Source: an optimization exercise on an open RTL-to-GDS flow (aim: small area and a short achievable clock period). Production flows keep margins and buffers that such runs may drop. Not every run is shown, and edits may drop behaviour that the tests do not exercise. No run shown here included a check of the RTL's function; only the layout flow was run. No run shown here takes its clock network from TritonCTS; it comes from the design's own scripts or RTL. The clock input has no modelled driver; a real chip could not lean on it and would need a root buffer or a full tree.

==> design.v <==
module c6288 (
  input  [15:0] a,
  input  [15:0] b,
  output [31:0] p
);
  wire pp0_0;
  wire pp0_1;
  wire pp0_2;
  wire pp0_3;
  wire pp0_4;
  wire pp0_5;
  wire pp0_6;
  wire pp0_7;
  wire pp0_8;
  wire pp0_9;
  wire pp0_10;
  wire pp0_11;
  wire pp0_12;
  wire pp0_13;
  wire pp0_14;
  wire pp0_15;
  wire pp1_0;
  wire pp1_1;
  wire pp1_2;
  wire pp1_3;
  wire pp1_4;
  wire pp1_5;
  wire pp1_6;
  wire pp1_7;
  wire pp1_8;
  wire pp1_9;
  wire pp1_10;
  wire pp1_11;
  wire pp1_12;
  wire pp1_13;
  wire pp1_14;
  wire pp1_15;
  wire pp2_0;
  wire pp2_1;
  wire pp2_2;
  wire pp2_3;
  wire pp2_4;
  wire pp2_5;
  wire pp2_6;
  wire pp2_7;
  wire pp2_8;
  wire pp2_9;
  wire pp2_10;
  wire pp2_11;
  wire pp2_12;
  wire pp2_13;
  wire pp2_14;
  wire pp2_15;
  wire pp3_0;
  wire pp3_1;
  wire pp3_2;
  wire pp3_3;
  wire pp3_4;
  wire pp3_5;
  wire pp3_6;
  wire pp3_7;
  wire pp3_8;
  wire pp3_9;
  wire pp3_10;
  wire pp3_11;
  wire pp3_12;
  wire pp3_13;
  wire pp3_14;
  wire pp3_15;
  wire pp4_0;
  wire pp4_1;
  wire pp4_2;
  wire pp4_3;
  wire pp4_4;
  wire pp4_5;
  wire pp4_6;
  wire pp4_7;
  wire pp4_8;
  wire pp4_9;
  wire pp4_10;
  wire pp4_11;
  wire pp4_12;
  wire pp4_13;
  wire pp4_14;
  wire pp4_15;
  wire pp5_0;
  wire pp5_1;
  wire pp5_2;
  wire pp5_3;
  wire pp5_4;
  wire pp5_5;
  wire pp5_6;
  wire pp5_7;
  wire pp5_8;
  wire pp5_9;
  wire pp5_10;
  wire pp5_11;
  wire pp5_12;
  wire pp5_13;
  wire pp5_14;
  wire pp5_15;
  wire pp6_0;
  wire pp6_1;
  wire pp6_2;
  wire pp6_3;
  wire pp6_4;
  wire pp6_5;
  wire pp6_6;
  wire pp6_7;
  wire pp6_8;
  wire pp6_9;
  wire pp6_10;
  wire pp6_11;
  wire pp6_12;
  wire pp6_13;
  wire pp6_14;
  wire pp6_15;
  wire pp7_0;
  wire pp7_1;
  wire pp7_2;
  wire pp7_3;
  wire pp7_4;
  wire pp7_5;
  wire pp7_6;
  wire pp7_7;
  wire pp7_8;
  wire pp7_9;
  wire pp7_10;
  wire pp7_11;
  wire pp7_12;
  wire pp7_13;
  wire pp7_14;
  wire pp7_15;
  wire pp8_0;
  wire pp8_1;
  wire pp8_2;
  wire pp8_3;
  wire pp8_4;
  wire pp8_5;
  wire pp8_6;
  wire pp8_7;
  wire pp8_8;
  wire pp8_9;
  wire pp8_10;
  wire pp8_11;
  wire pp8_12;
  wire pp8_13;
  wire pp8_14;
  wire pp8_15;
  wire pp9_0;
  wire pp9_1;
  wire pp9_2;
  wire pp9_3;
  wire pp9_4;
  wire pp9_5;
  wire pp9_6;
  wire pp9_7;
  wire pp9_8;
  wire pp9_9;
  wire pp9_10;
  wire pp9_11;
  wire pp9_12;
  wire pp9_13;
  wire pp9_14;
  wire pp9_15;
  wire pp10_0;
  wire pp10_1;
  wire pp10_2;
  wire pp10_3;
  wire pp10_4;
  wire pp10_5;
  wire pp10_6;
  wire pp10_7;
  wire pp10_8;
  wire pp10_9;
  wire pp10_10;
  wire pp10_11;
  wire pp10_12;
  wire pp10_13;
  wire pp10_14;
  wire pp10_15;
  wire pp11_0;
  wire pp11_1;
  wire pp11_2;
  wire pp11_3;
  wire pp11_4;
  wire pp11_5;
  wire pp11_6;
  wire pp11_7;
  wire pp11_8;
  wire pp11_9;
  wire pp11_10;
  wire pp11_11;
  wire pp11_12;
  wire pp11_13;
  wire pp11_14;
  wire pp11_15;
  wire pp12_0;
  wire pp12_1;
  wire pp12_2;
  wire pp12_3;
  wire pp12_4;
  wire pp12_5;
  wire pp12_6;
  wire pp12_7;
  wire pp12_8;
  wire pp12_9;
  wire pp12_10;
  wire pp12_11;
  wire pp12_12;
  wire pp12_13;
  wire pp12_14;
  wire pp12_15;
  wire pp13_0;
  wire pp13_1;
  wire pp13_2;
  wire pp13_3;
  wire pp13_4;
  wire pp13_5;
  wire pp13_6;
  wire pp13_7;
  wire pp13_8;
  wire pp13_9;
  wire pp13_10;
  wire pp13_11;
  wire pp13_12;
  wire pp13_13;
  wire pp13_14;
  wire pp13_15;
  wire pp14_0;
  wire pp14_1;
  wire pp14_2;
  wire pp14_3;
  wire pp14_4;
  wire pp14_5;
  wire pp14_6;
  wire pp14_7;
  wire pp14_8;
  wire pp14_9;
  wire pp14_10;
  wire pp14_11;
  wire pp14_12;
  wire pp14_13;
  wire pp14_14;
  wire pp14_15;
  wire pp15_0;
  wire pp15_1;
  wire pp15_2;
  wire pp15_3;
  wire pp15_4;
  wire pp15_5;
  wire pp15_6;
  wire pp15_7;
  wire pp15_8;
  wire pp15_9;
  wire pp15_10;
  wire pp15_11;
  wire pp15_12;
  wire pp15_13;
  wire pp15_14;
  wire pp15_15;
  wire hs0;
  wire hc0;
  wire s1;
  wire c1;
  wire hs2;
  wire hc2;
  wire s3;
  wire c3;
  wire s4;
  wire c4;
  wire hs5;
  wire hc5;
  wire s6;
  wire c6;
  wire s7;
  wire c7;
  wire hs8;
  wire hc8;
  wire s9;
  wire c9;
  wire s10;
  wire c10;
  wire s11;
  wire c11;
  wire hs12;
  wire hc12;
  wire s13;
  wire c13;
  wire hs14;
  wire hc14;
  wire s15;
  wire c15;
  wire s16;
  wire c16;
  wire hs17;
  wire hc17;
  wire s18;
  wire c18;
  wire s19;
  wire c19;
  wire s20;
  wire c20;
  wire hs21;
  wire hc21;
  wire s22;
  wire c22;
  wire s23;
  wire c23;
  wire s24;
  wire c24;
  wire s25;
  wire c25;
  wire s26;
  wire c26;
  wire s27;
  wire c27;
  wire s28;
  wire c28;
  wire s29;
  wire c29;
  wire s30;
  wire c30;
  wire s31;
  wire c31;
  wire s32;
  wire c32;
  wire s33;
  wire c33;
  wire s34;
  wire c34;
  wire s35;
  wire c35;
  wire s36;
  wire c36;
  wire s37;
  wire c37;
  wire s38;
  wire c38;
  wire s39;
  wire c39;
  wire s40;
  wire c40;
  wire s41;
  wire c41;
  wire s42;
  wire c42;
  wire s43;
  wire c43;
  wire s44;
  wire c44;
  wire s45;
  wire c45;
  wire s46;
  wire c46;
  wire s47;
  wire c47;
  wire s48;
  wire c48;
  wire s49;
  wire c49;
  wire s50;
  wire c50;
  wire s51;
  wire c51;
  wire s52;
  wire c52;
  wire s53;
  wire c53;
  wire s54;
  wire c54;
  wire s55;
  wire c55;
  wire hs56;
  wire hc56;
  wire s57;
  wire c57;
  wire hs58;
  wire hc58;
  wire s59;
  wire c59;
  wire s60;
  wire c60;
  wire hs61;
  wire hc61;
  wire s62;
  wire c62;
  wire s63;
  wire c63;
  wire s64;
  wire c64;
  wire s65;
  wire c65;
  wire s66;
  wire c66;
  wire s67;
  wire c67;
  wire s68;
  wire c68;
  wire s69;
  wire c69;
  wire s70;
  wire c70;
  wire s71;
  wire c71;
  wire s72;
  wire c72;
  wire s73;
  wire c73;
  wire s74;
  wire c74;
  wire s75;
  wire c75;
  wire s76;
  wire c76;
  wire s77;
  wire c77;
  wire s78;
  wire c78;
  wire s79;
  wire c79;
  wire s80;
  wire c80;
  wire s81;
  wire c81;
  wire s82;
  wire c82;
  wire s83;
  wire c83;
  wire s84;
  wire c84;
  wire s85;
  wire c85;
  wire s86;
  wire c86;
  wire s87;
  wire c87;
  wire s88;
  wire c88;
  wire s89;
  wire c89;
  wire s90;
  wire c90;
  wire s91;
  wire c91;
  wire s92;
  wire c92;
  wire s93;
  wire c93;
  wire s94;
  wire c94;
  wire s95;
  wire c95;
  wire s96;
  wire c96;
  wire s97;
  wire c97;
  wire s98;
  wire c98;
  wire s99;
  wire c99;
  wire s100;
  wire c100;
  wire s101;
  wire c101;
  wire s102;
  wire c102;
  wire s103;
  wire c103;
  wire s104;
  wire c104;
  wire s105;
  wire c105;
  wire s106;
  wire c106;
  wire s107;
  wire c107;
  wire s108;
  wire c108;
  wire s109;
  wire c109;
  wire hs110;
  wire hc110;
  wire s111;
  wire c111;
  wire hs112;
  wire hc112;
  wire s113;
  wire c113;
  wire s114;
  wire c114;
  wire s115;
  wire c115;
  wire s116;
  wire c116;
  wire s117;
  wire c117;
  wire s118;
  wire c118;
  wire s119;
  wire c119;
  wire s120;
  wire c120;
  wire s121;
  wire c121;
  wire s122;
  wire c122;
  wire s123;
  wire c123;
  wire s124;
  wire c124;
  wire s125;
  wire c125;
  wire s126;
  wire c126;
  wire s127;
  wire c127;
  wire s128;
  wire c128;
  wire s129;
  wire c129;
  wire s130;
  wire c130;
  wire s131;
  wire c131;
  wire s132;
  wire c132;
  wire s133;
  wire c133;
  wire s134;
  wire c134;
  wire s135;
  wire c135;
  wire s136;
  wire c136;
  wire s137;
  wire c137;
  wire s138;
  wire c138;
  wire s139;
  wire c139;
  wire s140;
  wire c140;
  wire s141;
  wire c141;
  wire s142;
  wire c142;
  wire s143;
  wire c143;
  wire s144;
  wire c144;
  wire s145;
  wire c145;
  wire s146;
  wire c146;
  wire s147;
  wire c147;
  wire s148;
  wire c148;
  wire s149;
  wire c149;
  wire s150;
  wire c150;
  wire s151;
  wire c151;
  wire s152;
  wire c152;
  wire s153;
  wire c153;
  wire s154;
  wire c154;
  wire s155;
  wire c155;
  wire hs156;
  wire hc156;
  wire s157;
  wire c157;
  wire s158;
  wire c158;
  wire s159;
  wire c159;
  wire s160;
  wire c160;
  wire s161;
  wire c161;
  wire s162;
  wire c162;
  wire s163;
  wire c163;
  wire s164;
  wire c164;
  wire s165;
  wire c165;
  wire s166;
  wire c166;
  wire s167;
  wire c167;
  wire s168;
  wire c168;
  wire s169;
  wire c169;
  wire s170;
  wire c170;
  wire s171;
  wire c171;
  wire s172;
  wire c172;
  wire s173;
  wire c173;
  wire s174;
  wire c174;
  wire s175;
  wire c175;
  wire s176;
  wire c176;
  wire s177;
  wire c177;
  wire s178;
  wire c178;
  wire s179;
  wire c179;
  wire s180;
  wire c180;
  wire s181;
  wire c181;
  wire hs182;
  wire hc182;
  wire s183;
  wire c183;
  wire s184;
  wire c184;
  wire s185;
  wire c185;
  wire s186;
  wire c186;
  wire s187;
  wire c187;
  wire s188;
  wire c188;
  wire s189;
  wire c189;
  wire s190;
  wire c190;
  wire s191;
  wire c191;
  wire s192;
  wire c192;
  wire s193;
  wire c193;
  wire s194;
  wire c194;
  wire s195;
  wire c195;
  wire s196;
  wire c196;
  wire s197;
  wire c197;
  wire s198;
  wire c198;
  wire s199;
  wire c199;
  wire s200;
  wire c200;
  wire s201;
  wire c201;
  wire s202;
  wire c202;
  wire s203;
  wire c203;
  wire s204;
  wire c204;
  wire s205;
  wire c205;
  wire s206;
  wire c206;
  wire s207;
  wire c207;
  wire s208;
  wire c208;
  wire s209;
  wire c209;
  assign pp0_0 = ~(a[0] & b[0]);
  assign pp0_1 = ~(a[1] & b[0]);
  assign pp0_2 = ~(a[2] & b[0]);
  assign pp0_3 = ~(a[3] & b[0]);
  assign pp0_4 = ~(a[4] & b[0]);
  assign pp0_5 = ~(a[5] & b[0]);
  assign pp0_6 = ~(a[6] & b[0]);
  assign pp0_7 = ~(a[7] & b[0]);
  assign pp0_8 = ~(a[8] & b[0]);
  assign pp0_9 = ~(a[9] & b[0]);
  assign pp0_10 = ~(a[10] & b[0]);
  assign pp0_11 = ~(a[11] & b[0]);
  assign pp0_12 = ~(a[12] & b[0]);
  assign pp0_13 = ~(a[13] & b[0]);
  assign pp0_14 = ~(a[14] & b[0]);
  assign pp0_15 = ~(a[15] & b[0]);
  assign pp1_0 = ~(a[0] & b[1]);
  assign pp1_1 = ~(a[1] & b[1]);
  assign pp1_2 = ~(a[2] & b[1]);
  assign pp1_3 = ~(a[3] & b[1]);
  assign pp1_4 = ~(a[4] & b[1]);
  assign pp1_5 = ~(a[5] & b[1]);
  assign pp1_6 = ~(a[6] & b[1]);
  assign pp1_7 = ~(a[7] & b[1]);
  assign pp1_8 = ~(a[8] & b[1]);
  assign pp1_9 = ~(a[9] & b[1]);
  assign pp1_10 = ~(a[10] & b[1]);
  assign pp1_11 = ~(a[11] & b[1]);
  assign pp1_12 = ~(a[12] & b[1]);
  assign pp1_13 = ~(a[13] & b[1]);
  assign pp1_14 = ~(a[14] & b[1]);
  assign pp1_15 = ~(a[15] & b[1]);
  assign pp2_0 = ~(a[0] & b[2]);
  assign pp2_1 = ~(a[1] & b[2]);
  assign pp2_2 = ~(a[2] & b[2]);
  assign pp2_3 = ~(a[3] & b[2]);
  assign pp2_4 = ~(a[4] & b[2]);
  assign pp2_5 = ~(a[5] & b[2]);
  assign pp2_6 = ~(a[6] & b[2]);
  assign pp2_7 = ~(a[7] & b[2]);
  assign pp2_8 = ~(a[8] & b[2]);
  assign pp2_9 = ~(a[9] & b[2]);
  assign pp2_10 = ~(a[10] & b[2]);
  assign pp2_11 = ~(a[11] & b[2]);
  assign pp2_12 = ~(a[12] & b[2]);
  assign pp2_13 = ~(a[13] & b[2]);
  assign pp2_14 = ~(a[14] & b[2]);
  assign pp2_15 = ~(a[15] & b[2]);
  assign pp3_0 = ~(a[0] & b[3]);
  assign pp3_1 = ~(a[1] & b[3]);
  assign pp3_2 = ~(a[2] & b[3]);
  assign pp3_3 = ~(a[3] & b[3]);
  assign pp3_4 = ~(a[4] & b[3]);
  assign pp3_5 = ~(a[5] & b[3]);
  assign pp3_6 = ~(a[6] & b[3]);
  assign pp3_7 = ~(a[7] & b[3]);
  assign pp3_8 = ~(a[8] & b[3]);
  assign pp3_9 = ~(a[9] & b[3]);
  assign pp3_10 = ~(a[10] & b[3]);
  assign pp3_11 = ~(a[11] & b[3]);
  assign pp3_12 = ~(a[12] & b[3]);
  assign pp3_13 = ~(a[13] & b[3]);
  assign pp3_14 = ~(a[14] & b[3]);
  assign pp3_15 = ~(a[15] & b[3]);
  assign pp4_0 = ~(a[0] & b[4]);
  assign pp4_1 = ~(a[1] & b[4]);
  assign pp4_2 = ~(a[2] & b[4]);
  assign pp4_3 = ~(a[3] & b[4]);
  assign pp4_4 = ~(a[4] & b[4]);
  assign pp4_5 = ~(a[5] & b[4]);
  assign pp4_6 = ~(a[6] & b[4]);
  assign pp4_7 = ~(a[7] & b[4]);
  assign pp4_8 = ~(a[8] & b[4]);
  assign pp4_9 = ~(a[9] & b[4]);
  assign pp4_10 = ~(a[10] & b[4]);
  assign pp4_11 = ~(a[11] & b[4]);
  assign pp4_12 = ~(a[12] & b[4]);
  assign pp4_13 = ~(a[13] & b[4]);
  assign pp4_14 = ~(a[14] & b[4]);
  assign pp4_15 = ~(a[15] & b[4]);
  assign pp5_0 = ~(a[0] & b[5]);
  assign pp5_1 = ~(a[1] & b[5]);
  assign pp5_2 = ~(a[2] & b[5]);
  assign pp5_3 = ~(a[3] & b[5]);
  assign pp5_4 = ~(a[4] & b[5]);
  assign pp5_5 = ~(a[5] & b[5]);
  assign pp5_6 = ~(a[6] & b[5]);
  assign pp5_7 = ~(a[7] & b[5]);
  assign pp5_8 = ~(a[8] & b[5]);
  assign pp5_9 = ~(a[9] & b[5]);
  assign pp5_10 = ~(a[10] & b[5]);
  assign pp5_11 = ~(a[11] & b[5]);
  assign pp5_12 = ~(a[12] & b[5]);
  assign pp5_13 = ~(a[13] & b[5]);
  assign pp5_14 = ~(a[14] & b[5]);
  assign pp5_15 = ~(a[15] & b[5]);
  assign pp6_0 = ~(a[0] & b[6]);
  assign pp6_1 = ~(a[1] & b[6]);
  assign pp6_2 = ~(a[2] & b[6]);
  assign pp6_3 = ~(a[3] & b[6]);
  assign pp6_4 = ~(a[4] & b[6]);
  assign pp6_5 = ~(a[5] & b[6]);
  assign pp6_6 = ~(a[6] & b[6]);
  assign pp6_7 = ~(a[7] & b[6]);
  assign pp6_8 = ~(a[8] & b[6]);
  assign pp6_9 = ~(a[9] & b[6]);
  assign pp6_10 = ~(a[10] & b[6]);
  assign pp6_11 = ~(a[11] & b[6]);
  assign pp6_12 = ~(a[12] & b[6]);
  assign pp6_13 = ~(a[13] & b[6]);
  assign pp6_14 = ~(a[14] & b[6]);
  assign pp6_15 = ~(a[15] & b[6]);
  assign pp7_0 = ~(a[0] & b[7]);
  assign pp7_1 = ~(a[1] & b[7]);
  assign pp7_2 = ~(a[2] & b[7]);
  assign pp7_3 = ~(a[3] & b[7]);
  assign pp7_4 = ~(a[4] & b[7]);
  assign pp7_5 = ~(a[5] & b[7]);
  assign pp7_6 = ~(a[6] & b[7]);
  assign pp7_7 = ~(a[7] & b[7]);
  assign pp7_8 = ~(a[8] & b[7]);
  assign pp7_9 = ~(a[9] & b[7]);
  assign pp7_10 = ~(a[10] & b[7]);
  assign pp7_11 = ~(a[11] & b[7]);
  assign pp7_12 = ~(a[12] & b[7]);
  assign pp7_13 = ~(a[13] & b[7]);
  assign pp7_14 = ~(a[14] & b[7]);
  assign pp7_15 = ~(a[15] & b[7]);
  assign pp8_0 = ~(a[0] & b[8]);
  assign pp8_1 = ~(a[1] & b[8]);
  assign pp8_2 = ~(a[2] & b[8]);
  assign pp8_3 = ~(a[3] & b[8]);
  assign pp8_4 = ~(a[4] & b[8]);
  assign pp8_5 = ~(a[5] & b[8]);
  assign pp8_6 = ~(a[6] & b[8]);
  assign pp8_7 = ~(a[7] & b[8]);
  assign pp8_8 = ~(a[8] & b[8]);
  assign pp8_9 = ~(a[9] & b[8]);
  assign pp8_10 = ~(a[10] & b[8]);
  assign pp8_11 = ~(a[11] & b[8]);
  assign pp8_12 = ~(a[12] & b[8]);
  assign pp8_13 = ~(a[13] & b[8]);
  assign pp8_14 = ~(a[14] & b[8]);
  assign pp8_15 = ~(a[15] & b[8]);
  assign pp9_0 = ~(a[0] & b[9]);
  assign pp9_1 = ~(a[1] & b[9]);
  assign pp9_2 = ~(a[2] & b[9]);
  assign pp9_3 = ~(a[3] & b[9]);
  assign pp9_4 = ~(a[4] & b[9]);
  assign pp9_5 = ~(a[5] & b[9]);
  assign pp9_6 = ~(a[6] & b[9]);
  assign pp9_7 = ~(a[7] & b[9]);
  assign pp9_8 = ~(a[8] & b[9]);
  assign pp9_9 = ~(a[9] & b[9]);
  assign pp9_10 = ~(a[10] & b[9]);
  assign pp9_11 = ~(a[11] & b[9]);
  assign pp9_12 = ~(a[12] & b[9]);
  assign pp9_13 = ~(a[13] & b[9]);
  assign pp9_14 = ~(a[14] & b[9]);
  assign pp9_15 = ~(a[15] & b[9]);
  assign pp10_0 = ~(a[0] & b[10]);
  assign pp10_1 = ~(a[1] & b[10]);
  assign pp10_2 = ~(a[2] & b[10]);
  assign pp10_3 = ~(a[3] & b[10]);
  assign pp10_4 = ~(a[4] & b[10]);
  assign pp10_5 = ~(a[5] & b[10]);
  assign pp10_6 = ~(a[6] & b[10]);
  assign pp10_7 = ~(a[7] & b[10]);
  assign pp10_8 = ~(a[8] & b[10]);
  assign pp10_9 = ~(a[9] & b[10]);
  assign pp10_10 = ~(a[10] & b[10]);
  assign pp10_11 = ~(a[11] & b[10]);
  assign pp10_12 = ~(a[12] & b[10]);
  assign pp10_13 = ~(a[13] & b[10]);
  assign pp10_14 = ~(a[14] & b[10]);
  assign pp10_15 = ~(a[15] & b[10]);
  assign pp11_0 = ~(a[0] & b[11]);
  assign pp11_1 = ~(a[1] & b[11]);
  assign pp11_2 = ~(a[2] & b[11]);
  assign pp11_3 = ~(a[3] & b[11]);
  assign pp11_4 = ~(a[4] & b[11]);
  assign pp11_5 = ~(a[5] & b[11]);
  assign pp11_6 = ~(a[6] & b[11]);
  assign pp11_7 = ~(a[7] & b[11]);
  assign pp11_8 = ~(a[8] & b[11]);
  assign pp11_9 = ~(a[9] & b[11]);
  assign pp11_10 = ~(a[10] & b[11]);
  assign pp11_11 = ~(a[11] & b[11]);
  assign pp11_12 = ~(a[12] & b[11]);
  assign pp11_13 = ~(a[13] & b[11]);
  assign pp11_14 = ~(a[14] & b[11]);
  assign pp11_15 = ~(a[15] & b[11]);
  assign pp12_0 = ~(a[0] & b[12]);
  assign pp12_1 = ~(a[1] & b[12]);
  assign pp12_2 = ~(a[2] & b[12]);
  assign pp12_3 = ~(a[3] & b[12]);
  assign pp12_4 = ~(a[4] & b[12]);
  assign pp12_5 = ~(a[5] & b[12]);
  assign pp12_6 = ~(a[6] & b[12]);
  assign pp12_7 = ~(a[7] & b[12]);
  assign pp12_8 = ~(a[8] & b[12]);
  assign pp12_9 = ~(a[9] & b[12]);
  assign pp12_10 = ~(a[10] & b[12]);
  assign pp12_11 = ~(a[11] & b[12]);
  assign pp12_12 = ~(a[12] & b[12]);
  assign pp12_13 = ~(a[13] & b[12]);
  assign pp12_14 = ~(a[14] & b[12]);
  assign pp12_15 = ~(a[15] & b[12]);
  assign pp13_0 = ~(a[0] & b[13]);
  assign pp13_1 = ~(a[1] & b[13]);
  assign pp13_2 = ~(a[2] & b[13]);
  assign pp13_3 = ~(a[3] & b[13]);
  assign pp13_4 = ~(a[4] & b[13]);
  assign pp13_5 = ~(a[5] & b[13]);
  assign pp13_6 = ~(a[6] & b[13]);
  assign pp13_7 = ~(a[7] & b[13]);
  assign pp13_8 = ~(a[8] & b[13]);
  assign pp13_9 = ~(a[9] & b[13]);
  assign pp13_10 = ~(a[10] & b[13]);
  assign pp13_11 = ~(a[11] & b[13]);
  assign pp13_12 = ~(a[12] & b[13]);
  assign pp13_13 = ~(a[13] & b[13]);
  assign pp13_14 = ~(a[14] & b[13]);
  assign pp13_15 = ~(a[15] & b[13]);
  assign pp14_0 = ~(a[0] & b[14]);
  assign pp14_1 = ~(a[1] & b[14]);
  assign pp14_2 = ~(a[2] & b[14]);
  assign pp14_3 = ~(a[3] & b[14]);
  assign pp14_4 = ~(a[4] & b[14]);
  assign pp14_5 = ~(a[5] & b[14]);
  assign pp14_6 = ~(a[6] & b[14]);
  assign pp14_7 = ~(a[7] & b[14]);
  assign pp14_8 = ~(a[8] & b[14]);
  assign pp14_9 = ~(a[9] & b[14]);
  assign pp14_10 = ~(a[10] & b[14]);
  assign pp14_11 = ~(a[11] & b[14]);
  assign pp14_12 = ~(a[12] & b[14]);
  assign pp14_13 = ~(a[13] & b[14]);
  assign pp14_14 = ~(a[14] & b[14]);
  assign pp14_15 = ~(a[15] & b[14]);
  assign pp15_0 = ~(a[0] & b[15]);
  assign pp15_1 = ~(a[1] & b[15]);
  assign pp15_2 = ~(a[2] & b[15]);
  assign pp15_3 = ~(a[3] & b[15]);
  assign pp15_4 = ~(a[4] & b[15]);
  assign pp15_5 = ~(a[5] & b[15]);
  assign pp15_6 = ~(a[6] & b[15]);
  assign pp15_7 = ~(a[7] & b[15]);
  assign pp15_8 = ~(a[8] & b[15]);
  assign pp15_9 = ~(a[9] & b[15]);
  assign pp15_10 = ~(a[10] & b[15]);
  assign pp15_11 = ~(a[11] & b[15]);
  assign pp15_12 = ~(a[12] & b[15]);
  assign pp15_13 = ~(a[13] & b[15]);
  assign pp15_14 = ~(a[14] & b[15]);
  assign pp15_15 = ~(a[15] & b[15]);
  mul_han u_ha0 (.a(pp0_13), .b(pp10_3), .s(hs0), .co(hc0));
  mul_fa u_fa1 (.a(pp0_14), .b(pp10_4), .c(pp11_3), .s(s1), .co(c1));
  mul_han u_ha2 (.a(pp12_2), .b(pp13_1), .s(hs2), .co(hc2));
  mul_fa u_fa3 (.a(pp0_15), .b(pp10_5), .c(pp11_4), .s(s3), .co(c3));
  mul_fa u_fa4 (.a(pp12_3), .b(pp13_2), .c(pp14_1), .s(s4), .co(c4));
  mul_han u_ha5 (.a(pp15_0), .b(pp1_14), .s(hs5), .co(hc5));
  mul_fa u_fa6 (.a(pp10_6), .b(pp11_5), .c(pp12_4), .s(s6), .co(c6));
  mul_fa u_fa7 (.a(pp13_3), .b(pp14_2), .c(pp15_1), .s(s7), .co(c7));
  mul_han u_ha8 (.a(pp1_15), .b(pp2_14), .s(hs8), .co(hc8));
  mul_fa u_fa9 (.a(pp10_7), .b(pp11_6), .c(pp12_5), .s(s9), .co(c9));
  mul_fa u_fa10 (.a(pp13_4), .b(pp14_3), .c(pp15_2), .s(s10), .co(c10));
  mul_fa u_fa11 (.a(pp10_8), .b(pp11_7), .c(pp12_6), .s(s11), .co(c11));
  mul_han u_ha12 (.a(pp0_9), .b(pp1_8), .s(hs12), .co(hc12));
  mul_fa u_fa13 (.a(pp0_10), .b(pp10_0), .c(pp1_9), .s(s13), .co(c13));
  mul_han u_ha14 (.a(pp2_8), .b(pp3_7), .s(hs14), .co(hc14));
  mul_fa u_fa15 (.a(pp0_11), .b(pp10_1), .c(pp11_0), .s(s15), .co(c15));
  mul_fa u_fa16 (.a(pp1_10), .b(pp2_9), .c(pp3_8), .s(s16), .co(c16));
  mul_han u_ha17 (.a(pp4_7), .b(pp5_6), .s(hs17), .co(hc17));
  mul_fa u_fa18 (.a(pp0_12), .b(pp10_2), .c(pp11_1), .s(s18), .co(c18));
  mul_fa u_fa19 (.a(pp12_0), .b(pp1_11), .c(pp2_10), .s(s19), .co(c19));
  mul_fa u_fa20 (.a(pp3_9), .b(pp4_8), .c(pp5_7), .s(s20), .co(c20));
  mul_han u_ha21 (.a(pp6_6), .b(pp7_5), .s(hs21), .co(hc21));
  mul_fa u_fa22 (.a(pp11_2), .b(pp12_1), .c(pp13_0), .s(s22), .co(c22));
  mul_fa u_fa23 (.a(pp1_12), .b(pp2_11), .c(pp3_10), .s(s23), .co(c23));
  mul_fa u_fa24 (.a(pp4_9), .b(pp5_8), .c(pp6_7), .s(s24), .co(c24));
  mul_fa u_fa25 (.a(pp7_6), .b(pp8_5), .c(pp9_4), .s(s25), .co(c25));
  mul_fa u_fa26 (.a(pp14_0), .b(pp1_13), .c(pp2_12), .s(s26), .co(c26));
  mul_fa u_fa27 (.a(pp3_11), .b(pp4_10), .c(pp5_9), .s(s27), .co(c27));
  mul_fa u_fa28 (.a(pp6_8), .b(pp7_7), .c(pp8_6), .s(s28), .co(c28));
  mul_fa u_fa29 (.a(pp9_5), .b(hc0), .c(hs2), .s(s29), .co(c29));
  mul_fa u_fa30 (.a(pp2_13), .b(pp3_12), .c(pp4_11), .s(s30), .co(c30));
  mul_fa u_fa31 (.a(pp5_10), .b(pp6_9), .c(pp7_8), .s(s31), .co(c31));
  mul_fa u_fa32 (.a(pp8_7), .b(pp9_6), .c(hc2), .s(s32), .co(c32));
  mul_fa u_fa33 (.a(hs5), .b(c1), .c(s3), .s(s33), .co(c33));
  mul_fa u_fa34 (.a(pp3_13), .b(pp4_12), .c(pp5_11), .s(s34), .co(c34));
  mul_fa u_fa35 (.a(pp6_10), .b(pp7_9), .c(pp8_8), .s(s35), .co(c35));
  mul_fa u_fa36 (.a(pp9_7), .b(hc5), .c(hs8), .s(s36), .co(c36));
  mul_fa u_fa37 (.a(c3), .b(c4), .c(s6), .s(s37), .co(c37));
  mul_fa u_fa38 (.a(pp2_15), .b(pp3_14), .c(pp4_13), .s(s38), .co(c38));
  mul_fa u_fa39 (.a(pp5_12), .b(pp6_11), .c(pp7_10), .s(s39), .co(c39));
  mul_fa u_fa40 (.a(pp8_9), .b(pp9_8), .c(hc8), .s(s40), .co(c40));
  mul_fa u_fa41 (.a(c6), .b(c7), .c(s10), .s(s41), .co(c41));
  mul_fa u_fa42 (.a(pp13_5), .b(pp14_4), .c(pp15_3), .s(s42), .co(c42));
  mul_fa u_fa43 (.a(pp3_15), .b(pp4_14), .c(pp5_13), .s(s43), .co(c43));
  mul_fa u_fa44 (.a(pp6_12), .b(pp7_11), .c(pp8_10), .s(s44), .co(c44));
  mul_fa u_fa45 (.a(pp9_9), .b(c10), .c(c9), .s(s45), .co(c45));
  mul_fa u_fa46 (.a(pp10_9), .b(pp11_8), .c(pp12_7), .s(s46), .co(c46));
  mul_fa u_fa47 (.a(pp13_6), .b(pp14_5), .c(pp15_4), .s(s47), .co(c47));
  mul_fa u_fa48 (.a(pp4_15), .b(pp5_14), .c(pp6_13), .s(s48), .co(c48));
  mul_fa u_fa49 (.a(pp7_12), .b(pp8_11), .c(pp9_10), .s(s49), .co(c49));
  mul_fa u_fa50 (.a(pp10_10), .b(pp11_9), .c(pp12_8), .s(s50), .co(c50));
  mul_fa u_fa51 (.a(pp13_7), .b(pp14_6), .c(pp15_5), .s(s51), .co(c51));
  mul_fa u_fa52 (.a(pp5_15), .b(pp6_14), .c(pp7_13), .s(s52), .co(c52));
  mul_fa u_fa53 (.a(pp10_11), .b(pp11_10), .c(pp12_9), .s(s53), .co(c53));
  mul_fa u_fa54 (.a(pp13_8), .b(pp14_7), .c(pp15_6), .s(s54), .co(c54));
  mul_fa u_fa55 (.a(pp10_12), .b(pp11_11), .c(pp12_10), .s(s55), .co(c55));
  mul_han u_ha56 (.a(pp0_6), .b(pp1_5), .s(hs56), .co(hc56));
  mul_fa u_fa57 (.a(pp0_7), .b(pp1_6), .c(pp2_5), .s(s57), .co(c57));
  mul_han u_ha58 (.a(pp3_4), .b(pp4_3), .s(hs58), .co(hc58));
  mul_fa u_fa59 (.a(pp0_8), .b(pp1_7), .c(pp2_6), .s(s59), .co(c59));
  mul_fa u_fa60 (.a(pp3_5), .b(pp4_4), .c(pp5_3), .s(s60), .co(c60));
  mul_han u_ha61 (.a(pp6_2), .b(pp7_1), .s(hs61), .co(hc61));
  mul_fa u_fa62 (.a(pp2_7), .b(pp3_6), .c(pp4_5), .s(s62), .co(c62));
  mul_fa u_fa63 (.a(pp5_4), .b(pp6_3), .c(pp7_2), .s(s63), .co(c63));
  mul_fa u_fa64 (.a(pp8_1), .b(pp9_0), .c(hs12), .s(s64), .co(c64));
  mul_fa u_fa65 (.a(pp4_6), .b(pp5_5), .c(pp6_4), .s(s65), .co(c65));
  mul_fa u_fa66 (.a(pp7_3), .b(pp8_2), .c(pp9_1), .s(s66), .co(c66));
  mul_fa u_fa67 (.a(hc12), .b(hs14), .c(s13), .s(s67), .co(c67));
  mul_fa u_fa68 (.a(pp6_5), .b(pp7_4), .c(pp8_3), .s(s68), .co(c68));
  mul_fa u_fa69 (.a(pp9_2), .b(hc14), .c(hs17), .s(s69), .co(c69));
  mul_fa u_fa70 (.a(c13), .b(s15), .c(s16), .s(s70), .co(c70));
  mul_fa u_fa71 (.a(pp8_4), .b(pp9_3), .c(hc17), .s(s71), .co(c71));
  mul_fa u_fa72 (.a(hs21), .b(c15), .c(c16), .s(s72), .co(c72));
  mul_fa u_fa73 (.a(s18), .b(s19), .c(s20), .s(s73), .co(c73));
  mul_fa u_fa74 (.a(hc21), .b(hs0), .c(c18), .s(s74), .co(c74));
  mul_fa u_fa75 (.a(c19), .b(c20), .c(s22), .s(s75), .co(c75));
  mul_fa u_fa76 (.a(s23), .b(s24), .c(s25), .s(s76), .co(c76));
  mul_fa u_fa77 (.a(c22), .b(c23), .c(c24), .s(s77), .co(c77));
  mul_fa u_fa78 (.a(c25), .b(s1), .c(s26), .s(s78), .co(c78));
  mul_fa u_fa79 (.a(s27), .b(s28), .c(s29), .s(s79), .co(c79));
  mul_fa u_fa80 (.a(c26), .b(c27), .c(c28), .s(s80), .co(c80));
  mul_fa u_fa81 (.a(s30), .b(s31), .c(s4), .s(s81), .co(c81));
  mul_fa u_fa82 (.a(c29), .b(s32), .c(s33), .s(s82), .co(c82));
  mul_fa u_fa83 (.a(c30), .b(c31), .c(s34), .s(s83), .co(c83));
  mul_fa u_fa84 (.a(s35), .b(s7), .c(c32), .s(s84), .co(c84));
  mul_fa u_fa85 (.a(s36), .b(c33), .c(s37), .s(s85), .co(c85));
  mul_fa u_fa86 (.a(c34), .b(c35), .c(s38), .s(s86), .co(c86));
  mul_fa u_fa87 (.a(s39), .b(s9), .c(c36), .s(s87), .co(c87));
  mul_fa u_fa88 (.a(s40), .b(c37), .c(s41), .s(s88), .co(c88));
  mul_fa u_fa89 (.a(c38), .b(c39), .c(s11), .s(s89), .co(c89));
  mul_fa u_fa90 (.a(s42), .b(s43), .c(s44), .s(s90), .co(c90));
  mul_fa u_fa91 (.a(c40), .b(c41), .c(s45), .s(s91), .co(c91));
  mul_fa u_fa92 (.a(c11), .b(c42), .c(c43), .s(s92), .co(c92));
  mul_fa u_fa93 (.a(c44), .b(s46), .c(s47), .s(s93), .co(c93));
  mul_fa u_fa94 (.a(s48), .b(s49), .c(c45), .s(s94), .co(c94));
  mul_fa u_fa95 (.a(pp8_12), .b(pp9_11), .c(c46), .s(s95), .co(c95));
  mul_fa u_fa96 (.a(c47), .b(c48), .c(c49), .s(s96), .co(c96));
  mul_fa u_fa97 (.a(s50), .b(s51), .c(s52), .s(s97), .co(c97));
  mul_fa u_fa98 (.a(pp6_15), .b(pp7_14), .c(pp8_13), .s(s98), .co(c98));
  mul_fa u_fa99 (.a(pp9_12), .b(c50), .c(c51), .s(s99), .co(c99));
  mul_fa u_fa100 (.a(c52), .b(s53), .c(s54), .s(s100), .co(c100));
  mul_fa u_fa101 (.a(pp13_9), .b(pp14_8), .c(pp15_7), .s(s101), .co(c101));
  mul_fa u_fa102 (.a(pp7_15), .b(pp8_14), .c(pp9_13), .s(s102), .co(c102));
  mul_fa u_fa103 (.a(c53), .b(c54), .c(s55), .s(s103), .co(c103));
  mul_fa u_fa104 (.a(pp10_13), .b(pp11_12), .c(pp12_11), .s(s104), .co(c104));
  mul_fa u_fa105 (.a(pp13_10), .b(pp14_9), .c(pp15_8), .s(s105), .co(c105));
  mul_fa u_fa106 (.a(pp8_15), .b(pp9_14), .c(c55), .s(s106), .co(c106));
  mul_fa u_fa107 (.a(pp10_14), .b(pp11_13), .c(pp12_12), .s(s107), .co(c107));
  mul_fa u_fa108 (.a(pp13_11), .b(pp14_10), .c(pp15_9), .s(s108), .co(c108));
  mul_fa u_fa109 (.a(pp10_15), .b(pp11_14), .c(pp12_13), .s(s109), .co(c109));
  mul_han u_ha110 (.a(pp0_4), .b(pp1_3), .s(hs110), .co(hc110));
  mul_fa u_fa111 (.a(pp0_5), .b(pp1_4), .c(pp2_3), .s(s111), .co(c111));
  mul_han u_ha112 (.a(pp3_2), .b(pp4_1), .s(hs112), .co(hc112));
  mul_fa u_fa113 (.a(pp2_4), .b(pp3_3), .c(pp4_2), .s(s113), .co(c113));
  mul_fa u_fa114 (.a(pp5_1), .b(pp6_0), .c(hs56), .s(s114), .co(c114));
  mul_fa u_fa115 (.a(pp5_2), .b(pp6_1), .c(pp7_0), .s(s115), .co(c115));
  mul_fa u_fa116 (.a(hc56), .b(hs58), .c(s57), .s(s116), .co(c116));
  mul_fa u_fa117 (.a(pp8_0), .b(hc58), .c(hs61), .s(s117), .co(c117));
  mul_fa u_fa118 (.a(c57), .b(s59), .c(s60), .s(s118), .co(c118));
  mul_fa u_fa119 (.a(hc61), .b(c59), .c(c60), .s(s119), .co(c119));
  mul_fa u_fa120 (.a(s62), .b(s63), .c(s64), .s(s120), .co(c120));
  mul_fa u_fa121 (.a(c62), .b(c63), .c(s65), .s(s121), .co(c121));
  mul_fa u_fa122 (.a(s66), .b(c64), .c(s67), .s(s122), .co(c122));
  mul_fa u_fa123 (.a(c65), .b(c66), .c(s68), .s(s123), .co(c123));
  mul_fa u_fa124 (.a(s69), .b(c67), .c(s70), .s(s124), .co(c124));
  mul_fa u_fa125 (.a(c68), .b(c69), .c(s71), .s(s125), .co(c125));
  mul_fa u_fa126 (.a(c70), .b(s72), .c(s73), .s(s126), .co(c126));
  mul_fa u_fa127 (.a(c71), .b(c72), .c(c73), .s(s127), .co(c127));
  mul_fa u_fa128 (.a(s74), .b(s75), .c(s76), .s(s128), .co(c128));
  mul_fa u_fa129 (.a(c74), .b(c75), .c(c76), .s(s129), .co(c129));
  mul_fa u_fa130 (.a(s77), .b(s78), .c(s79), .s(s130), .co(c130));
  mul_fa u_fa131 (.a(c77), .b(c78), .c(s80), .s(s131), .co(c131));
  mul_fa u_fa132 (.a(s81), .b(c79), .c(s82), .s(s132), .co(c132));
  mul_fa u_fa133 (.a(c80), .b(c81), .c(s83), .s(s133), .co(c133));
  mul_fa u_fa134 (.a(s84), .b(c82), .c(s85), .s(s134), .co(c134));
  mul_fa u_fa135 (.a(c83), .b(s86), .c(c84), .s(s135), .co(c135));
  mul_fa u_fa136 (.a(s87), .b(c85), .c(s88), .s(s136), .co(c136));
  mul_fa u_fa137 (.a(c86), .b(s89), .c(s90), .s(s137), .co(c137));
  mul_fa u_fa138 (.a(c87), .b(c88), .c(s91), .s(s138), .co(c138));
  mul_fa u_fa139 (.a(c89), .b(c90), .c(s92), .s(s139), .co(c139));
  mul_fa u_fa140 (.a(s93), .b(c91), .c(s94), .s(s140), .co(c140));
  mul_fa u_fa141 (.a(c92), .b(c93), .c(s95), .s(s141), .co(c141));
  mul_fa u_fa142 (.a(s96), .b(s97), .c(c94), .s(s142), .co(c142));
  mul_fa u_fa143 (.a(s98), .b(c95), .c(c96), .s(s143), .co(c143));
  mul_fa u_fa144 (.a(c97), .b(s99), .c(s100), .s(s144), .co(c144));
  mul_fa u_fa145 (.a(c98), .b(s101), .c(s102), .s(s145), .co(c145));
  mul_fa u_fa146 (.a(c99), .b(c100), .c(s103), .s(s146), .co(c146));
  mul_fa u_fa147 (.a(c101), .b(c102), .c(s104), .s(s147), .co(c147));
  mul_fa u_fa148 (.a(s105), .b(c103), .c(s106), .s(s148), .co(c148));
  mul_fa u_fa149 (.a(pp9_15), .b(c104), .c(c105), .s(s149), .co(c149));
  mul_fa u_fa150 (.a(s107), .b(s108), .c(c106), .s(s150), .co(c150));
  mul_fa u_fa151 (.a(pp13_12), .b(pp14_11), .c(pp15_10), .s(s151), .co(c151));
  mul_fa u_fa152 (.a(c107), .b(c108), .c(s109), .s(s152), .co(c152));
  mul_fa u_fa153 (.a(pp11_15), .b(pp12_14), .c(pp13_13), .s(s153), .co(c153));
  mul_fa u_fa154 (.a(pp14_12), .b(pp15_11), .c(c109), .s(s154), .co(c154));
  mul_fa u_fa155 (.a(pp12_15), .b(pp13_14), .c(pp14_13), .s(s155), .co(c155));
  mul_han u_ha156 (.a(pp0_3), .b(pp1_2), .s(hs156), .co(hc156));
  mul_fa u_fa157 (.a(pp2_2), .b(pp3_1), .c(pp4_0), .s(s157), .co(c157));
  mul_fa u_fa158 (.a(pp5_0), .b(hc110), .c(hs112), .s(s158), .co(c158));
  mul_fa u_fa159 (.a(hc112), .b(c111), .c(s113), .s(s159), .co(c159));
  mul_fa u_fa160 (.a(c113), .b(s115), .c(c114), .s(s160), .co(c160));
  mul_fa u_fa161 (.a(c115), .b(s117), .c(c116), .s(s161), .co(c161));
  mul_fa u_fa162 (.a(c117), .b(c118), .c(s119), .s(s162), .co(c162));
  mul_fa u_fa163 (.a(c119), .b(s121), .c(c120), .s(s163), .co(c163));
  mul_fa u_fa164 (.a(c121), .b(s123), .c(c122), .s(s164), .co(c164));
  mul_fa u_fa165 (.a(c123), .b(s125), .c(c124), .s(s165), .co(c165));
  mul_fa u_fa166 (.a(c125), .b(c126), .c(s127), .s(s166), .co(c166));
  mul_fa u_fa167 (.a(c127), .b(c128), .c(s129), .s(s167), .co(c167));
  mul_fa u_fa168 (.a(c129), .b(s131), .c(c130), .s(s168), .co(c168));
  mul_fa u_fa169 (.a(c131), .b(s133), .c(c132), .s(s169), .co(c169));
  mul_fa u_fa170 (.a(c133), .b(s135), .c(c134), .s(s170), .co(c170));
  mul_fa u_fa171 (.a(c135), .b(s137), .c(s138), .s(s171), .co(c171));
  mul_fa u_fa172 (.a(c137), .b(s139), .c(s140), .s(s172), .co(c172));
  mul_fa u_fa173 (.a(c139), .b(s141), .c(s142), .s(s173), .co(c173));
  mul_fa u_fa174 (.a(c141), .b(s143), .c(s144), .s(s174), .co(c174));
  mul_fa u_fa175 (.a(s145), .b(c143), .c(c144), .s(s175), .co(c175));
  mul_fa u_fa176 (.a(c145), .b(s147), .c(c146), .s(s176), .co(c176));
  mul_fa u_fa177 (.a(c147), .b(s149), .c(c148), .s(s177), .co(c177));
  mul_fa u_fa178 (.a(s151), .b(c149), .c(s152), .s(s178), .co(c178));
  mul_fa u_fa179 (.a(c151), .b(s153), .c(c152), .s(s179), .co(c179));
  mul_fa u_fa180 (.a(pp15_12), .b(c153), .c(s155), .s(s180), .co(c180));
  mul_fa u_fa181 (.a(pp13_15), .b(pp14_14), .c(pp15_13), .s(s181), .co(c181));
  mul_han u_ha182 (.a(pp0_2), .b(pp1_1), .s(hs182), .co(hc182));
  mul_fa u_fa183 (.a(pp2_1), .b(pp3_0), .c(hs156), .s(s183), .co(c183));
  mul_fa u_fa184 (.a(hc156), .b(hs110), .c(s157), .s(s184), .co(c184));
  mul_fa u_fa185 (.a(c157), .b(s111), .c(s158), .s(s185), .co(c185));
  mul_fa u_fa186 (.a(c158), .b(s114), .c(s159), .s(s186), .co(c186));
  mul_fa u_fa187 (.a(c159), .b(s116), .c(s160), .s(s187), .co(c187));
  mul_fa u_fa188 (.a(s118), .b(c160), .c(s161), .s(s188), .co(c188));
  mul_fa u_fa189 (.a(s120), .b(c161), .c(s162), .s(s189), .co(c189));
  mul_fa u_fa190 (.a(c162), .b(s122), .c(s163), .s(s190), .co(c190));
  mul_fa u_fa191 (.a(s124), .b(c163), .c(s164), .s(s191), .co(c191));
  mul_fa u_fa192 (.a(s126), .b(c164), .c(s165), .s(s192), .co(c192));
  mul_fa u_fa193 (.a(s128), .b(c165), .c(s166), .s(s193), .co(c193));
  mul_fa u_fa194 (.a(s130), .b(c166), .c(s167), .s(s194), .co(c194));
  mul_fa u_fa195 (.a(c167), .b(s132), .c(s168), .s(s195), .co(c195));
  mul_fa u_fa196 (.a(s134), .b(c168), .c(s169), .s(s196), .co(c196));
  mul_fa u_fa197 (.a(s136), .b(c169), .c(s170), .s(s197), .co(c197));
  mul_fa u_fa198 (.a(c136), .b(c170), .c(s171), .s(s198), .co(c198));
  mul_fa u_fa199 (.a(c138), .b(s172), .c(c171), .s(s199), .co(c199));
  mul_fa u_fa200 (.a(c140), .b(s173), .c(c172), .s(s200), .co(c200));
  mul_fa u_fa201 (.a(c142), .b(s174), .c(c173), .s(s201), .co(c201));
  mul_fa u_fa202 (.a(s146), .b(s175), .c(c174), .s(s202), .co(c202));
  mul_fa u_fa203 (.a(s148), .b(c175), .c(s176), .s(s203), .co(c203));
  mul_fa u_fa204 (.a(s150), .b(s177), .c(c176), .s(s204), .co(c204));
  mul_fa u_fa205 (.a(c150), .b(s178), .c(c177), .s(s205), .co(c205));
  mul_fa u_fa206 (.a(s154), .b(c178), .c(s179), .s(s206), .co(c206));
  mul_fa u_fa207 (.a(c154), .b(s180), .c(c179), .s(s207), .co(c207));
  mul_fa u_fa208 (.a(c155), .b(s181), .c(c180), .s(s208), .co(c208));
  mul_fa u_fa209 (.a(pp14_15), .b(pp15_14), .c(c181), .s(s209), .co(c209));
  wire [31:0] xn = {1'b1, pp15_15, s209, s208, s207, s206, c204, c203, c202, s202, c200, c199, c198, c197, c196, c195, c194, c193, c192, c191, c190, c189, c188, c187, c186, c185, c184, c183, hc182, pp2_0, pp0_1, pp0_0};
  wire [31:0] yn = {1'b1, c209, c208, c207, c206, c205, s205, s204, s203, c201, s201, s200, s199, s198, s197, s196, s195, s194, s193, s192, s191, s190, s189, s188, s187, s186, s185, s184, s183, hs182, pp1_0, 1'b1};
  wire [31:0] pg, kl;
  assign pg[0] = ~xn[0];
  assign kl[0] = xn[0];
  mul_ha u_cpa1 (.a(xn[1]), .b(yn[1]), .s(pg[1]), .co(kl[1]));
  mul_ha u_cpa2 (.a(xn[2]), .b(yn[2]), .s(pg[2]), .co(kl[2]));
  mul_ha u_cpa3 (.a(xn[3]), .b(yn[3]), .s(pg[3]), .co(kl[3]));
  mul_ha u_cpa4 (.a(xn[4]), .b(yn[4]), .s(pg[4]), .co(kl[4]));
  mul_ha u_cpa5 (.a(xn[5]), .b(yn[5]), .s(pg[5]), .co(kl[5]));
  mul_ha u_cpa6 (.a(xn[6]), .b(yn[6]), .s(pg[6]), .co(kl[6]));
  mul_ha u_cpa7 (.a(xn[7]), .b(yn[7]), .s(pg[7]), .co(kl[7]));
  mul_ha u_cpa8 (.a(xn[8]), .b(yn[8]), .s(pg[8]), .co(kl[8]));
  mul_ha u_cpa9 (.a(xn[9]), .b(yn[9]), .s(pg[9]), .co(kl[9]));
  mul_ha u_cpa10 (.a(xn[10]), .b(yn[10]), .s(pg[10]), .co(kl[10]));
  mul_ha u_cpa11 (.a(xn[11]), .b(yn[11]), .s(pg[11]), .co(kl[11]));
  mul_ha u_cpa12 (.a(xn[12]), .b(yn[12]), .s(pg[12]), .co(kl[12]));
  mul_ha u_cpa13 (.a(xn[13]), .b(yn[13]), .s(pg[13]), .co(kl[13]));
  mul_ha u_cpa14 (.a(xn[14]), .b(yn[14]), .s(pg[14]), .co(kl[14]));
  mul_ha u_cpa15 (.a(xn[15]), .b(yn[15]), .s(pg[15]), .co(kl[15]));
  mul_ha u_cpa16 (.a(xn[16]), .b(yn[16]), .s(pg[16]), .co(kl[16]));
  mul_ha u_cpa17 (.a(xn[17]), .b(yn[17]), .s(pg[17]), .co(kl[17]));
  mul_ha u_cpa18 (.a(xn[18]), .b(yn[18]), .s(pg[18]), .co(kl[18]));
  mul_ha u_cpa19 (.a(xn[19]), .b(yn[19]), .s(pg[19]), .co(kl[19]));
  mul_ha u_cpa20 (.a(xn[20]), .b(yn[20]), .s(pg[20]), .co(kl[20]));
  mul_ha u_cpa21 (.a(xn[21]), .b(yn[21]), .s(pg[21]), .co(kl[21]));
  mul_ha u_cpa22 (.a(xn[22]), .b(yn[22]), .s(pg[22]), .co(kl[22]));
  mul_ha u_cpa23 (.a(xn[23]), .b(yn[23]), .s(pg[23]), .co(kl[23]));
  mul_ha u_cpa24 (.a(xn[24]), .b(yn[24]), .s(pg[24]), .co(kl[24]));
  mul_ha u_cpa25 (.a(xn[25]), .b(yn[25]), .s(pg[25]), .co(kl[25]));
  mul_ha u_cpa26 (.a(xn[26]), .b(yn[26]), .s(pg[26]), .co(kl[26]));
  mul_ha u_cpa27 (.a(xn[27]), .b(yn[27]), .s(pg[27]), .co(kl[27]));
  mul_ha u_cpa28 (.a(xn[28]), .b(yn[28]), .s(pg[28]), .co(kl[28]));
  mul_ha u_cpa29 (.a(xn[29]), .b(yn[29]), .s(pg[29]), .co(kl[29]));
  mul_ha u_cpa30 (.a(xn[30]), .b(yn[30]), .s(pg[30]), .co(kl[30]));
  assign pg[31] = 1'b0;
  assign kl[31] = 1'b1;
  wire rg1 = kl[1] | (pg[1] & 1'b1);
  wire rg2 = kl[2] | (pg[2] & rg1);
  wire rg3 = kl[3] | (pg[3] & rg2);
  wire G0_5 = kl[5] | (pg[5] & kl[4]);
  wire P0_5 = pg[5] & pg[4];
  wire G0_7 = kl[7] | (pg[7] & kl[6]);
  wire P0_7 = pg[7] & pg[6];
  wire G0_9 = kl[9] | (pg[9] & kl[8]);
  wire P0_9 = pg[9] & pg[8];
  wire G0_11 = kl[11] | (pg[11] & kl[10]);
  wire P0_11 = pg[11] & pg[10];
  wire G0_13 = kl[13] | (pg[13] & kl[12]);
  wire P0_13 = pg[13] & pg[12];
  wire G0_15 = kl[15] | (pg[15] & kl[14]);
  wire P0_15 = pg[15] & pg[14];
  wire G0_17 = kl[17] | (pg[17] & kl[16]);
  wire P0_17 = pg[17] & pg[16];
  wire G0_19 = kl[19] | (pg[19] & kl[18]);
  wire P0_19 = pg[19] & pg[18];
  wire G0_21 = kl[21] | (pg[21] & kl[20]);
  wire P0_21 = pg[21] & pg[20];
  wire G0_23 = kl[23] | (pg[23] & kl[22]);
  wire P0_23 = pg[23] & pg[22];
  wire G0_25 = kl[25] | (pg[25] & kl[24]);
  wire P0_25 = pg[25] & pg[24];
  wire G0_27 = kl[27] | (pg[27] & kl[26]);
  wire P0_27 = pg[27] & pg[26];
  wire G0_29 = kl[29] | (pg[29] & kl[28]);
  wire P0_29 = pg[29] & pg[28];
  wire G0_31 = kl[31] | (pg[31] & kl[30]);
  wire P0_31 = pg[31] & pg[30];
  wire G1_6 = kl[6] | (pg[6] & G0_5);
  wire P1_6 = pg[6] & P0_5;
  wire G1_7 = G0_7 | (P0_7 & G0_5);
  wire P1_7 = P0_7 & P0_5;
  wire G1_10 = kl[10] | (pg[10] & G0_9);
  wire P1_10 = pg[10] & P0_9;
  wire G1_11 = G0_11 | (P0_11 & G0_9);
  wire P1_11 = P0_11 & P0_9;
  wire G1_14 = kl[14] | (pg[14] & G0_13);
  wire P1_14 = pg[14] & P0_13;
  wire G1_15 = G0_15 | (P0_15 & G0_13);
  wire P1_15 = P0_15 & P0_13;
  wire G1_18 = kl[18] | (pg[18] & G0_17);
  wire P1_18 = pg[18] & P0_17;
  wire G1_19 = G0_19 | (P0_19 & G0_17);
  wire P1_19 = P0_19 & P0_17;
  wire G1_22 = kl[22] | (pg[22] & G0_21);
  wire P1_22 = pg[22] & P0_21;
  wire G1_23 = G0_23 | (P0_23 & G0_21);
  wire P1_23 = P0_23 & P0_21;
  wire G1_26 = kl[26] | (pg[26] & G0_25);
  wire P1_26 = pg[26] & P0_25;
  wire G1_27 = G0_27 | (P0_27 & G0_25);
  wire P1_27 = P0_27 & P0_25;
  wire G1_30 = kl[30] | (pg[30] & G0_29);
  wire P1_30 = pg[30] & P0_29;
  wire G1_31 = G0_31 | (P0_31 & G0_29);
  wire P1_31 = P0_31 & P0_29;
  wire G2_4 = kl[4] | (pg[4] & rg3);
  wire G2_5 = G0_5 | (P0_5 & rg3);
  wire G2_6 = G1_6 | (P1_6 & rg3);
  wire G2_7 = G1_7 | (P1_7 & rg3);
  wire G2_12 = kl[12] | (pg[12] & G1_11);
  wire P2_12 = pg[12] & P1_11;
  wire G2_13 = G0_13 | (P0_13 & G1_11);
  wire P2_13 = P0_13 & P1_11;
  wire G2_14 = G1_14 | (P1_14 & G1_11);
  wire P2_14 = P1_14 & P1_11;
  wire G2_15 = G1_15 | (P1_15 & G1_11);
  wire P2_15 = P1_15 & P1_11;
  wire G2_20 = kl[20] | (pg[20] & G1_19);
  wire P2_20 = pg[20] & P1_19;
  wire G2_21 = G0_21 | (P0_21 & G1_19);
  wire P2_21 = P0_21 & P1_19;
  wire G2_22 = G1_22 | (P1_22 & G1_19);
  wire P2_22 = P1_22 & P1_19;
  wire G2_23 = G1_23 | (P1_23 & G1_19);
  wire P2_23 = P1_23 & P1_19;
  wire G2_28 = kl[28] | (pg[28] & G1_27);
  wire P2_28 = pg[28] & P1_27;
  wire G2_29 = G0_29 | (P0_29 & G1_27);
  wire P2_29 = P0_29 & P1_27;
  wire G2_30 = G1_30 | (P1_30 & G1_27);
  wire P2_30 = P1_30 & P1_27;
  wire G2_31 = G1_31 | (P1_31 & G1_27);
  wire P2_31 = P1_31 & P1_27;
  wire G3_8 = kl[8] | (pg[8] & G2_7);
  wire G3_9 = G0_9 | (P0_9 & G2_7);
  wire G3_10 = G1_10 | (P1_10 & G2_7);
  wire G3_11 = G1_11 | (P1_11 & G2_7);
  wire G3_12 = G2_12 | (P2_12 & G2_7);
  wire G3_13 = G2_13 | (P2_13 & G2_7);
  wire G3_14 = G2_14 | (P2_14 & G2_7);
  wire G3_15 = G2_15 | (P2_15 & G2_7);
  wire G3_24 = kl[24] | (pg[24] & G2_23);
  wire P3_24 = pg[24] & P2_23;
  wire G3_25 = G0_25 | (P0_25 & G2_23);
  wire P3_25 = P0_25 & P2_23;
  wire G3_26 = G1_26 | (P1_26 & G2_23);
  wire P3_26 = P1_26 & P2_23;
  wire G3_27 = G1_27 | (P1_27 & G2_23);
  wire P3_27 = P1_27 & P2_23;
  wire G3_28 = G2_28 | (P2_28 & G2_23);
  wire P3_28 = P2_28 & P2_23;
  wire G3_29 = G2_29 | (P2_29 & G2_23);
  wire P3_29 = P2_29 & P2_23;
  wire G3_30 = G2_30 | (P2_30 & G2_23);
  wire P3_30 = P2_30 & P2_23;
  wire G3_31 = G2_31 | (P2_31 & G2_23);
  wire P3_31 = P2_31 & P2_23;
  wire G4_16 = kl[16] | (pg[16] & G3_15);
  wire G4_17 = G0_17 | (P0_17 & G3_15);
  wire G4_18 = G1_18 | (P1_18 & G3_15);
  wire G4_19 = G1_19 | (P1_19 & G3_15);
  wire G4_20 = G2_20 | (P2_20 & G3_15);
  wire G4_21 = G2_21 | (P2_21 & G3_15);
  wire G4_22 = G2_22 | (P2_22 & G3_15);
  wire G4_23 = G2_23 | (P2_23 & G3_15);
  wire G4_24 = G3_24 | (P3_24 & G3_15);
  wire G4_25 = G3_25 | (P3_25 & G3_15);
  wire G4_26 = G3_26 | (P3_26 & G3_15);
  wire G4_27 = G3_27 | (P3_27 & G3_15);
  wire G4_28 = G3_28 | (P3_28 & G3_15);
  wire G4_29 = G3_29 | (P3_29 & G3_15);
  wire G4_30 = G3_30 | (P3_30 & G3_15);
  wire G4_31 = G3_31 | (P3_31 & G3_15);
  assign p[0] = pg[0];
  assign p[1] = pg[1];
  mul_xn2 u_sum2 (.a(pg[2]), .b(rg1), .y(p[2]));
  mul_xn2 u_sum3 (.a(pg[3]), .b(rg2), .y(p[3]));
  mul_xn2 u_sum4 (.a(pg[4]), .b(rg3), .y(p[4]));
  mul_xn2 u_sum5 (.a(pg[5]), .b(G2_4), .y(p[5]));
  mul_xn2 u_sum6 (.a(pg[6]), .b(G2_5), .y(p[6]));
  mul_xn2 u_sum7 (.a(pg[7]), .b(G2_6), .y(p[7]));
  mul_xn2 u_sum8 (.a(pg[8]), .b(G2_7), .y(p[8]));
  mul_xn2 u_sum9 (.a(pg[9]), .b(G3_8), .y(p[9]));
  mul_xn2 u_sum10 (.a(pg[10]), .b(G3_9), .y(p[10]));
  mul_xn2 u_sum11 (.a(pg[11]), .b(G3_10), .y(p[11]));
  mul_xn2 u_sum12 (.a(pg[12]), .b(G3_11), .y(p[12]));
  mul_xn2 u_sum13 (.a(pg[13]), .b(G3_12), .y(p[13]));
  mul_xn2 u_sum14 (.a(pg[14]), .b(G3_13), .y(p[14]));
  mul_xn2 u_sum15 (.a(pg[15]), .b(G3_14), .y(p[15]));
  mul_xn2 u_sum16 (.a(pg[16]), .b(G3_15), .y(p[16]));
  mul_xn2 u_sum17 (.a(pg[17]), .b(G4_16), .y(p[17]));
  mul_xn2 u_sum18 (.a(pg[18]), .b(G4_17), .y(p[18]));
  mul_xn2 u_sum19 (.a(pg[19]), .b(G4_18), .y(p[19]));
  mul_xn2 u_sum20 (.a(pg[20]), .b(G4_19), .y(p[20]));
  mul_xn2 u_sum21 (.a(pg[21]), .b(G4_20), .y(p[21]));
  mul_xn2 u_sum22 (.a(pg[22]), .b(G4_21), .y(p[22]));
  mul_xn2 u_sum23 (.a(pg[23]), .b(G4_22), .y(p[23]));
  mul_xn2 u_sum24 (.a(pg[24]), .b(G4_23), .y(p[24]));
  mul_xn2 u_sum25 (.a(pg[25]), .b(G4_24), .y(p[25]));
  mul_xn2 u_sum26 (.a(pg[26]), .b(G4_25), .y(p[26]));
  mul_xn2 u_sum27 (.a(pg[27]), .b(G4_26), .y(p[27]));
  mul_xn2 u_sum28 (.a(pg[28]), .b(G4_27), .y(p[28]));
  mul_xn2 u_sum29 (.a(pg[29]), .b(G4_28), .y(p[29]));
  mul_xn2 u_sum30 (.a(pg[30]), .b(G4_29), .y(p[30]));
  assign p[31] = ~G4_30;
endmodule
module mul_fa (input a, input b, input c, output s, output co);
  assign s  = a ^ b ^ c;
  assign co = (a & b) | (a & c) | (b & c);
endmodule
module mul_fx (input a, input b, input c, output s, output co);
  wire t;
  mul_x2  u_x1 (.a(a), .b(b), .y(t));
  mul_x2  u_x2 (.a(t), .b(c), .y(s));
  mul_maj u_mj (.a(a), .b(b), .c(c), .y(co));
endmodule
module mul_x2 (input a, input b, output y);
  assign y = a ^ b;
endmodule
module mul_maj (input a, input b, input c, output y);
  assign y = (a & b) | (a & c) | (b & c);
endmodule
module mul_han (input a, input b, output s, output co);
  mul_xn2 u_x (.a(a), .b(b), .y(s));
  mul_or2 u_o (.a(a), .b(b), .y(co));
endmodule
module mul_xn2 (input a, input b, output y);
  assign y = ~(a ^ b);
endmodule
module mul_inv (input a, output y);
  assign y = ~a;
endmodule
module mul_nand2 (input a, input b, output y);
  assign y = ~(a & b);
endmodule
module mul_nor2 (input a, input b, output y);
  assign y = ~(a | b);
endmodule
module mul_aoi21 (input a1, input a2, input b1, output y);
  assign y = ~((a1 & a2) | b1);
endmodule
module mul_oai21 (input a1, input a2, input b1, output y);
  assign y = ~((a1 | a2) & b1);
endmodule
module mul_or2 (input a, input b, output y);
  assign y = a | b;
endmodule
module mul_ha (input a, input b, output s, output co);
  assign s  = a ^ b;
  assign co = a & b;
endmodule
module c6288_top (
  input         clk,
  input  [15:0] a,
  input  [15:0] b,
  output [31:0] p
);
  reg  [15:0] a_q;
  reg  [15:0] b_q;
  reg  [31:0] p_q;
  wire [31:0] prod;
  always @(posedge clk) begin
    a_q <= a;
    b_q <= b;
    p_q <= prod;
  end
  assign p = p_q;
  c6288 u_mul (.a(a_q), .b(b_q), .p(prod));
endmodule
==> flow/run.sh <==
#!/bin/bash
set -uo pipefail
source flow/params.sh
export RES=orfs/results/sky130hd/c6288_top/base
ARGS=(MATCH_CELL_FOOTPRINT=0 "BUFFER_PORTS_ARGS=-buffer_cell $PORT_BUF" SETUP_SLACK_MARGIN=$SETUP_MARGIN $EXTRA)
if [ -n "${CTS_OPTS:-}" ]; then ARGS+=("CTS_ARGS=$CTS_OPTS"); fi
bash standard.sh "${ARGS[@]}" floorplan > std_floorplan.log 2>&1 || exit 1
if [ -n "$IN_FF" ]; then
  IN_FF=$IN_FF openroad -no_init -exit flow/upsize.tcl > upsize.log 2>&1 || exit 1
fi
bash standard.sh "${ARGS[@]}" cts > std_cts.log 2>&1 || exit 1
if [ -n "$SKEW_CELLS" ]; then
  SKEW_CELLS="$SKEW_CELLS" ROOT_CELL="${ROOT_CELL:-}" P_GROUP="${P_GROUP:-8}" IN_ROOTS="${IN_ROOTS:-2}" openroad -no_init -exit flow/${SKEW_TCL:-skew.tcl} > skew.log 2>&1 || exit 1
fi
bash standard.sh "${ARGS[@]}" finish > std_finish.log 2>&1
st=$?
cp orfs/logs/sky130hd/c6288_top/base/*.log . 2>/dev/null
exit $st
==> flow/params.sh <==
SETUP_MARGIN=10.7
PORT_BUF=sky130_fd_sc_hd__buf_1
IN_FF=sky130_fd_sc_hd__dfxtp_2
SKEW_CELLS="sky130_fd_sc_hd__clkdlybuf4s50_1 sky130_fd_sc_hd__clkbuf_8"
EXTRA="SKIP_CTS_REPAIR_TIMING=1 REMOVE_ABC_BUFFERS=1 SETUP_MOVE_SEQUENCE=sizeup,swap"
CTS_OPTS="-sink_clustering_enable -repair_clock_nets -dont_use_dummy_load -buf_list {sky130_fd_sc_hd__clkbuf_4 sky130_fd_sc_hd__clkbuf_8}"
SKEW_TCL="skew2.tcl"
ROOT_CELL="sky130_fd_sc_hd__clkbuf_16"
P_GROUP="8"
IN_ROOTS="3"
==> flow/skew.tcl <==
read_db $::env(RES)/4_cts.odb
set block [ord::get_db_block]
set db [ord::get_db]
array set groups {}
foreach inst [$block getInsts] {
  if {[string match {p_q*} [$inst getName]]} {
    set it [$inst findITerm CLK]
    lappend groups([[$it getNet] getName]) $it
  }
}
set k 0
foreach netname [lsort [array names groups]] {
  set src [$block findNet $netname]
  set sx 0; set sy 0; set c 0
  foreach it $groups($netname) {
    set bb [[$it getInst] getBBox]
    incr sx [$bb xMin]; incr sy [$bb yMin]; incr c
  }
  set x [expr {$sx / $c}]; set y [expr {$sy / $c}]
  foreach cell $::env(SKEW_CELLS) {
    set buf [odb::dbInst_create $block [$db findMaster $cell] "skew_buf_$k"]
    set dst [odb::dbNet_create $block "skew_clk_$k"]
    $dst setSigType CLOCK
    [$buf findITerm A] connect $src
    [$buf findITerm X] connect $dst
    $buf setLocation $x $y
    $buf setPlacementStatus PLACED
    set src $dst
    incr k
  }
  foreach it $groups($netname) {
    $it disconnect
    $it connect $src
  }
  puts "leaf $netname: $c product registers behind $::env(SKEW_CELLS)"
}
global_connect
detailed_placement
check_placement
write_db $::env(RES)/4_cts.odb
==> flow/skew2.tcl <==
read_db $::env(RES)/4_cts.odb
set block [ord::get_db_block]
set db [ord::get_db]
set portnet [$block findNet clk]
set root ""
foreach it [$portnet getITerms] { set root [$it getInst] }
$root swapMaster [$db findMaster $::env(ROOT_CELL)]
set rootnet [[$root findITerm X] getNet]
puts "root [$root getName] -> [$rootnet getName]"
set leaves {}
set pflops {}
set inflops {}
foreach inst [$block getInsts] {
  set name [$inst getName]
  if {[string match {a_q*} $name] || [string match {b_q*} $name] || [string match {p_q*} $name]} {
    set it [$inst findITerm CLK]
    set drv [[$it getNet] getFirstOutput]
    if {$drv ne "NULL" && $drv ne ""} {
      set d [$drv getInst]
      if {$d ne $root} { lappend leaves $d }
    }
    $it disconnect
    if {[string match {p_q*} $name]} {
      lappend pflops $inst
    } else {
      lappend inflops $inst
    }
  }
}
# operand registers: split by position among IN_ROOTS new root buffers
set pts {}
foreach inst $inflops {
  set bb [$inst getBBox]
  lappend pts [list $inst [$bb xMin] [$bb yMin]]
}
set pts [lsort -integer -index 2 $pts]
set nr $::env(IN_ROOTS)
set per [expr {([llength $pts] + $nr - 1) / $nr}]
for {set r 0} {$r < $nr} {incr r} {
  set grp [lrange $pts [expr {$r * $per}] [expr {$r * $per + $per - 1}]]
  set sx 0; set sy 0
  foreach p $grp { incr sx [lindex $p 1]; incr sy [lindex $p 2] }
  set n [llength $grp]
  set buf [odb::dbInst_create $block [$db findMaster $::env(ROOT_CELL)] "clk_in_root_$r"]
  set dst [odb::dbNet_create $block "clk_in_$r"]
  $dst setSigType CLOCK
  [$buf findITerm A] connect $portnet
  [$buf findITerm X] connect $dst
  $buf setLocation [expr {$sx / $n}] [expr {$sy / $n}]
  $buf setPlacementStatus PLACED
  foreach p $grp { [[lindex $p 0] findITerm CLK] connect $dst }
  puts "operand root $r: $n registers"
}
set pts {}
foreach inst $pflops {
  set bb [$inst getBBox]
  lappend pts [list $inst [$bb xMin] [$bb yMin]]
}
set pts [lsort -integer -index 2 $pts]
set gsize $::env(P_GROUP)
set k 0
set g 0
for {set i 0} {$i < [llength $pts]} {incr i $gsize} {
  set grp [lsort -integer -index 1 [lrange $pts $i [expr {$i + $gsize - 1}]]]
  set sx 0; set sy 0
  foreach p $grp { incr sx [lindex $p 1]; incr sy [lindex $p 2] }
  set n [llength $grp]
  set x [expr {$sx / $n}]; set y [expr {$sy / $n}]
  set src $rootnet
  foreach cell $::env(SKEW_CELLS) {
    set buf [odb::dbInst_create $block [$db findMaster $cell] "skew_buf_$k"]
    set dst [odb::dbNet_create $block "skew_clk_$k"]
    $dst setSigType CLOCK
    [$buf findITerm A] connect $src
    [$buf findITerm X] connect $dst
    $buf setLocation $x $y
    $buf setPlacementStatus PLACED
    set src $dst
    incr k
  }
  foreach p $grp { [[lindex $p 0] findITerm CLK] connect $src }
  puts "group $g: $n product registers behind $::env(SKEW_CELLS)"
  incr g
}
# remove the CTS leaf buffers that now drive nothing
foreach d [lsort -unique $leaves] {
  set out [[$d findITerm X] getNet]
  set loads 0
  if {$out ne "NULL"} {
    foreach it [$out getITerms] { if {[$it isInputSignal]} { incr loads } }
  }
  if {$loads == 0} {
    puts "removing [$d getName]"
    odb::dbInst_destroy $d
    if {$out ne "NULL"} { odb::dbNet_destroy $out }
  }
}
global_connect
detailed_placement
check_placement
write_db $::env(RES)/4_cts.odb
==> flow/upsize.tcl <==
# Give the operand registers a stronger flip-flop of the same type.
read_db $::env(RES)/2_floorplan.odb
set block [ord::get_db_block]
set m [[ord::get_db] findMaster $::env(IN_FF)]
set n 0
foreach inst [$block getInsts] {
  set name [$inst getName]
  if {[string match {a_q*} $name] || [string match {b_q*} $name]} {
    $inst swapMaster $m
    incr n
  }
}
puts "upsized $n registers to $::env(IN_FF)"
write_db $::env(RES)/2_floorplan.odb
==> standard.sh <==
#!/bin/bash
# synth_recipe.tcl (not shown) runs the flow's synth.tcl, then flattens the netlist and writes it again
# the make line also repeats each setting of config.mk as NAME=value (left out here)
make -C /OpenROAD-flow-scripts/flow DESIGN_CONFIG=/design/flow/config.mk WORK_HOME=/design/flow/orfs CLKGATE_MAP_FILE= SYNTH_SCRIPT=/design/flow/synth_recipe.tcl "${@:-finish}"
==> config.mk <==
export PLATFORM = sky130hd
export DESIGN_NAME = c6288_top
export DESIGN_NICKNAME = c6288_top
export VERILOG_FILES = /design/flow/design.v
export SDC_FILE = /design/flow/constraint.sdc
export NUM_CORES = 4
export LEC_CHECK = 0
export CAP_MARGIN = 20
export CORE_MARGIN = 2
export CORE_UTILIZATION = 65
export SLEW_MARGIN = 20
export SYNTH_HIERARCHICAL = 1
export SYNTH_MINIMUM_KEEP_SIZE = 0
==> constraint.sdc <==
create_clock -name core_clock -period 15.0 [get_ports {clk}]
set_input_delay 3.0000 -clock core_clock [delete_from_list [all_inputs] [get_ports {clk}]]
set_output_delay 3.0000 -clock core_clock [all_outputs]
set_load 0.01 [all_outputs]
==> reports/qor.yml, run 1 <==
status: "timing/DRC/antenna clean"
ys_ff_latch: 64
nFillCells: 817
grt_pass1_vias: 6085
track_usage_pct: 32.6
area_delta_synth_final_pct: 10.3
ys.warnings.count: 7
io_pins: 65
synth_compound_area_share_pct: 4.68
die_h_um: 113
start_kind: "flip-flop"
netlist_area_um2: 7770
rows: 39
worst_slew_pin_slew_ps: 805
maxCapViolations: 0
fin_tns_setup_ps: 0
port_buffers: 64
drtIter0Drc: 433
hp-class: "reg2reg"
worstSetupEndpointType: "flip-flop"
gr-total-overflow: 0
path_clk_slew_ps: 80
critical_path_class: "reg2reg"
viasPerCell: 6.06
rsz0062_at_grt: "true"
antenna_left: 0
grt_max_degree: 17
fmax_ghz: 0.218
clock_latency_ps: 820
hold_viol: 0
synth-simple-area-share_pct: 15.5
syn_avg_cell_area_um2: 10.4
finalCritPeriodShare_pct: 30.5
drive_gt1_share_pct: 15.2
setup_violations: 0
cts.sinks: 64
==> run 1: layer usage <==
metal | GRT usage [%] | part of all wire (%) | up-vias
met3 | 5.73 | 6.4 | 56
met4 | 16.3 | 3.3 | 0
li1 | - | - | 2318
met5 | 0 | 0 | -
met1 | 42.6 | 39 | 2854
met2 | 53.3 | 51 | 252
==> run 1: path summary, 6_finish.rpt <==
check / from / endpoint / slack (ps) / cells after the start
setup / recovery: b_q[13] / p_q[30] / 10420 / 16
hold / removal: b_q[1] / p_q[1] / 40 / 2
setup reg to reg: b_q[13] / p_q[30] / 10420 / 16
hold reg to reg: b_q[1] / p_q[1] / 40 / 2
==> run 1: cell type report <==
| cell class | count | area (µm²) | share of cell area (%) |
|---|---|---|---|
| multi-input cells | 616 | 6510 | 75.9 |
| flip-flops and latches | 64 | 1400 | 16.4 |
| repair buffers | 66 | 275 | 3.21 |
| well taps | 143 | 179 | 2.09 |
| plain buffers | 11 | 170 | 1.98 |
| clock buffers | 1 | 25.0 | 0.292 |
| inverters | 4 | 15.0 | 0.175 |
==> run 1: per-module statistics from Yosys (local to each module, per instance), a selection <==
module	flip-flops and latches	area [µm²]
mul_fa	0	20.0
mul_xn2	0	8.76
c6288_top	64	1280
mul_or2	0	6.26
c6288	0	1730
mul_ha	0	12.5
==> run 1: cells in the mapped netlist (all sizes together) <==
cell,instances,area (µm²)
a211oi,1,7.51
a21bo,1,10.0
a21boi,1,7.51
a21o,17,128
a21oi,14,81.3
a221oi,2,41.3
a311o,1,10.0
a31o,1,8.76
a31oi,1,6.26
and2,3,18.8
and4,1,8.76
buf,2,15.0
clkbuf,62,233
dfxtp,64,1280
fa,195,3900
ha,30,375
inv,4,15.0
nand2,263,987
nand2b,3,18.8
nand3,2,10.0
nand4,3,18.8
nor2,2,7.51
nor2b,1,6.26
o211ai,1,7.51
o21ai,7,38.8
o21ba,1,10.0
o21bai,1,7.51
or2,19,119
or3,1,6.26
xnor2,44,385
==> run 1: sequential cells by signal (all words and copies together) (netlist names) <==
signal	flops
p_q	32
a_q	16
b_q	16
==> run 1: stage by stage <==
| step | setup WS (ps) | hold WS, ps | instance area, µm² | util (%) |
|---|---|---|---|---|
| 2_1_floorplan | 9770 | 627 | 7530 | - |
| 3_3_place_gp | 9420 | 641 | 7990 | 69.0 |
| 3_5_place_dp | 9330 | 645 | 7990 | 69.0 |
| 4_1_cts | 9310 | 657 | 8110 | 70.1 |
| 5_1_grt | 10280 | 51.1 | 8570 | 74.1 |
| 6_report | 10420 | 43.2 | 8570 | 74.1 |
==> run 1: cell families (layout without fill, tap and decap cells) <==
group | after synthesis | after routing
AND/OR/NAND/NOR | 298 | 298
adder cells (fa/ha/maj) | 225 | 225
buffers and inverters | 68 | 82
flip-flops | 64 | 64
AO/OA/AOI/OAI | 49 | 49
XOR/XNOR | 44 | 44
==> run 1: worst max-delay path: stages, from the launching register on <==
cell and delay [ps]:
dfxtp_4 500, nand2_2 100, fa_2 470, fa_1 400, fa_2 560, fa_1 430
fa_2 540, fa_2 450, ha_4 180, a21oi_2 160, o21ai_4 90, a221oi_4 360
nand2_1 110, o21ba_4 220, a31o_4 230, a21o_1 180, xnor2_1 110
Figure 1. M3 wires (run 1).
Bar = 20 µm.
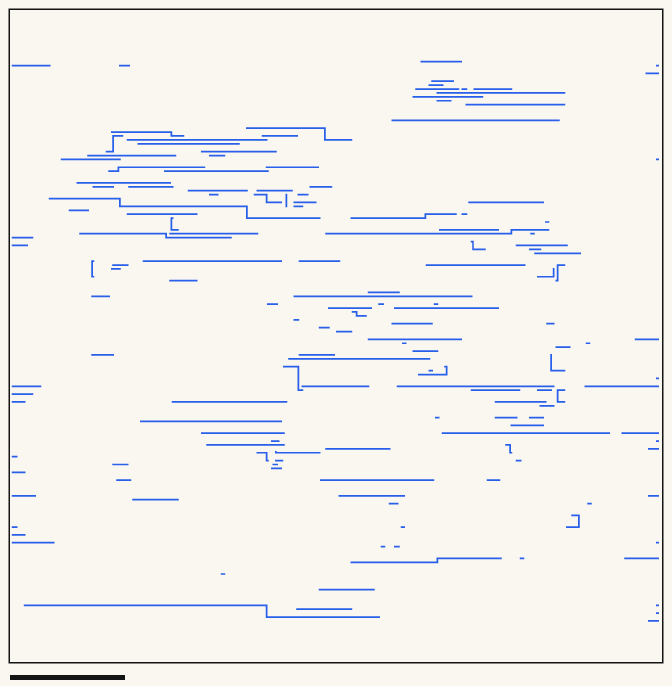
109 nets have wire on it. The layer holds 6.4% of the routed length. The wires run mostly horizontal. The layer carries 1230 µm of wire.

Figure 2. Zoomed window (run 1).
Bar = 10 µm. Window x 13 to 43, y 70 to 100 µm. Cells in gray, sequential cells in the stronger gray; small squares are vias.
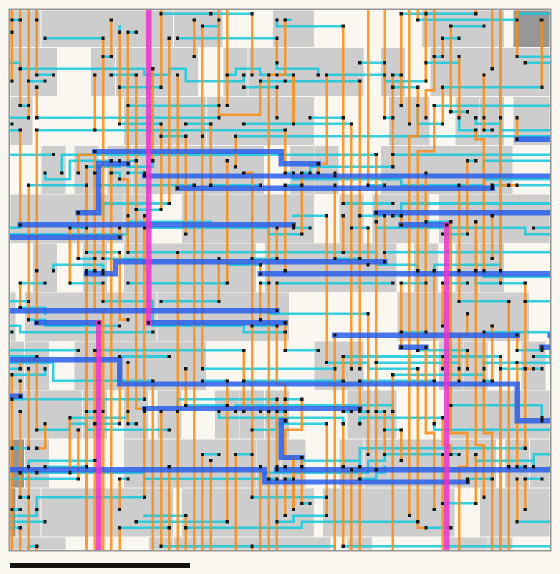
Key: blue = metal 3; orange = metal 2; magenta = metal 4; cyan = metal 1
70 logic cells have their middle in the window. Most frequent: nand2_1 (36), fa_1 (20). Sequential cells in the window: 0.

Figure 3. Signal wires by layer (run 1).
Bar = 20 µm. Only two layers are drawn.
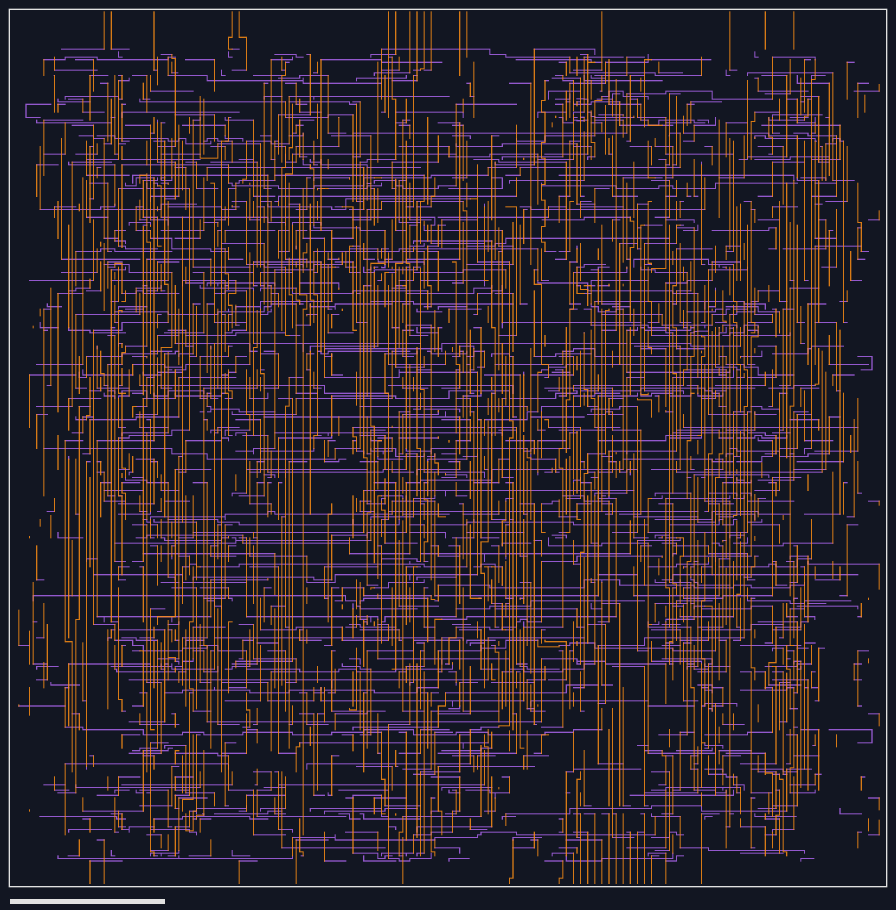
Key: orange = metal 2 [wire length 9870 µm]; purple = metal 1 [wire length 7500 µm]

--- run 2 (diff from run 1) ---
--- a/design.v
+++ b/design.v
@@ -937,14 +937,14 @@
   assign pp15_15 = ~(a[15] & b[15]);
   mul_han u_ha0 (.a(pp0_13), .b(pp10_3), .s(hs0), .co(hc0));
-  mul_fa u_fa1 (.a(pp0_14), .b(pp10_4), .c(pp11_3), .s(s1), .co(c1));
+  mul_fx u_fa1 (.a(pp0_14), .b(pp10_4), .c(pp11_3), .s(s1), .co(c1));
   mul_han u_ha2 (.a(pp12_2), .b(pp13_1), .s(hs2), .co(hc2));
-  mul_fa u_fa3 (.a(pp0_15), .b(pp10_5), .c(pp11_4), .s(s3), .co(c3));
+  mul_fx u_fa3 (.a(pp0_15), .b(pp10_5), .c(pp11_4), .s(s3), .co(c3));
   mul_fa u_fa4 (.a(pp12_3), .b(pp13_2), .c(pp14_1), .s(s4), .co(c4));
   mul_han u_ha5 (.a(pp15_0), .b(pp1_14), .s(hs5), .co(hc5));
-  mul_fa u_fa6 (.a(pp10_6), .b(pp11_5), .c(pp12_4), .s(s6), .co(c6));
+  mul_fx u_fa6 (.a(pp10_6), .b(pp11_5), .c(pp12_4), .s(s6), .co(c6));
   mul_fa u_fa7 (.a(pp13_3), .b(pp14_2), .c(pp15_1), .s(s7), .co(c7));
   mul_han u_ha8 (.a(pp1_15), .b(pp2_14), .s(hs8), .co(hc8));
   mul_fa u_fa9 (.a(pp10_7), .b(pp11_6), .c(pp12_5), .s(s9), .co(c9));
-  mul_fa u_fa10 (.a(pp13_4), .b(pp14_3), .c(pp15_2), .s(s10), .co(c10));
+  mul_fx u_fa10 (.a(pp13_4), .b(pp14_3), .c(pp15_2), .s(s10), .co(c10));
   mul_fa u_fa11 (.a(pp10_8), .b(pp11_7), .c(pp12_6), .s(s11), .co(c11));
   mul_han u_ha12 (.a(pp0_9), .b(pp1_8), .s(hs12), .co(hc12));
@@ -969,17 +969,17 @@
   mul_fa u_fa31 (.a(pp5_10), .b(pp6_9), .c(pp7_8), .s(s31), .co(c31));
   mul_fa u_fa32 (.a(pp8_7), .b(pp9_6), .c(hc2), .s(s32), .co(c32));
-  mul_fa u_fa33 (.a(hs5), .b(c1), .c(s3), .s(s33), .co(c33));
+  mul_fx u_fa33 (.a(hs5), .b(c1), .c(s3), .s(s33), .co(c33));
   mul_fa u_fa34 (.a(pp3_13), .b(pp4_12), .c(pp5_11), .s(s34), .co(c34));
   mul_fa u_fa35 (.a(pp6_10), .b(pp7_9), .c(pp8_8), .s(s35), .co(c35));
   mul_fa u_fa36 (.a(pp9_7), .b(hc5), .c(hs8), .s(s36), .co(c36));
-  mul_fa u_fa37 (.a(c3), .b(c4), .c(s6), .s(s37), .co(c37));
+  mul_fx u_fa37 (.a(c3), .b(c4), .c(s6), .s(s37), .co(c37));
   mul_fa u_fa38 (.a(pp2_15), .b(pp3_14), .c(pp4_13), .s(s38), .co(c38));
   mul_fa u_fa39 (.a(pp5_12), .b(pp6_11), .c(pp7_10), .s(s39), .co(c39));
   mul_fa u_fa40 (.a(pp8_9), .b(pp9_8), .c(hc8), .s(s40), .co(c40));
-  mul_fa u_fa41 (.a(c6), .b(c7), .c(s10), .s(s41), .co(c41));
+  mul_fx u_fa41 (.a(c6), .b(c7), .c(s10), .s(s41), .co(c41));
   mul_fa u_fa42 (.a(pp13_5), .b(pp14_4), .c(pp15_3), .s(s42), .co(c42));
   mul_fa u_fa43 (.a(pp3_15), .b(pp4_14), .c(pp5_13), .s(s43), .co(c43));
   mul_fa u_fa44 (.a(pp6_12), .b(pp7_11), .c(pp8_10), .s(s44), .co(c44));
-  mul_fa u_fa45 (.a(pp9_9), .b(c10), .c(c9), .s(s45), .co(c45));
+  mul_fx u_fa45 (.a(pp9_9), .b(c10), .c(c9), .s(s45), .co(c45));
   mul_fa u_fa46 (.a(pp10_9), .b(pp11_8), .c(pp12_7), .s(s46), .co(c46));
   mul_fa u_fa47 (.a(pp13_6), .b(pp14_5), .c(pp15_4), .s(s47), .co(c47));
@@ -1018,8 +1018,8 @@
   mul_fa u_fa80 (.a(c26), .b(c27), .c(c28), .s(s80), .co(c80));
   mul_fa u_fa81 (.a(s30), .b(s31), .c(s4), .s(s81), .co(c81));
-  mul_fa u_fa82 (.a(c29), .b(s32), .c(s33), .s(s82), .co(c82));
+  mul_fx u_fa82 (.a(c29), .b(s32), .c(s33), .s(s82), .co(c82));
   mul_fa u_fa83 (.a(c30), .b(c31), .c(s34), .s(s83), .co(c83));
   mul_fa u_fa84 (.a(s35), .b(s7), .c(c32), .s(s84), .co(c84));
-  mul_fa u_fa85 (.a(s36), .b(c33), .c(s37), .s(s85), .co(c85));
+  mul_fx u_fa85 (.a(s36), .b(c33), .c(s37), .s(s85), .co(c85));
   mul_fa u_fa86 (.a(c34), .b(c35), .c(s38), .s(s86), .co(c86));
   mul_fa u_fa87 (.a(s39), .b(s9), .c(c36), .s(s87), .co(c87));
@@ -1027,8 +1027,8 @@
   mul_fa u_fa89 (.a(c38), .b(c39), .c(s11), .s(s89), .co(c89));
   mul_fa u_fa90 (.a(s42), .b(s43), .c(s44), .s(s90), .co(c90));
-  mul_fa u_fa91 (.a(c40), .b(c41), .c(s45), .s(s91), .co(c91));
+  mul_fx u_fa91 (.a(c40), .b(c41), .c(s45), .s(s91), .co(c91));
   mul_fa u_fa92 (.a(c11), .b(c42), .c(c43), .s(s92), .co(c92));
   mul_fa u_fa93 (.a(c44), .b(s46), .c(s47), .s(s93), .co(c93));
-  mul_fa u_fa94 (.a(s48), .b(s49), .c(c45), .s(s94), .co(c94));
+  mul_fx u_fa94 (.a(s48), .b(s49), .c(c45), .s(s94), .co(c94));
   mul_fa u_fa95 (.a(pp8_12), .b(pp9_11), .c(c46), .s(s95), .co(c95));
   mul_fa u_fa96 (.a(c47), .b(c48), .c(c49), .s(s96), .co(c96));
@@ -1068,13 +1068,13 @@
   mul_fa u_fa130 (.a(s77), .b(s78), .c(s79), .s(s130), .co(c130));
   mul_fa u_fa131 (.a(c77), .b(c78), .c(s80), .s(s131), .co(c131));
-  mul_fa u_fa132 (.a(s81), .b(c79), .c(s82), .s(s132), .co(c132));
+  mul_fx u_fa132 (.a(s81), .b(c79), .c(s82), .s(s132), .co(c132));
   mul_fa u_fa133 (.a(c80), .b(c81), .c(s83), .s(s133), .co(c133));
-  mul_fa u_fa134 (.a(s84), .b(c82), .c(s85), .s(s134), .co(c134));
+  mul_fx u_fa134 (.a(s84), .b(c82), .c(s85), .s(s134), .co(c134));
   mul_fa u_fa135 (.a(c83), .b(s86), .c(c84), .s(s135), .co(c135));
   mul_fa u_fa136 (.a(s87), .b(c85), .c(s88), .s(s136), .co(c136));
   mul_fa u_fa137 (.a(c86), .b(s89), .c(s90), .s(s137), .co(c137));
-  mul_fa u_fa138 (.a(c87), .b(c88), .c(s91), .s(s138), .co(c138));
+  mul_fx u_fa138 (.a(c87), .b(c88), .c(s91), .s(s138), .co(c138));
   mul_fa u_fa139 (.a(c89), .b(c90), .c(s92), .s(s139), .co(c139));
-  mul_fa u_fa140 (.a(s93), .b(c91), .c(s94), .s(s140), .co(c140));
+  mul_fx u_fa140 (.a(s93), .b(c91), .c(s94), .s(s140), .co(c140));
   mul_fa u_fa141 (.a(c92), .b(c93), .c(s95), .s(s141), .co(c141));
   mul_fa u_fa142 (.a(s96), .b(s97), .c(c94), .s(s142), .co(c142));
@@ -1105,8 +1105,8 @@
   mul_fa u_fa167 (.a(c127), .b(c128), .c(s129), .s(s167), .co(c167));
   mul_fa u_fa168 (.a(c129), .b(s131), .c(c130), .s(s168), .co(c168));
-  mul_fa u_fa169 (.a(c131), .b(s133), .c(c132), .s(s169), .co(c169));
-  mul_fa u_fa170 (.a(c133), .b(s135), .c(c134), .s(s170), .co(c170));
-  mul_fa u_fa171 (.a(c135), .b(s137), .c(s138), .s(s171), .co(c171));
-  mul_fa u_fa172 (.a(c137), .b(s139), .c(s140), .s(s172), .co(c172));
+  mul_fx u_fa169 (.a(c131), .b(s133), .c(c132), .s(s169), .co(c169));
+  mul_fx u_fa170 (.a(c133), .b(s135), .c(c134), .s(s170), .co(c170));
+  mul_fx u_fa171 (.a(c135), .b(s137), .c(s138), .s(s171), .co(c171));
+  mul_fx u_fa172 (.a(c137), .b(s139), .c(s140), .s(s172), .co(c172));
   mul_fa u_fa173 (.a(c139), .b(s141), .c(s142), .s(s173), .co(c173));
   mul_fa u_fa174 (.a(c141), .b(s143), .c(s144), .s(s174), .co(c174));
@@ -1132,8 +1132,8 @@
   mul_fa u_fa194 (.a(s130), .b(c166), .c(s167), .s(s194), .co(c194));
   mul_fa u_fa195 (.a(c167), .b(s132), .c(s168), .s(s195), .co(c195));
-  mul_fa u_fa196 (.a(s134), .b(c168), .c(s169), .s(s196), .co(c196));
-  mul_fa u_fa197 (.a(s136), .b(c169), .c(s170), .s(s197), .co(c197));
-  mul_fa u_fa198 (.a(c136), .b(c170), .c(s171), .s(s198), .co(c198));
-  mul_fa u_fa199 (.a(c138), .b(s172), .c(c171), .s(s199), .co(c199));
+  mul_fx u_fa196 (.a(s134), .b(c168), .c(s169), .s(s196), .co(c196));
+  mul_fx u_fa197 (.a(s136), .b(c169), .c(s170), .s(s197), .co(c197));
+  mul_fx u_fa198 (.a(c136), .b(c170), .c(s171), .s(s198), .co(c198));
+  mul_fx u_fa199 (.a(c138), .b(s172), .c(c171), .s(s199), .co(c199));
   mul_fa u_fa200 (.a(c140), .b(s173), .c(c172), .s(s200), .co(c200));
   mul_fa u_fa201 (.a(c142), .b(s174), .c(c173), .s(s201), .co(c201));
@@ -1183,5 +1183,6 @@
   assign pg[31] = 1'b0;
   assign kl[31] = 1'b1;
-  wire rg1 = kl[1] | (pg[1] & 1'b1);
+  wire nc0 = kl[0] | pg[0];
+  wire rg1 = kl[1] | (pg[1] & nc0);
   wire rg2 = kl[2] | (pg[2] & rg1);
   wire rg3 = kl[3] | (pg[3] & rg2);
@@ -1311,5 +1312,5 @@
   wire G4_31 = G3_31 | (P3_31 & G3_15);
   assign p[0] = pg[0];
-  assign p[1] = pg[1];
+  mul_xn2 u_sum1 (.a(pg[1]), .b(nc0), .y(p[1]));
   mul_xn2 u_sum2 (.a(pg[2]), .b(rg1), .y(p[2]));
   mul_xn2 u_sum3 (.a(pg[3]), .b(rg2), .y(p[3]));
@@ -1341,5 +1342,5 @@
   mul_xn2 u_sum29 (.a(pg[29]), .b(G4_28), .y(p[29]));
   mul_xn2 u_sum30 (.a(pg[30]), .b(G4_29), .y(p[30]));
-  assign p[31] = ~G4_30;
+  mul_xn2 u_sum31 (.a(pg[31]), .b(G4_30), .y(p[31]));
 endmodule
 module mul_fa (input a, input b, input c, output s, output co);
@@ -1366,19 +1367,4 @@
   assign y = ~(a ^ b);
 endmodule
-module mul_inv (input a, output y);
-  assign y = ~a;
-endmodule
-module mul_nand2 (input a, input b, output y);
-  assign y = ~(a & b);
-endmodule
-module mul_nor2 (input a, input b, output y);
-  assign y = ~(a | b);
-endmodule
-module mul_aoi21 (input a1, input a2, input b1, output y);
-  assign y = ~((a1 & a2) | b1);
-endmodule
-module mul_oai21 (input a1, input a2, input b1, output y);
-  assign y = ~((a1 | a2) & b1);
-endmodule
 module mul_or2 (input a, input b, output y);
   assign y = a | b;
--- a/flow/params.sh
+++ b/flow/params.sh
@@ -1,3 +1,3 @@
-SETUP_MARGIN=10.7
+SETUP_MARGIN=10.6
 PORT_BUF=sky130_fd_sc_hd__buf_1
 IN_FF=sky130_fd_sc_hd__dfxtp_2
Figure 4. M3 wires (run 2).
Bar = 20 µm.
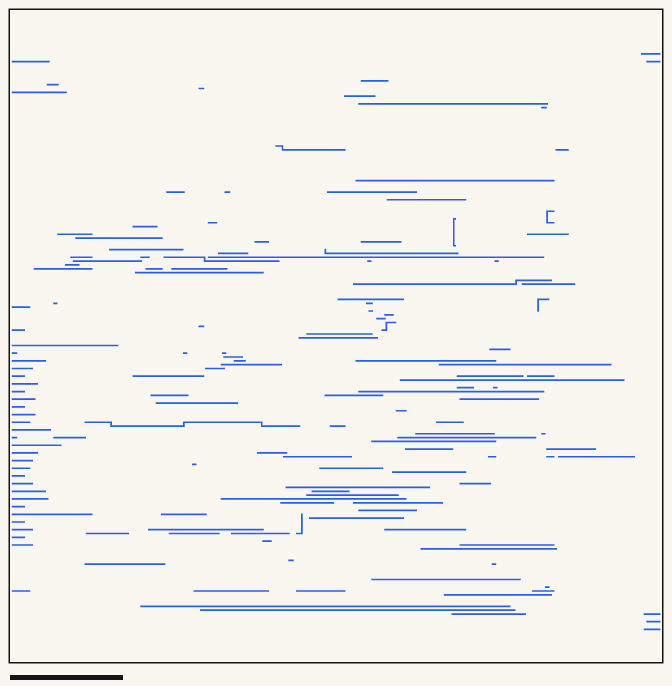
The longest straight run is 65.3 µm. The wires run mostly horizontal. The layer carries 1510 µm of wire.

Figure 5. Drive-strength map (run 2).
Bar = 20 µm.
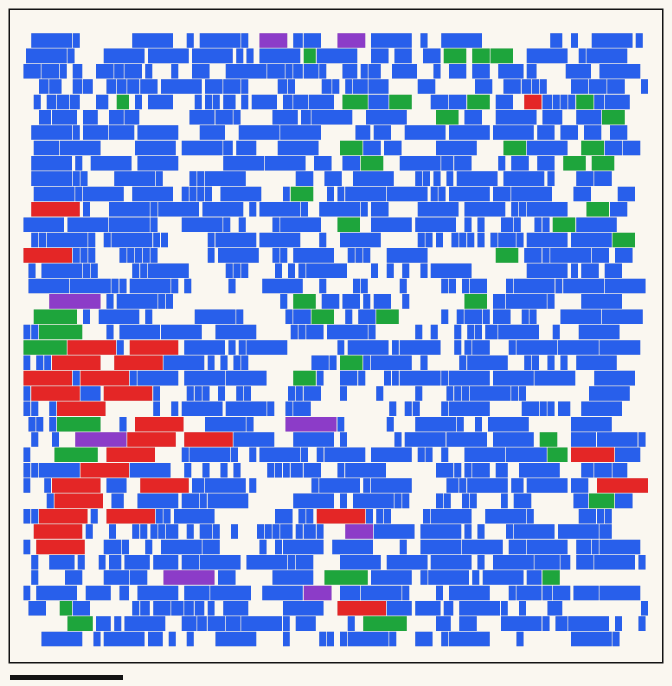
Key: purple = _6 and larger [cells 8, share 0.96%]; blue = _0 and _1 cells [cells 759, share 91%]; green = _2 cells [cells 42, share 5.0%]; red = _3 and _4 cells [cells 28, share 3.3%]

==> reports/qor.yml, run 2 <==
reg_top3: "p_q (32), a_q (16), b_q (16)"
io_pins: 65  # unchanged
drtIter0Drc: 401  # -7.4%
clock_latency_ps: 780  # -40 ps
path_cells: "buf_1"
rsz0062_at_grt: "false"
rows: 40  # +2.6%
ys.flop_type: "dfxtp_1"
start_kind: "flip-flop"
ys_ff_latch: 64  # unchanged
track_usage_pct: 32.1  # -0.47 points
startpoint: "p_q[20]"
cp_slowest_stage_delay_ps: 320  # -240 ps
path_delay_family: "flip-flops"
area_delta_synth_final_pct: 6.82
top_register: "p_q"
timing.rr.start: "b_q[6]"
fmax_ghz: 0.235  # +7.6%
status: "timing/DRC/antenna clean"
preCtsSetupSlack_ps: 10000  # +670 ps
hold-worst-slack_ps: 163  # +120 ps
fin_ws_ps: 10750  # +324 ps
cts.sinks: 64  # unchanged
worstSetupEndpointType: "output pin"
synthArstFlopShare_pct: 0  # unchanged
yosysMostFrequentCell: "nand2_1"
slowest_stage: "dfxtp_1"
synth_top_area_share_pct: 42.3  # -7.9 points
Figure 6. Signal wires by layer (run 2).
Bar = 20 µm. Only two layers are drawn.
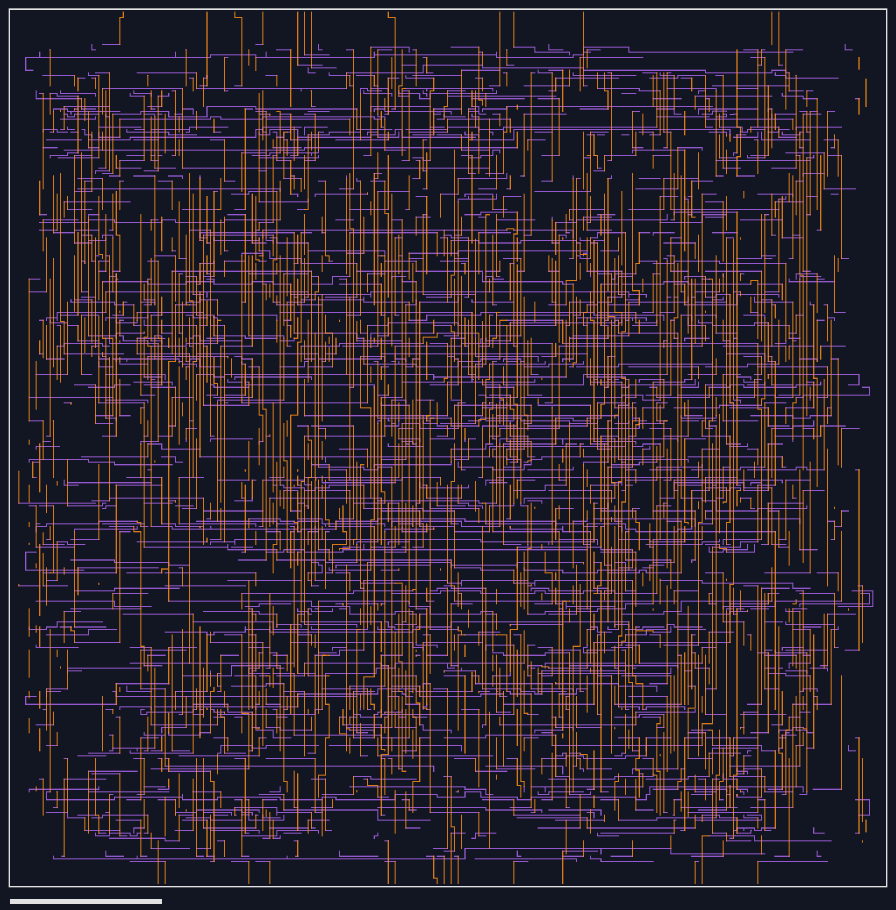
Key: purple = metal 1 [wire length 8310 µm]; orange = metal 2 [wire length 9150 µm]

[run 2: cell types whose count changed after synthesis, moves of 4 or more]
cell | previous run | this run
nor2_1 | 2 | 12
a21o_1 | 17 | 12
nor3_1 | 0 | 5
nand2_1 | 263 | 267
a21oi_1 | 11 | 17
and3_1 | 0 | 4
maj3_2 | 0 | 24
xor2_1 | 0 | 48
fa_1 | 195 | 171
[run 2: worst paths after layout]
check             to  slack [ps]  depth (start not counted)
max reg2reg  p_q[31]       10780                         13
max            p[20]       10750                          1
min          p_q[30]         160                          3
min reg2reg  p_q[30]         160                          3
[run 2: routing by layer]
metal | track usage (%) | share of wire (%)
met5 | 0 | 0
met4 | 12.4 | 2.9
met3 | 6.22 | 7.7
met2 | 49.9 | 47
met1 | 45.3 | 43
[run 2: area by class of cell]
class                           instances  area [µm²]
Tap cell                              168         210
Buffer                                 11         170
Clock buffer                            1        25.0
Timing Repair Buffer                   66         260
Fill cell                             916        3420
Multi-Input combinational cell        691        6580
Sequential cell                        64        1380
Inverter                                4        15.0
[run 2: stage by stage]
stage	utilization [%]	instance area, µm²
CTS	70.2	8470
global placement	69.2	8340
global route	71.7	8640
detailed placement	69.2	8340
floorplan	-	7850
finish	71.7	8640
[run 2: Yosys stat by module (local to each module, per instance), a selection]
module	copies in the design	cell area, µm²	cells inside	flip-flops and latches
c6288	1	1820	424	0
c6288_top	1	1280	64	64
mul_fa	171	20.0	1	0
mul_ha	30	12.5	1	0
mul_maj	24	11.3	1	0
mul_x2	48	8.76	1	0
mul_xn2	46	8.76	1	0
mul_or2	15	6.26	1	0
[run 2: cells by family (layout without fill, tap and decap cells)]
kind of cell,after synthesis,count (layout),synth area share (%)
buffers and inverters,67,82,3.15
other,2,2,0.0928
AND/OR/NAND/NOR,315,315,15.7
AO/OA/AOI/OAI,55,55,4.79
XOR/XNOR,94,94,10.2
flip-flops,64,64,15.8
adder cells (fa/ha/maj),225,225,50.3
==> run 3: too many edits to list; what changed since run 2 <==
design.v: 1393 -> 1715 lines; modules unchanged: 9
  c6288: edited, 1345 -> 1652 lines
  mul_inv: new, 3 lines
  mul_nand2: new, 3 lines
  mul_nor2: new, 3 lines
  mul_aoi21: new, 3 lines
  mul_oai21: new, 3 lines
==> module mul_aoi21 as of run 3 <==
module mul_aoi21 (input a1, input a2, input b1, output y);
  assign y = ~((a1 & a2) | b1);
endmodule
==> module mul_nor2 as of run 3 <==
module mul_nor2 (input a, input b, output y);
  assign y = ~(a | b);
endmodule
==> module mul_inv as of run 3 <==
module mul_inv (input a, output y);
  assign y = ~a;
endmodule
==> module mul_oai21 as of run 3 <==
module mul_oai21 (input a1, input a2, input b1, output y);
  assign y = ~((a1 | a2) & b1);
endmodule
==> module mul_nand2 as of run 3 <==
module mul_nand2 (input a, input b, output y);
  assign y = ~(a & b);
endmodule
--- a/flow/params.sh
+++ b/flow/params.sh
@@ -1,3 +1,3 @@
-SETUP_MARGIN=10.6
+SETUP_MARGIN=10.7
 PORT_BUF=sky130_fd_sc_hd__buf_1
 IN_FF=sky130_fd_sc_hd__dfxtp_2
Figure 7. Signal wires by layer (run 3).
Bar = 20 µm. Only two layers are drawn.
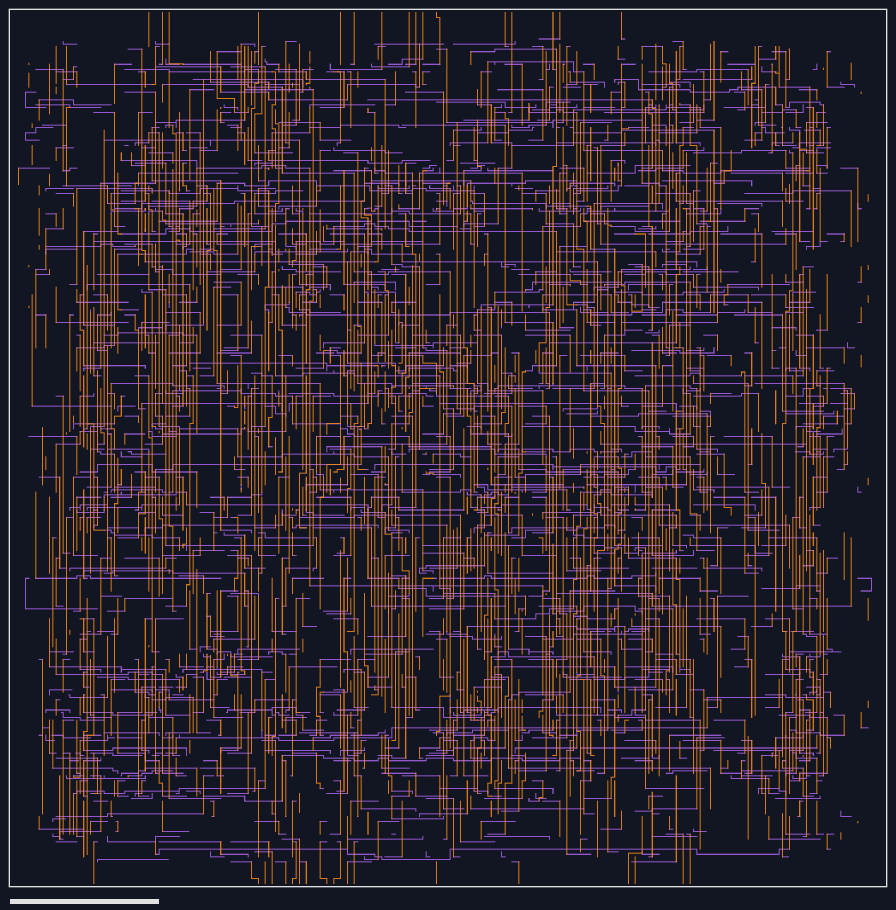
Key: orange = metal 2 [wire length 10200 µm]; purple = metal 1 [wire length 7240 µm]

Figure 8. Drive-strength map (run 3).
Bar = 20 µm.
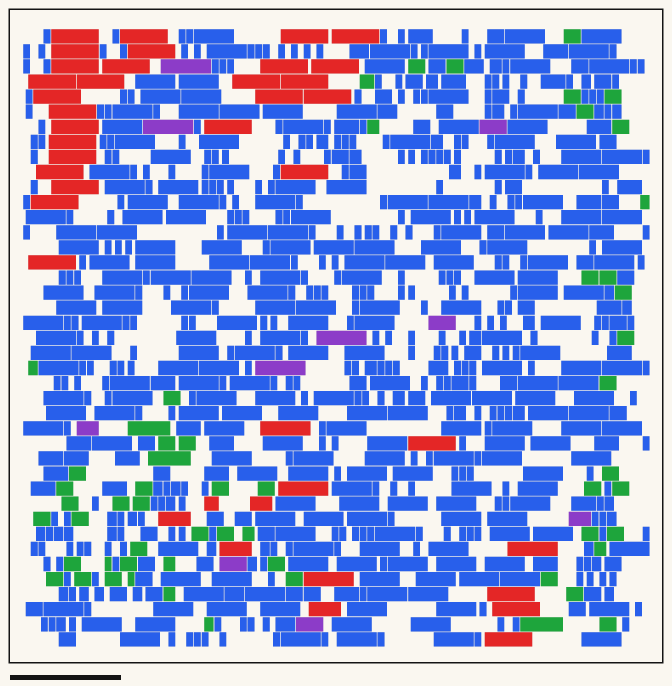
Key: blue = _0 and _1 cells [cells 722, share 87%]; purple = _6 and larger [cells 10, share 1.2%]; red = _3 and _4 cells [cells 40, share 4.8%]; green = _2 cells [cells 57, share 6.9%]

==> reports/qor.yml, run 3 <==
hold_viol: 1
register_area_um2: 1400  # +1.3%
syn_avg_cell_area_um2: 10.3
failed_checks: "hold timing"
netlist_area_um2: 8390
vias: 5732
insertedDiodeCount: 0
synthArstFlopShare_pct: 0  # unchanged
synth_edf_count: 0
multi_input_area_um2: 6520  # -0.86%
utilization_pct: 69.1  # -2.5 points
rows: 41  # +2.5%
final_common_cell: "nand2_1"
setup_violations: 0
hold-worst-slack_ps: -22.5  # -186 ps
reg_top3: "p_q (32), a_q (16), b_q (16)"
status: "complete, but fails checks"
start_kind: "flip-flop"
ys.flop_type: "dfxtp_1"
fmax_ghz: 0.235  # -0.12%
timing.rr.start: "b_q[10]"
reg2reg_to: "p_q[28]"
path_cells: "buf_2"
yosysMostFrequentCell: "nand2_1"
preCtsSetupSlack_ps: 9820  # -182 ps
hold_depth: 2  # -1
fin_ws_ps: 10740  # -5.30 ps
io_pins: 65  # unchanged
top_register: "p_q"
startpoint: "p_q[23]"
slew_violations: 0
slowest_stage: "dfxtp_2"
rsz0062_at_grt: "false"
ys_ff_latch: 64  # unchanged
drtIter0Drc: 223  # -44%
area_delta_synth_final_pct: 3.98
cts.sinks: 64  # unchanged
min_to: "p_q[1]"
track_usage_pct: 29.3  # -2.8 points
nFillCells: 1039  # +13%
drtPass1Iterations: 5
worstSetupEndpointType: "output pin"
ff2ff_setup_slack_ps: 10830  # +50 ps
synth_seq_area_share_pct: 15.3
reg2reg_depth: 15  # +2
Figure 9. M3 wires (run 3).
Bar = 20 µm.
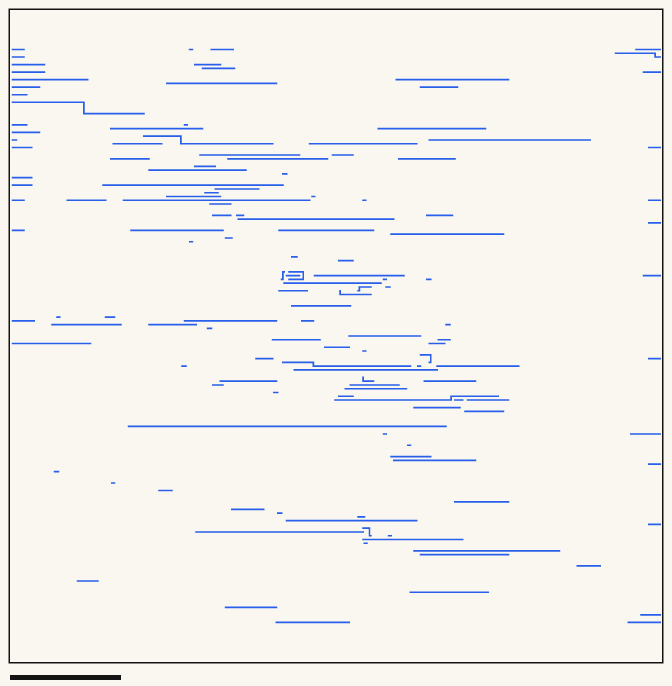
The longest straight run is 57.3 µm. The layer carries 1180 µm of wire. 90 nets have wire on it. The wires run mostly horizontal. The layer holds 6.0% of the routed length.

-- run 3: cell count changes in the layout (fill, tap and decap cells not counted), moves of 5 or more --
cell | previous run | this run
inv_1 | 4 | 25
dfxtp_4 | 25 | 31
a21oi_2 | 0 | 42
nand2_1 | 267 | 281
xnor2_1 | 46 | 28
a21o_1 | 12 | 0
maj3_2 | 24 | 0
o21ai_1 | 1 | 27
a21oi_1 | 17 | 0
xor2_1 | 48 | 16
o21ai_0 | 5 | 0
fa_1 | 171 | 195
-- run 3: logic make-up after synthesis --
kind of cell	after synthesis	synth area share [%]
adders and majority gates	225	51.0
buffers and inverters	92	8.17
AOI/OAI and AO/OA	73	6.32
xor gates and xnor gates	44	4.59
DFF	64	15.3
and+or+nand+nor	316	14.7
-- run 3: layer usage --
layer	global-route usage [%]	up-vias	wire length (µm)
met5	0	-	0
met4	14.9	0	813
met3	4.75	55	1180
met2	52.3	223	10200
met1	34.3	2959	7240
li1	-	2495	-
-- run 3: area by class of cell --
class                   instances  area share [%]
flip-flops and latches         64            16.1
well taps                     172            2.47
plain buffers                  11            1.95
multi-input cells             658            74.7
inverters                      28            1.25
clock buffers                   1           0.287
repair buffers                 67            3.24
-- run 3: per-module statistics from Yosys (local to each module, per instance), excerpt --
module,cell area (µm²),copies in the design,cells inside,flip-flops and latches
c6288,1550,1,320,0
c6288_top,1280,1,64,64
mul_aoi21,8.76,44,1,0
mul_fa,20.0,195,1,0
mul_ha,12.5,30,1,0
mul_inv,3.75,28,1,0
mul_nand2,3.75,29,1,0
mul_nor2,3.75,16,1,0
mul_oai21,5.00,29,1,0
mul_or2,6.26,15,1,0
mul_x2,8.76,16,1,0
mul_xn2,8.76,28,1,0
-- run 3: worst max-delay path by stage --
| stage | slack (ps) | to | cells after the start |
|---|---|---|---|
| after detailed placement | 9820 | p_q[28] | 15 |
| after global routing | 10680 | p_q[30] | 15 |
| after floorplan | 10000 | p_q[18] | 15 |
| after global placement | 9950 | p_q[25] | 15 |
| after CTS | 9810 | p_q[28] | 15 |
| final | 10740 | p[23] | 1 |
-- run 3: through the flow --
stage / cell area (µm²) / hold slack, ps
after floorplan: 7810 / 650
after global placement: 8310 / 661
after detailed placement: 8310 / 671
after CTS: 8440 / 686
after global routing: 8730 / 21.5
final: 8730 / -22.5

## re-timing with driven ports
How much do the figures lean on ideal ports? The routed layouts below were timed once more, with nothing changed but the port constraints.
Step 1, drivers: a clkbuf_16 drives clk and a buf_2 each remaining input, both assumed.
Step 2, shift: input delay + t, output delay - t, t = (earliest + latest rising clock arrival at the registers) / 2. This alone moves slack from input paths to output paths.
Three values: no drivers, after step 1, after step 2; two values: the first two.
| run | t, ns | slack for setup (ns) | hold slack, ns | worst setup path at the end | latest minus earliest clock arrival (ns) | worst data-port slew with drivers (ns) |
|---|---|---|---|---|---|---|
| run 1 | 0.554 | 10.420 / 10.420 / 10.420 | 0.043 / 0.043 / 0.043 | register to register | 0.693 / 0.692 | 0.04 |
| run 2 | 0.528 | 10.745 / 10.668 / 10.784 | 0.163 / 0.163 / 0.163 | register to register | 0.664 / 0.664 | 0.04 |
| run 3 | 0.529 | 10.740 / 10.669 / 10.831 | -0.022 / -0.022 / -0.022 | register to register | 0.676 / 0.677 | 0.04 |
Clock arrivals are far apart in every run listed, so t is only a midpoint there and step 2 fits no single register.
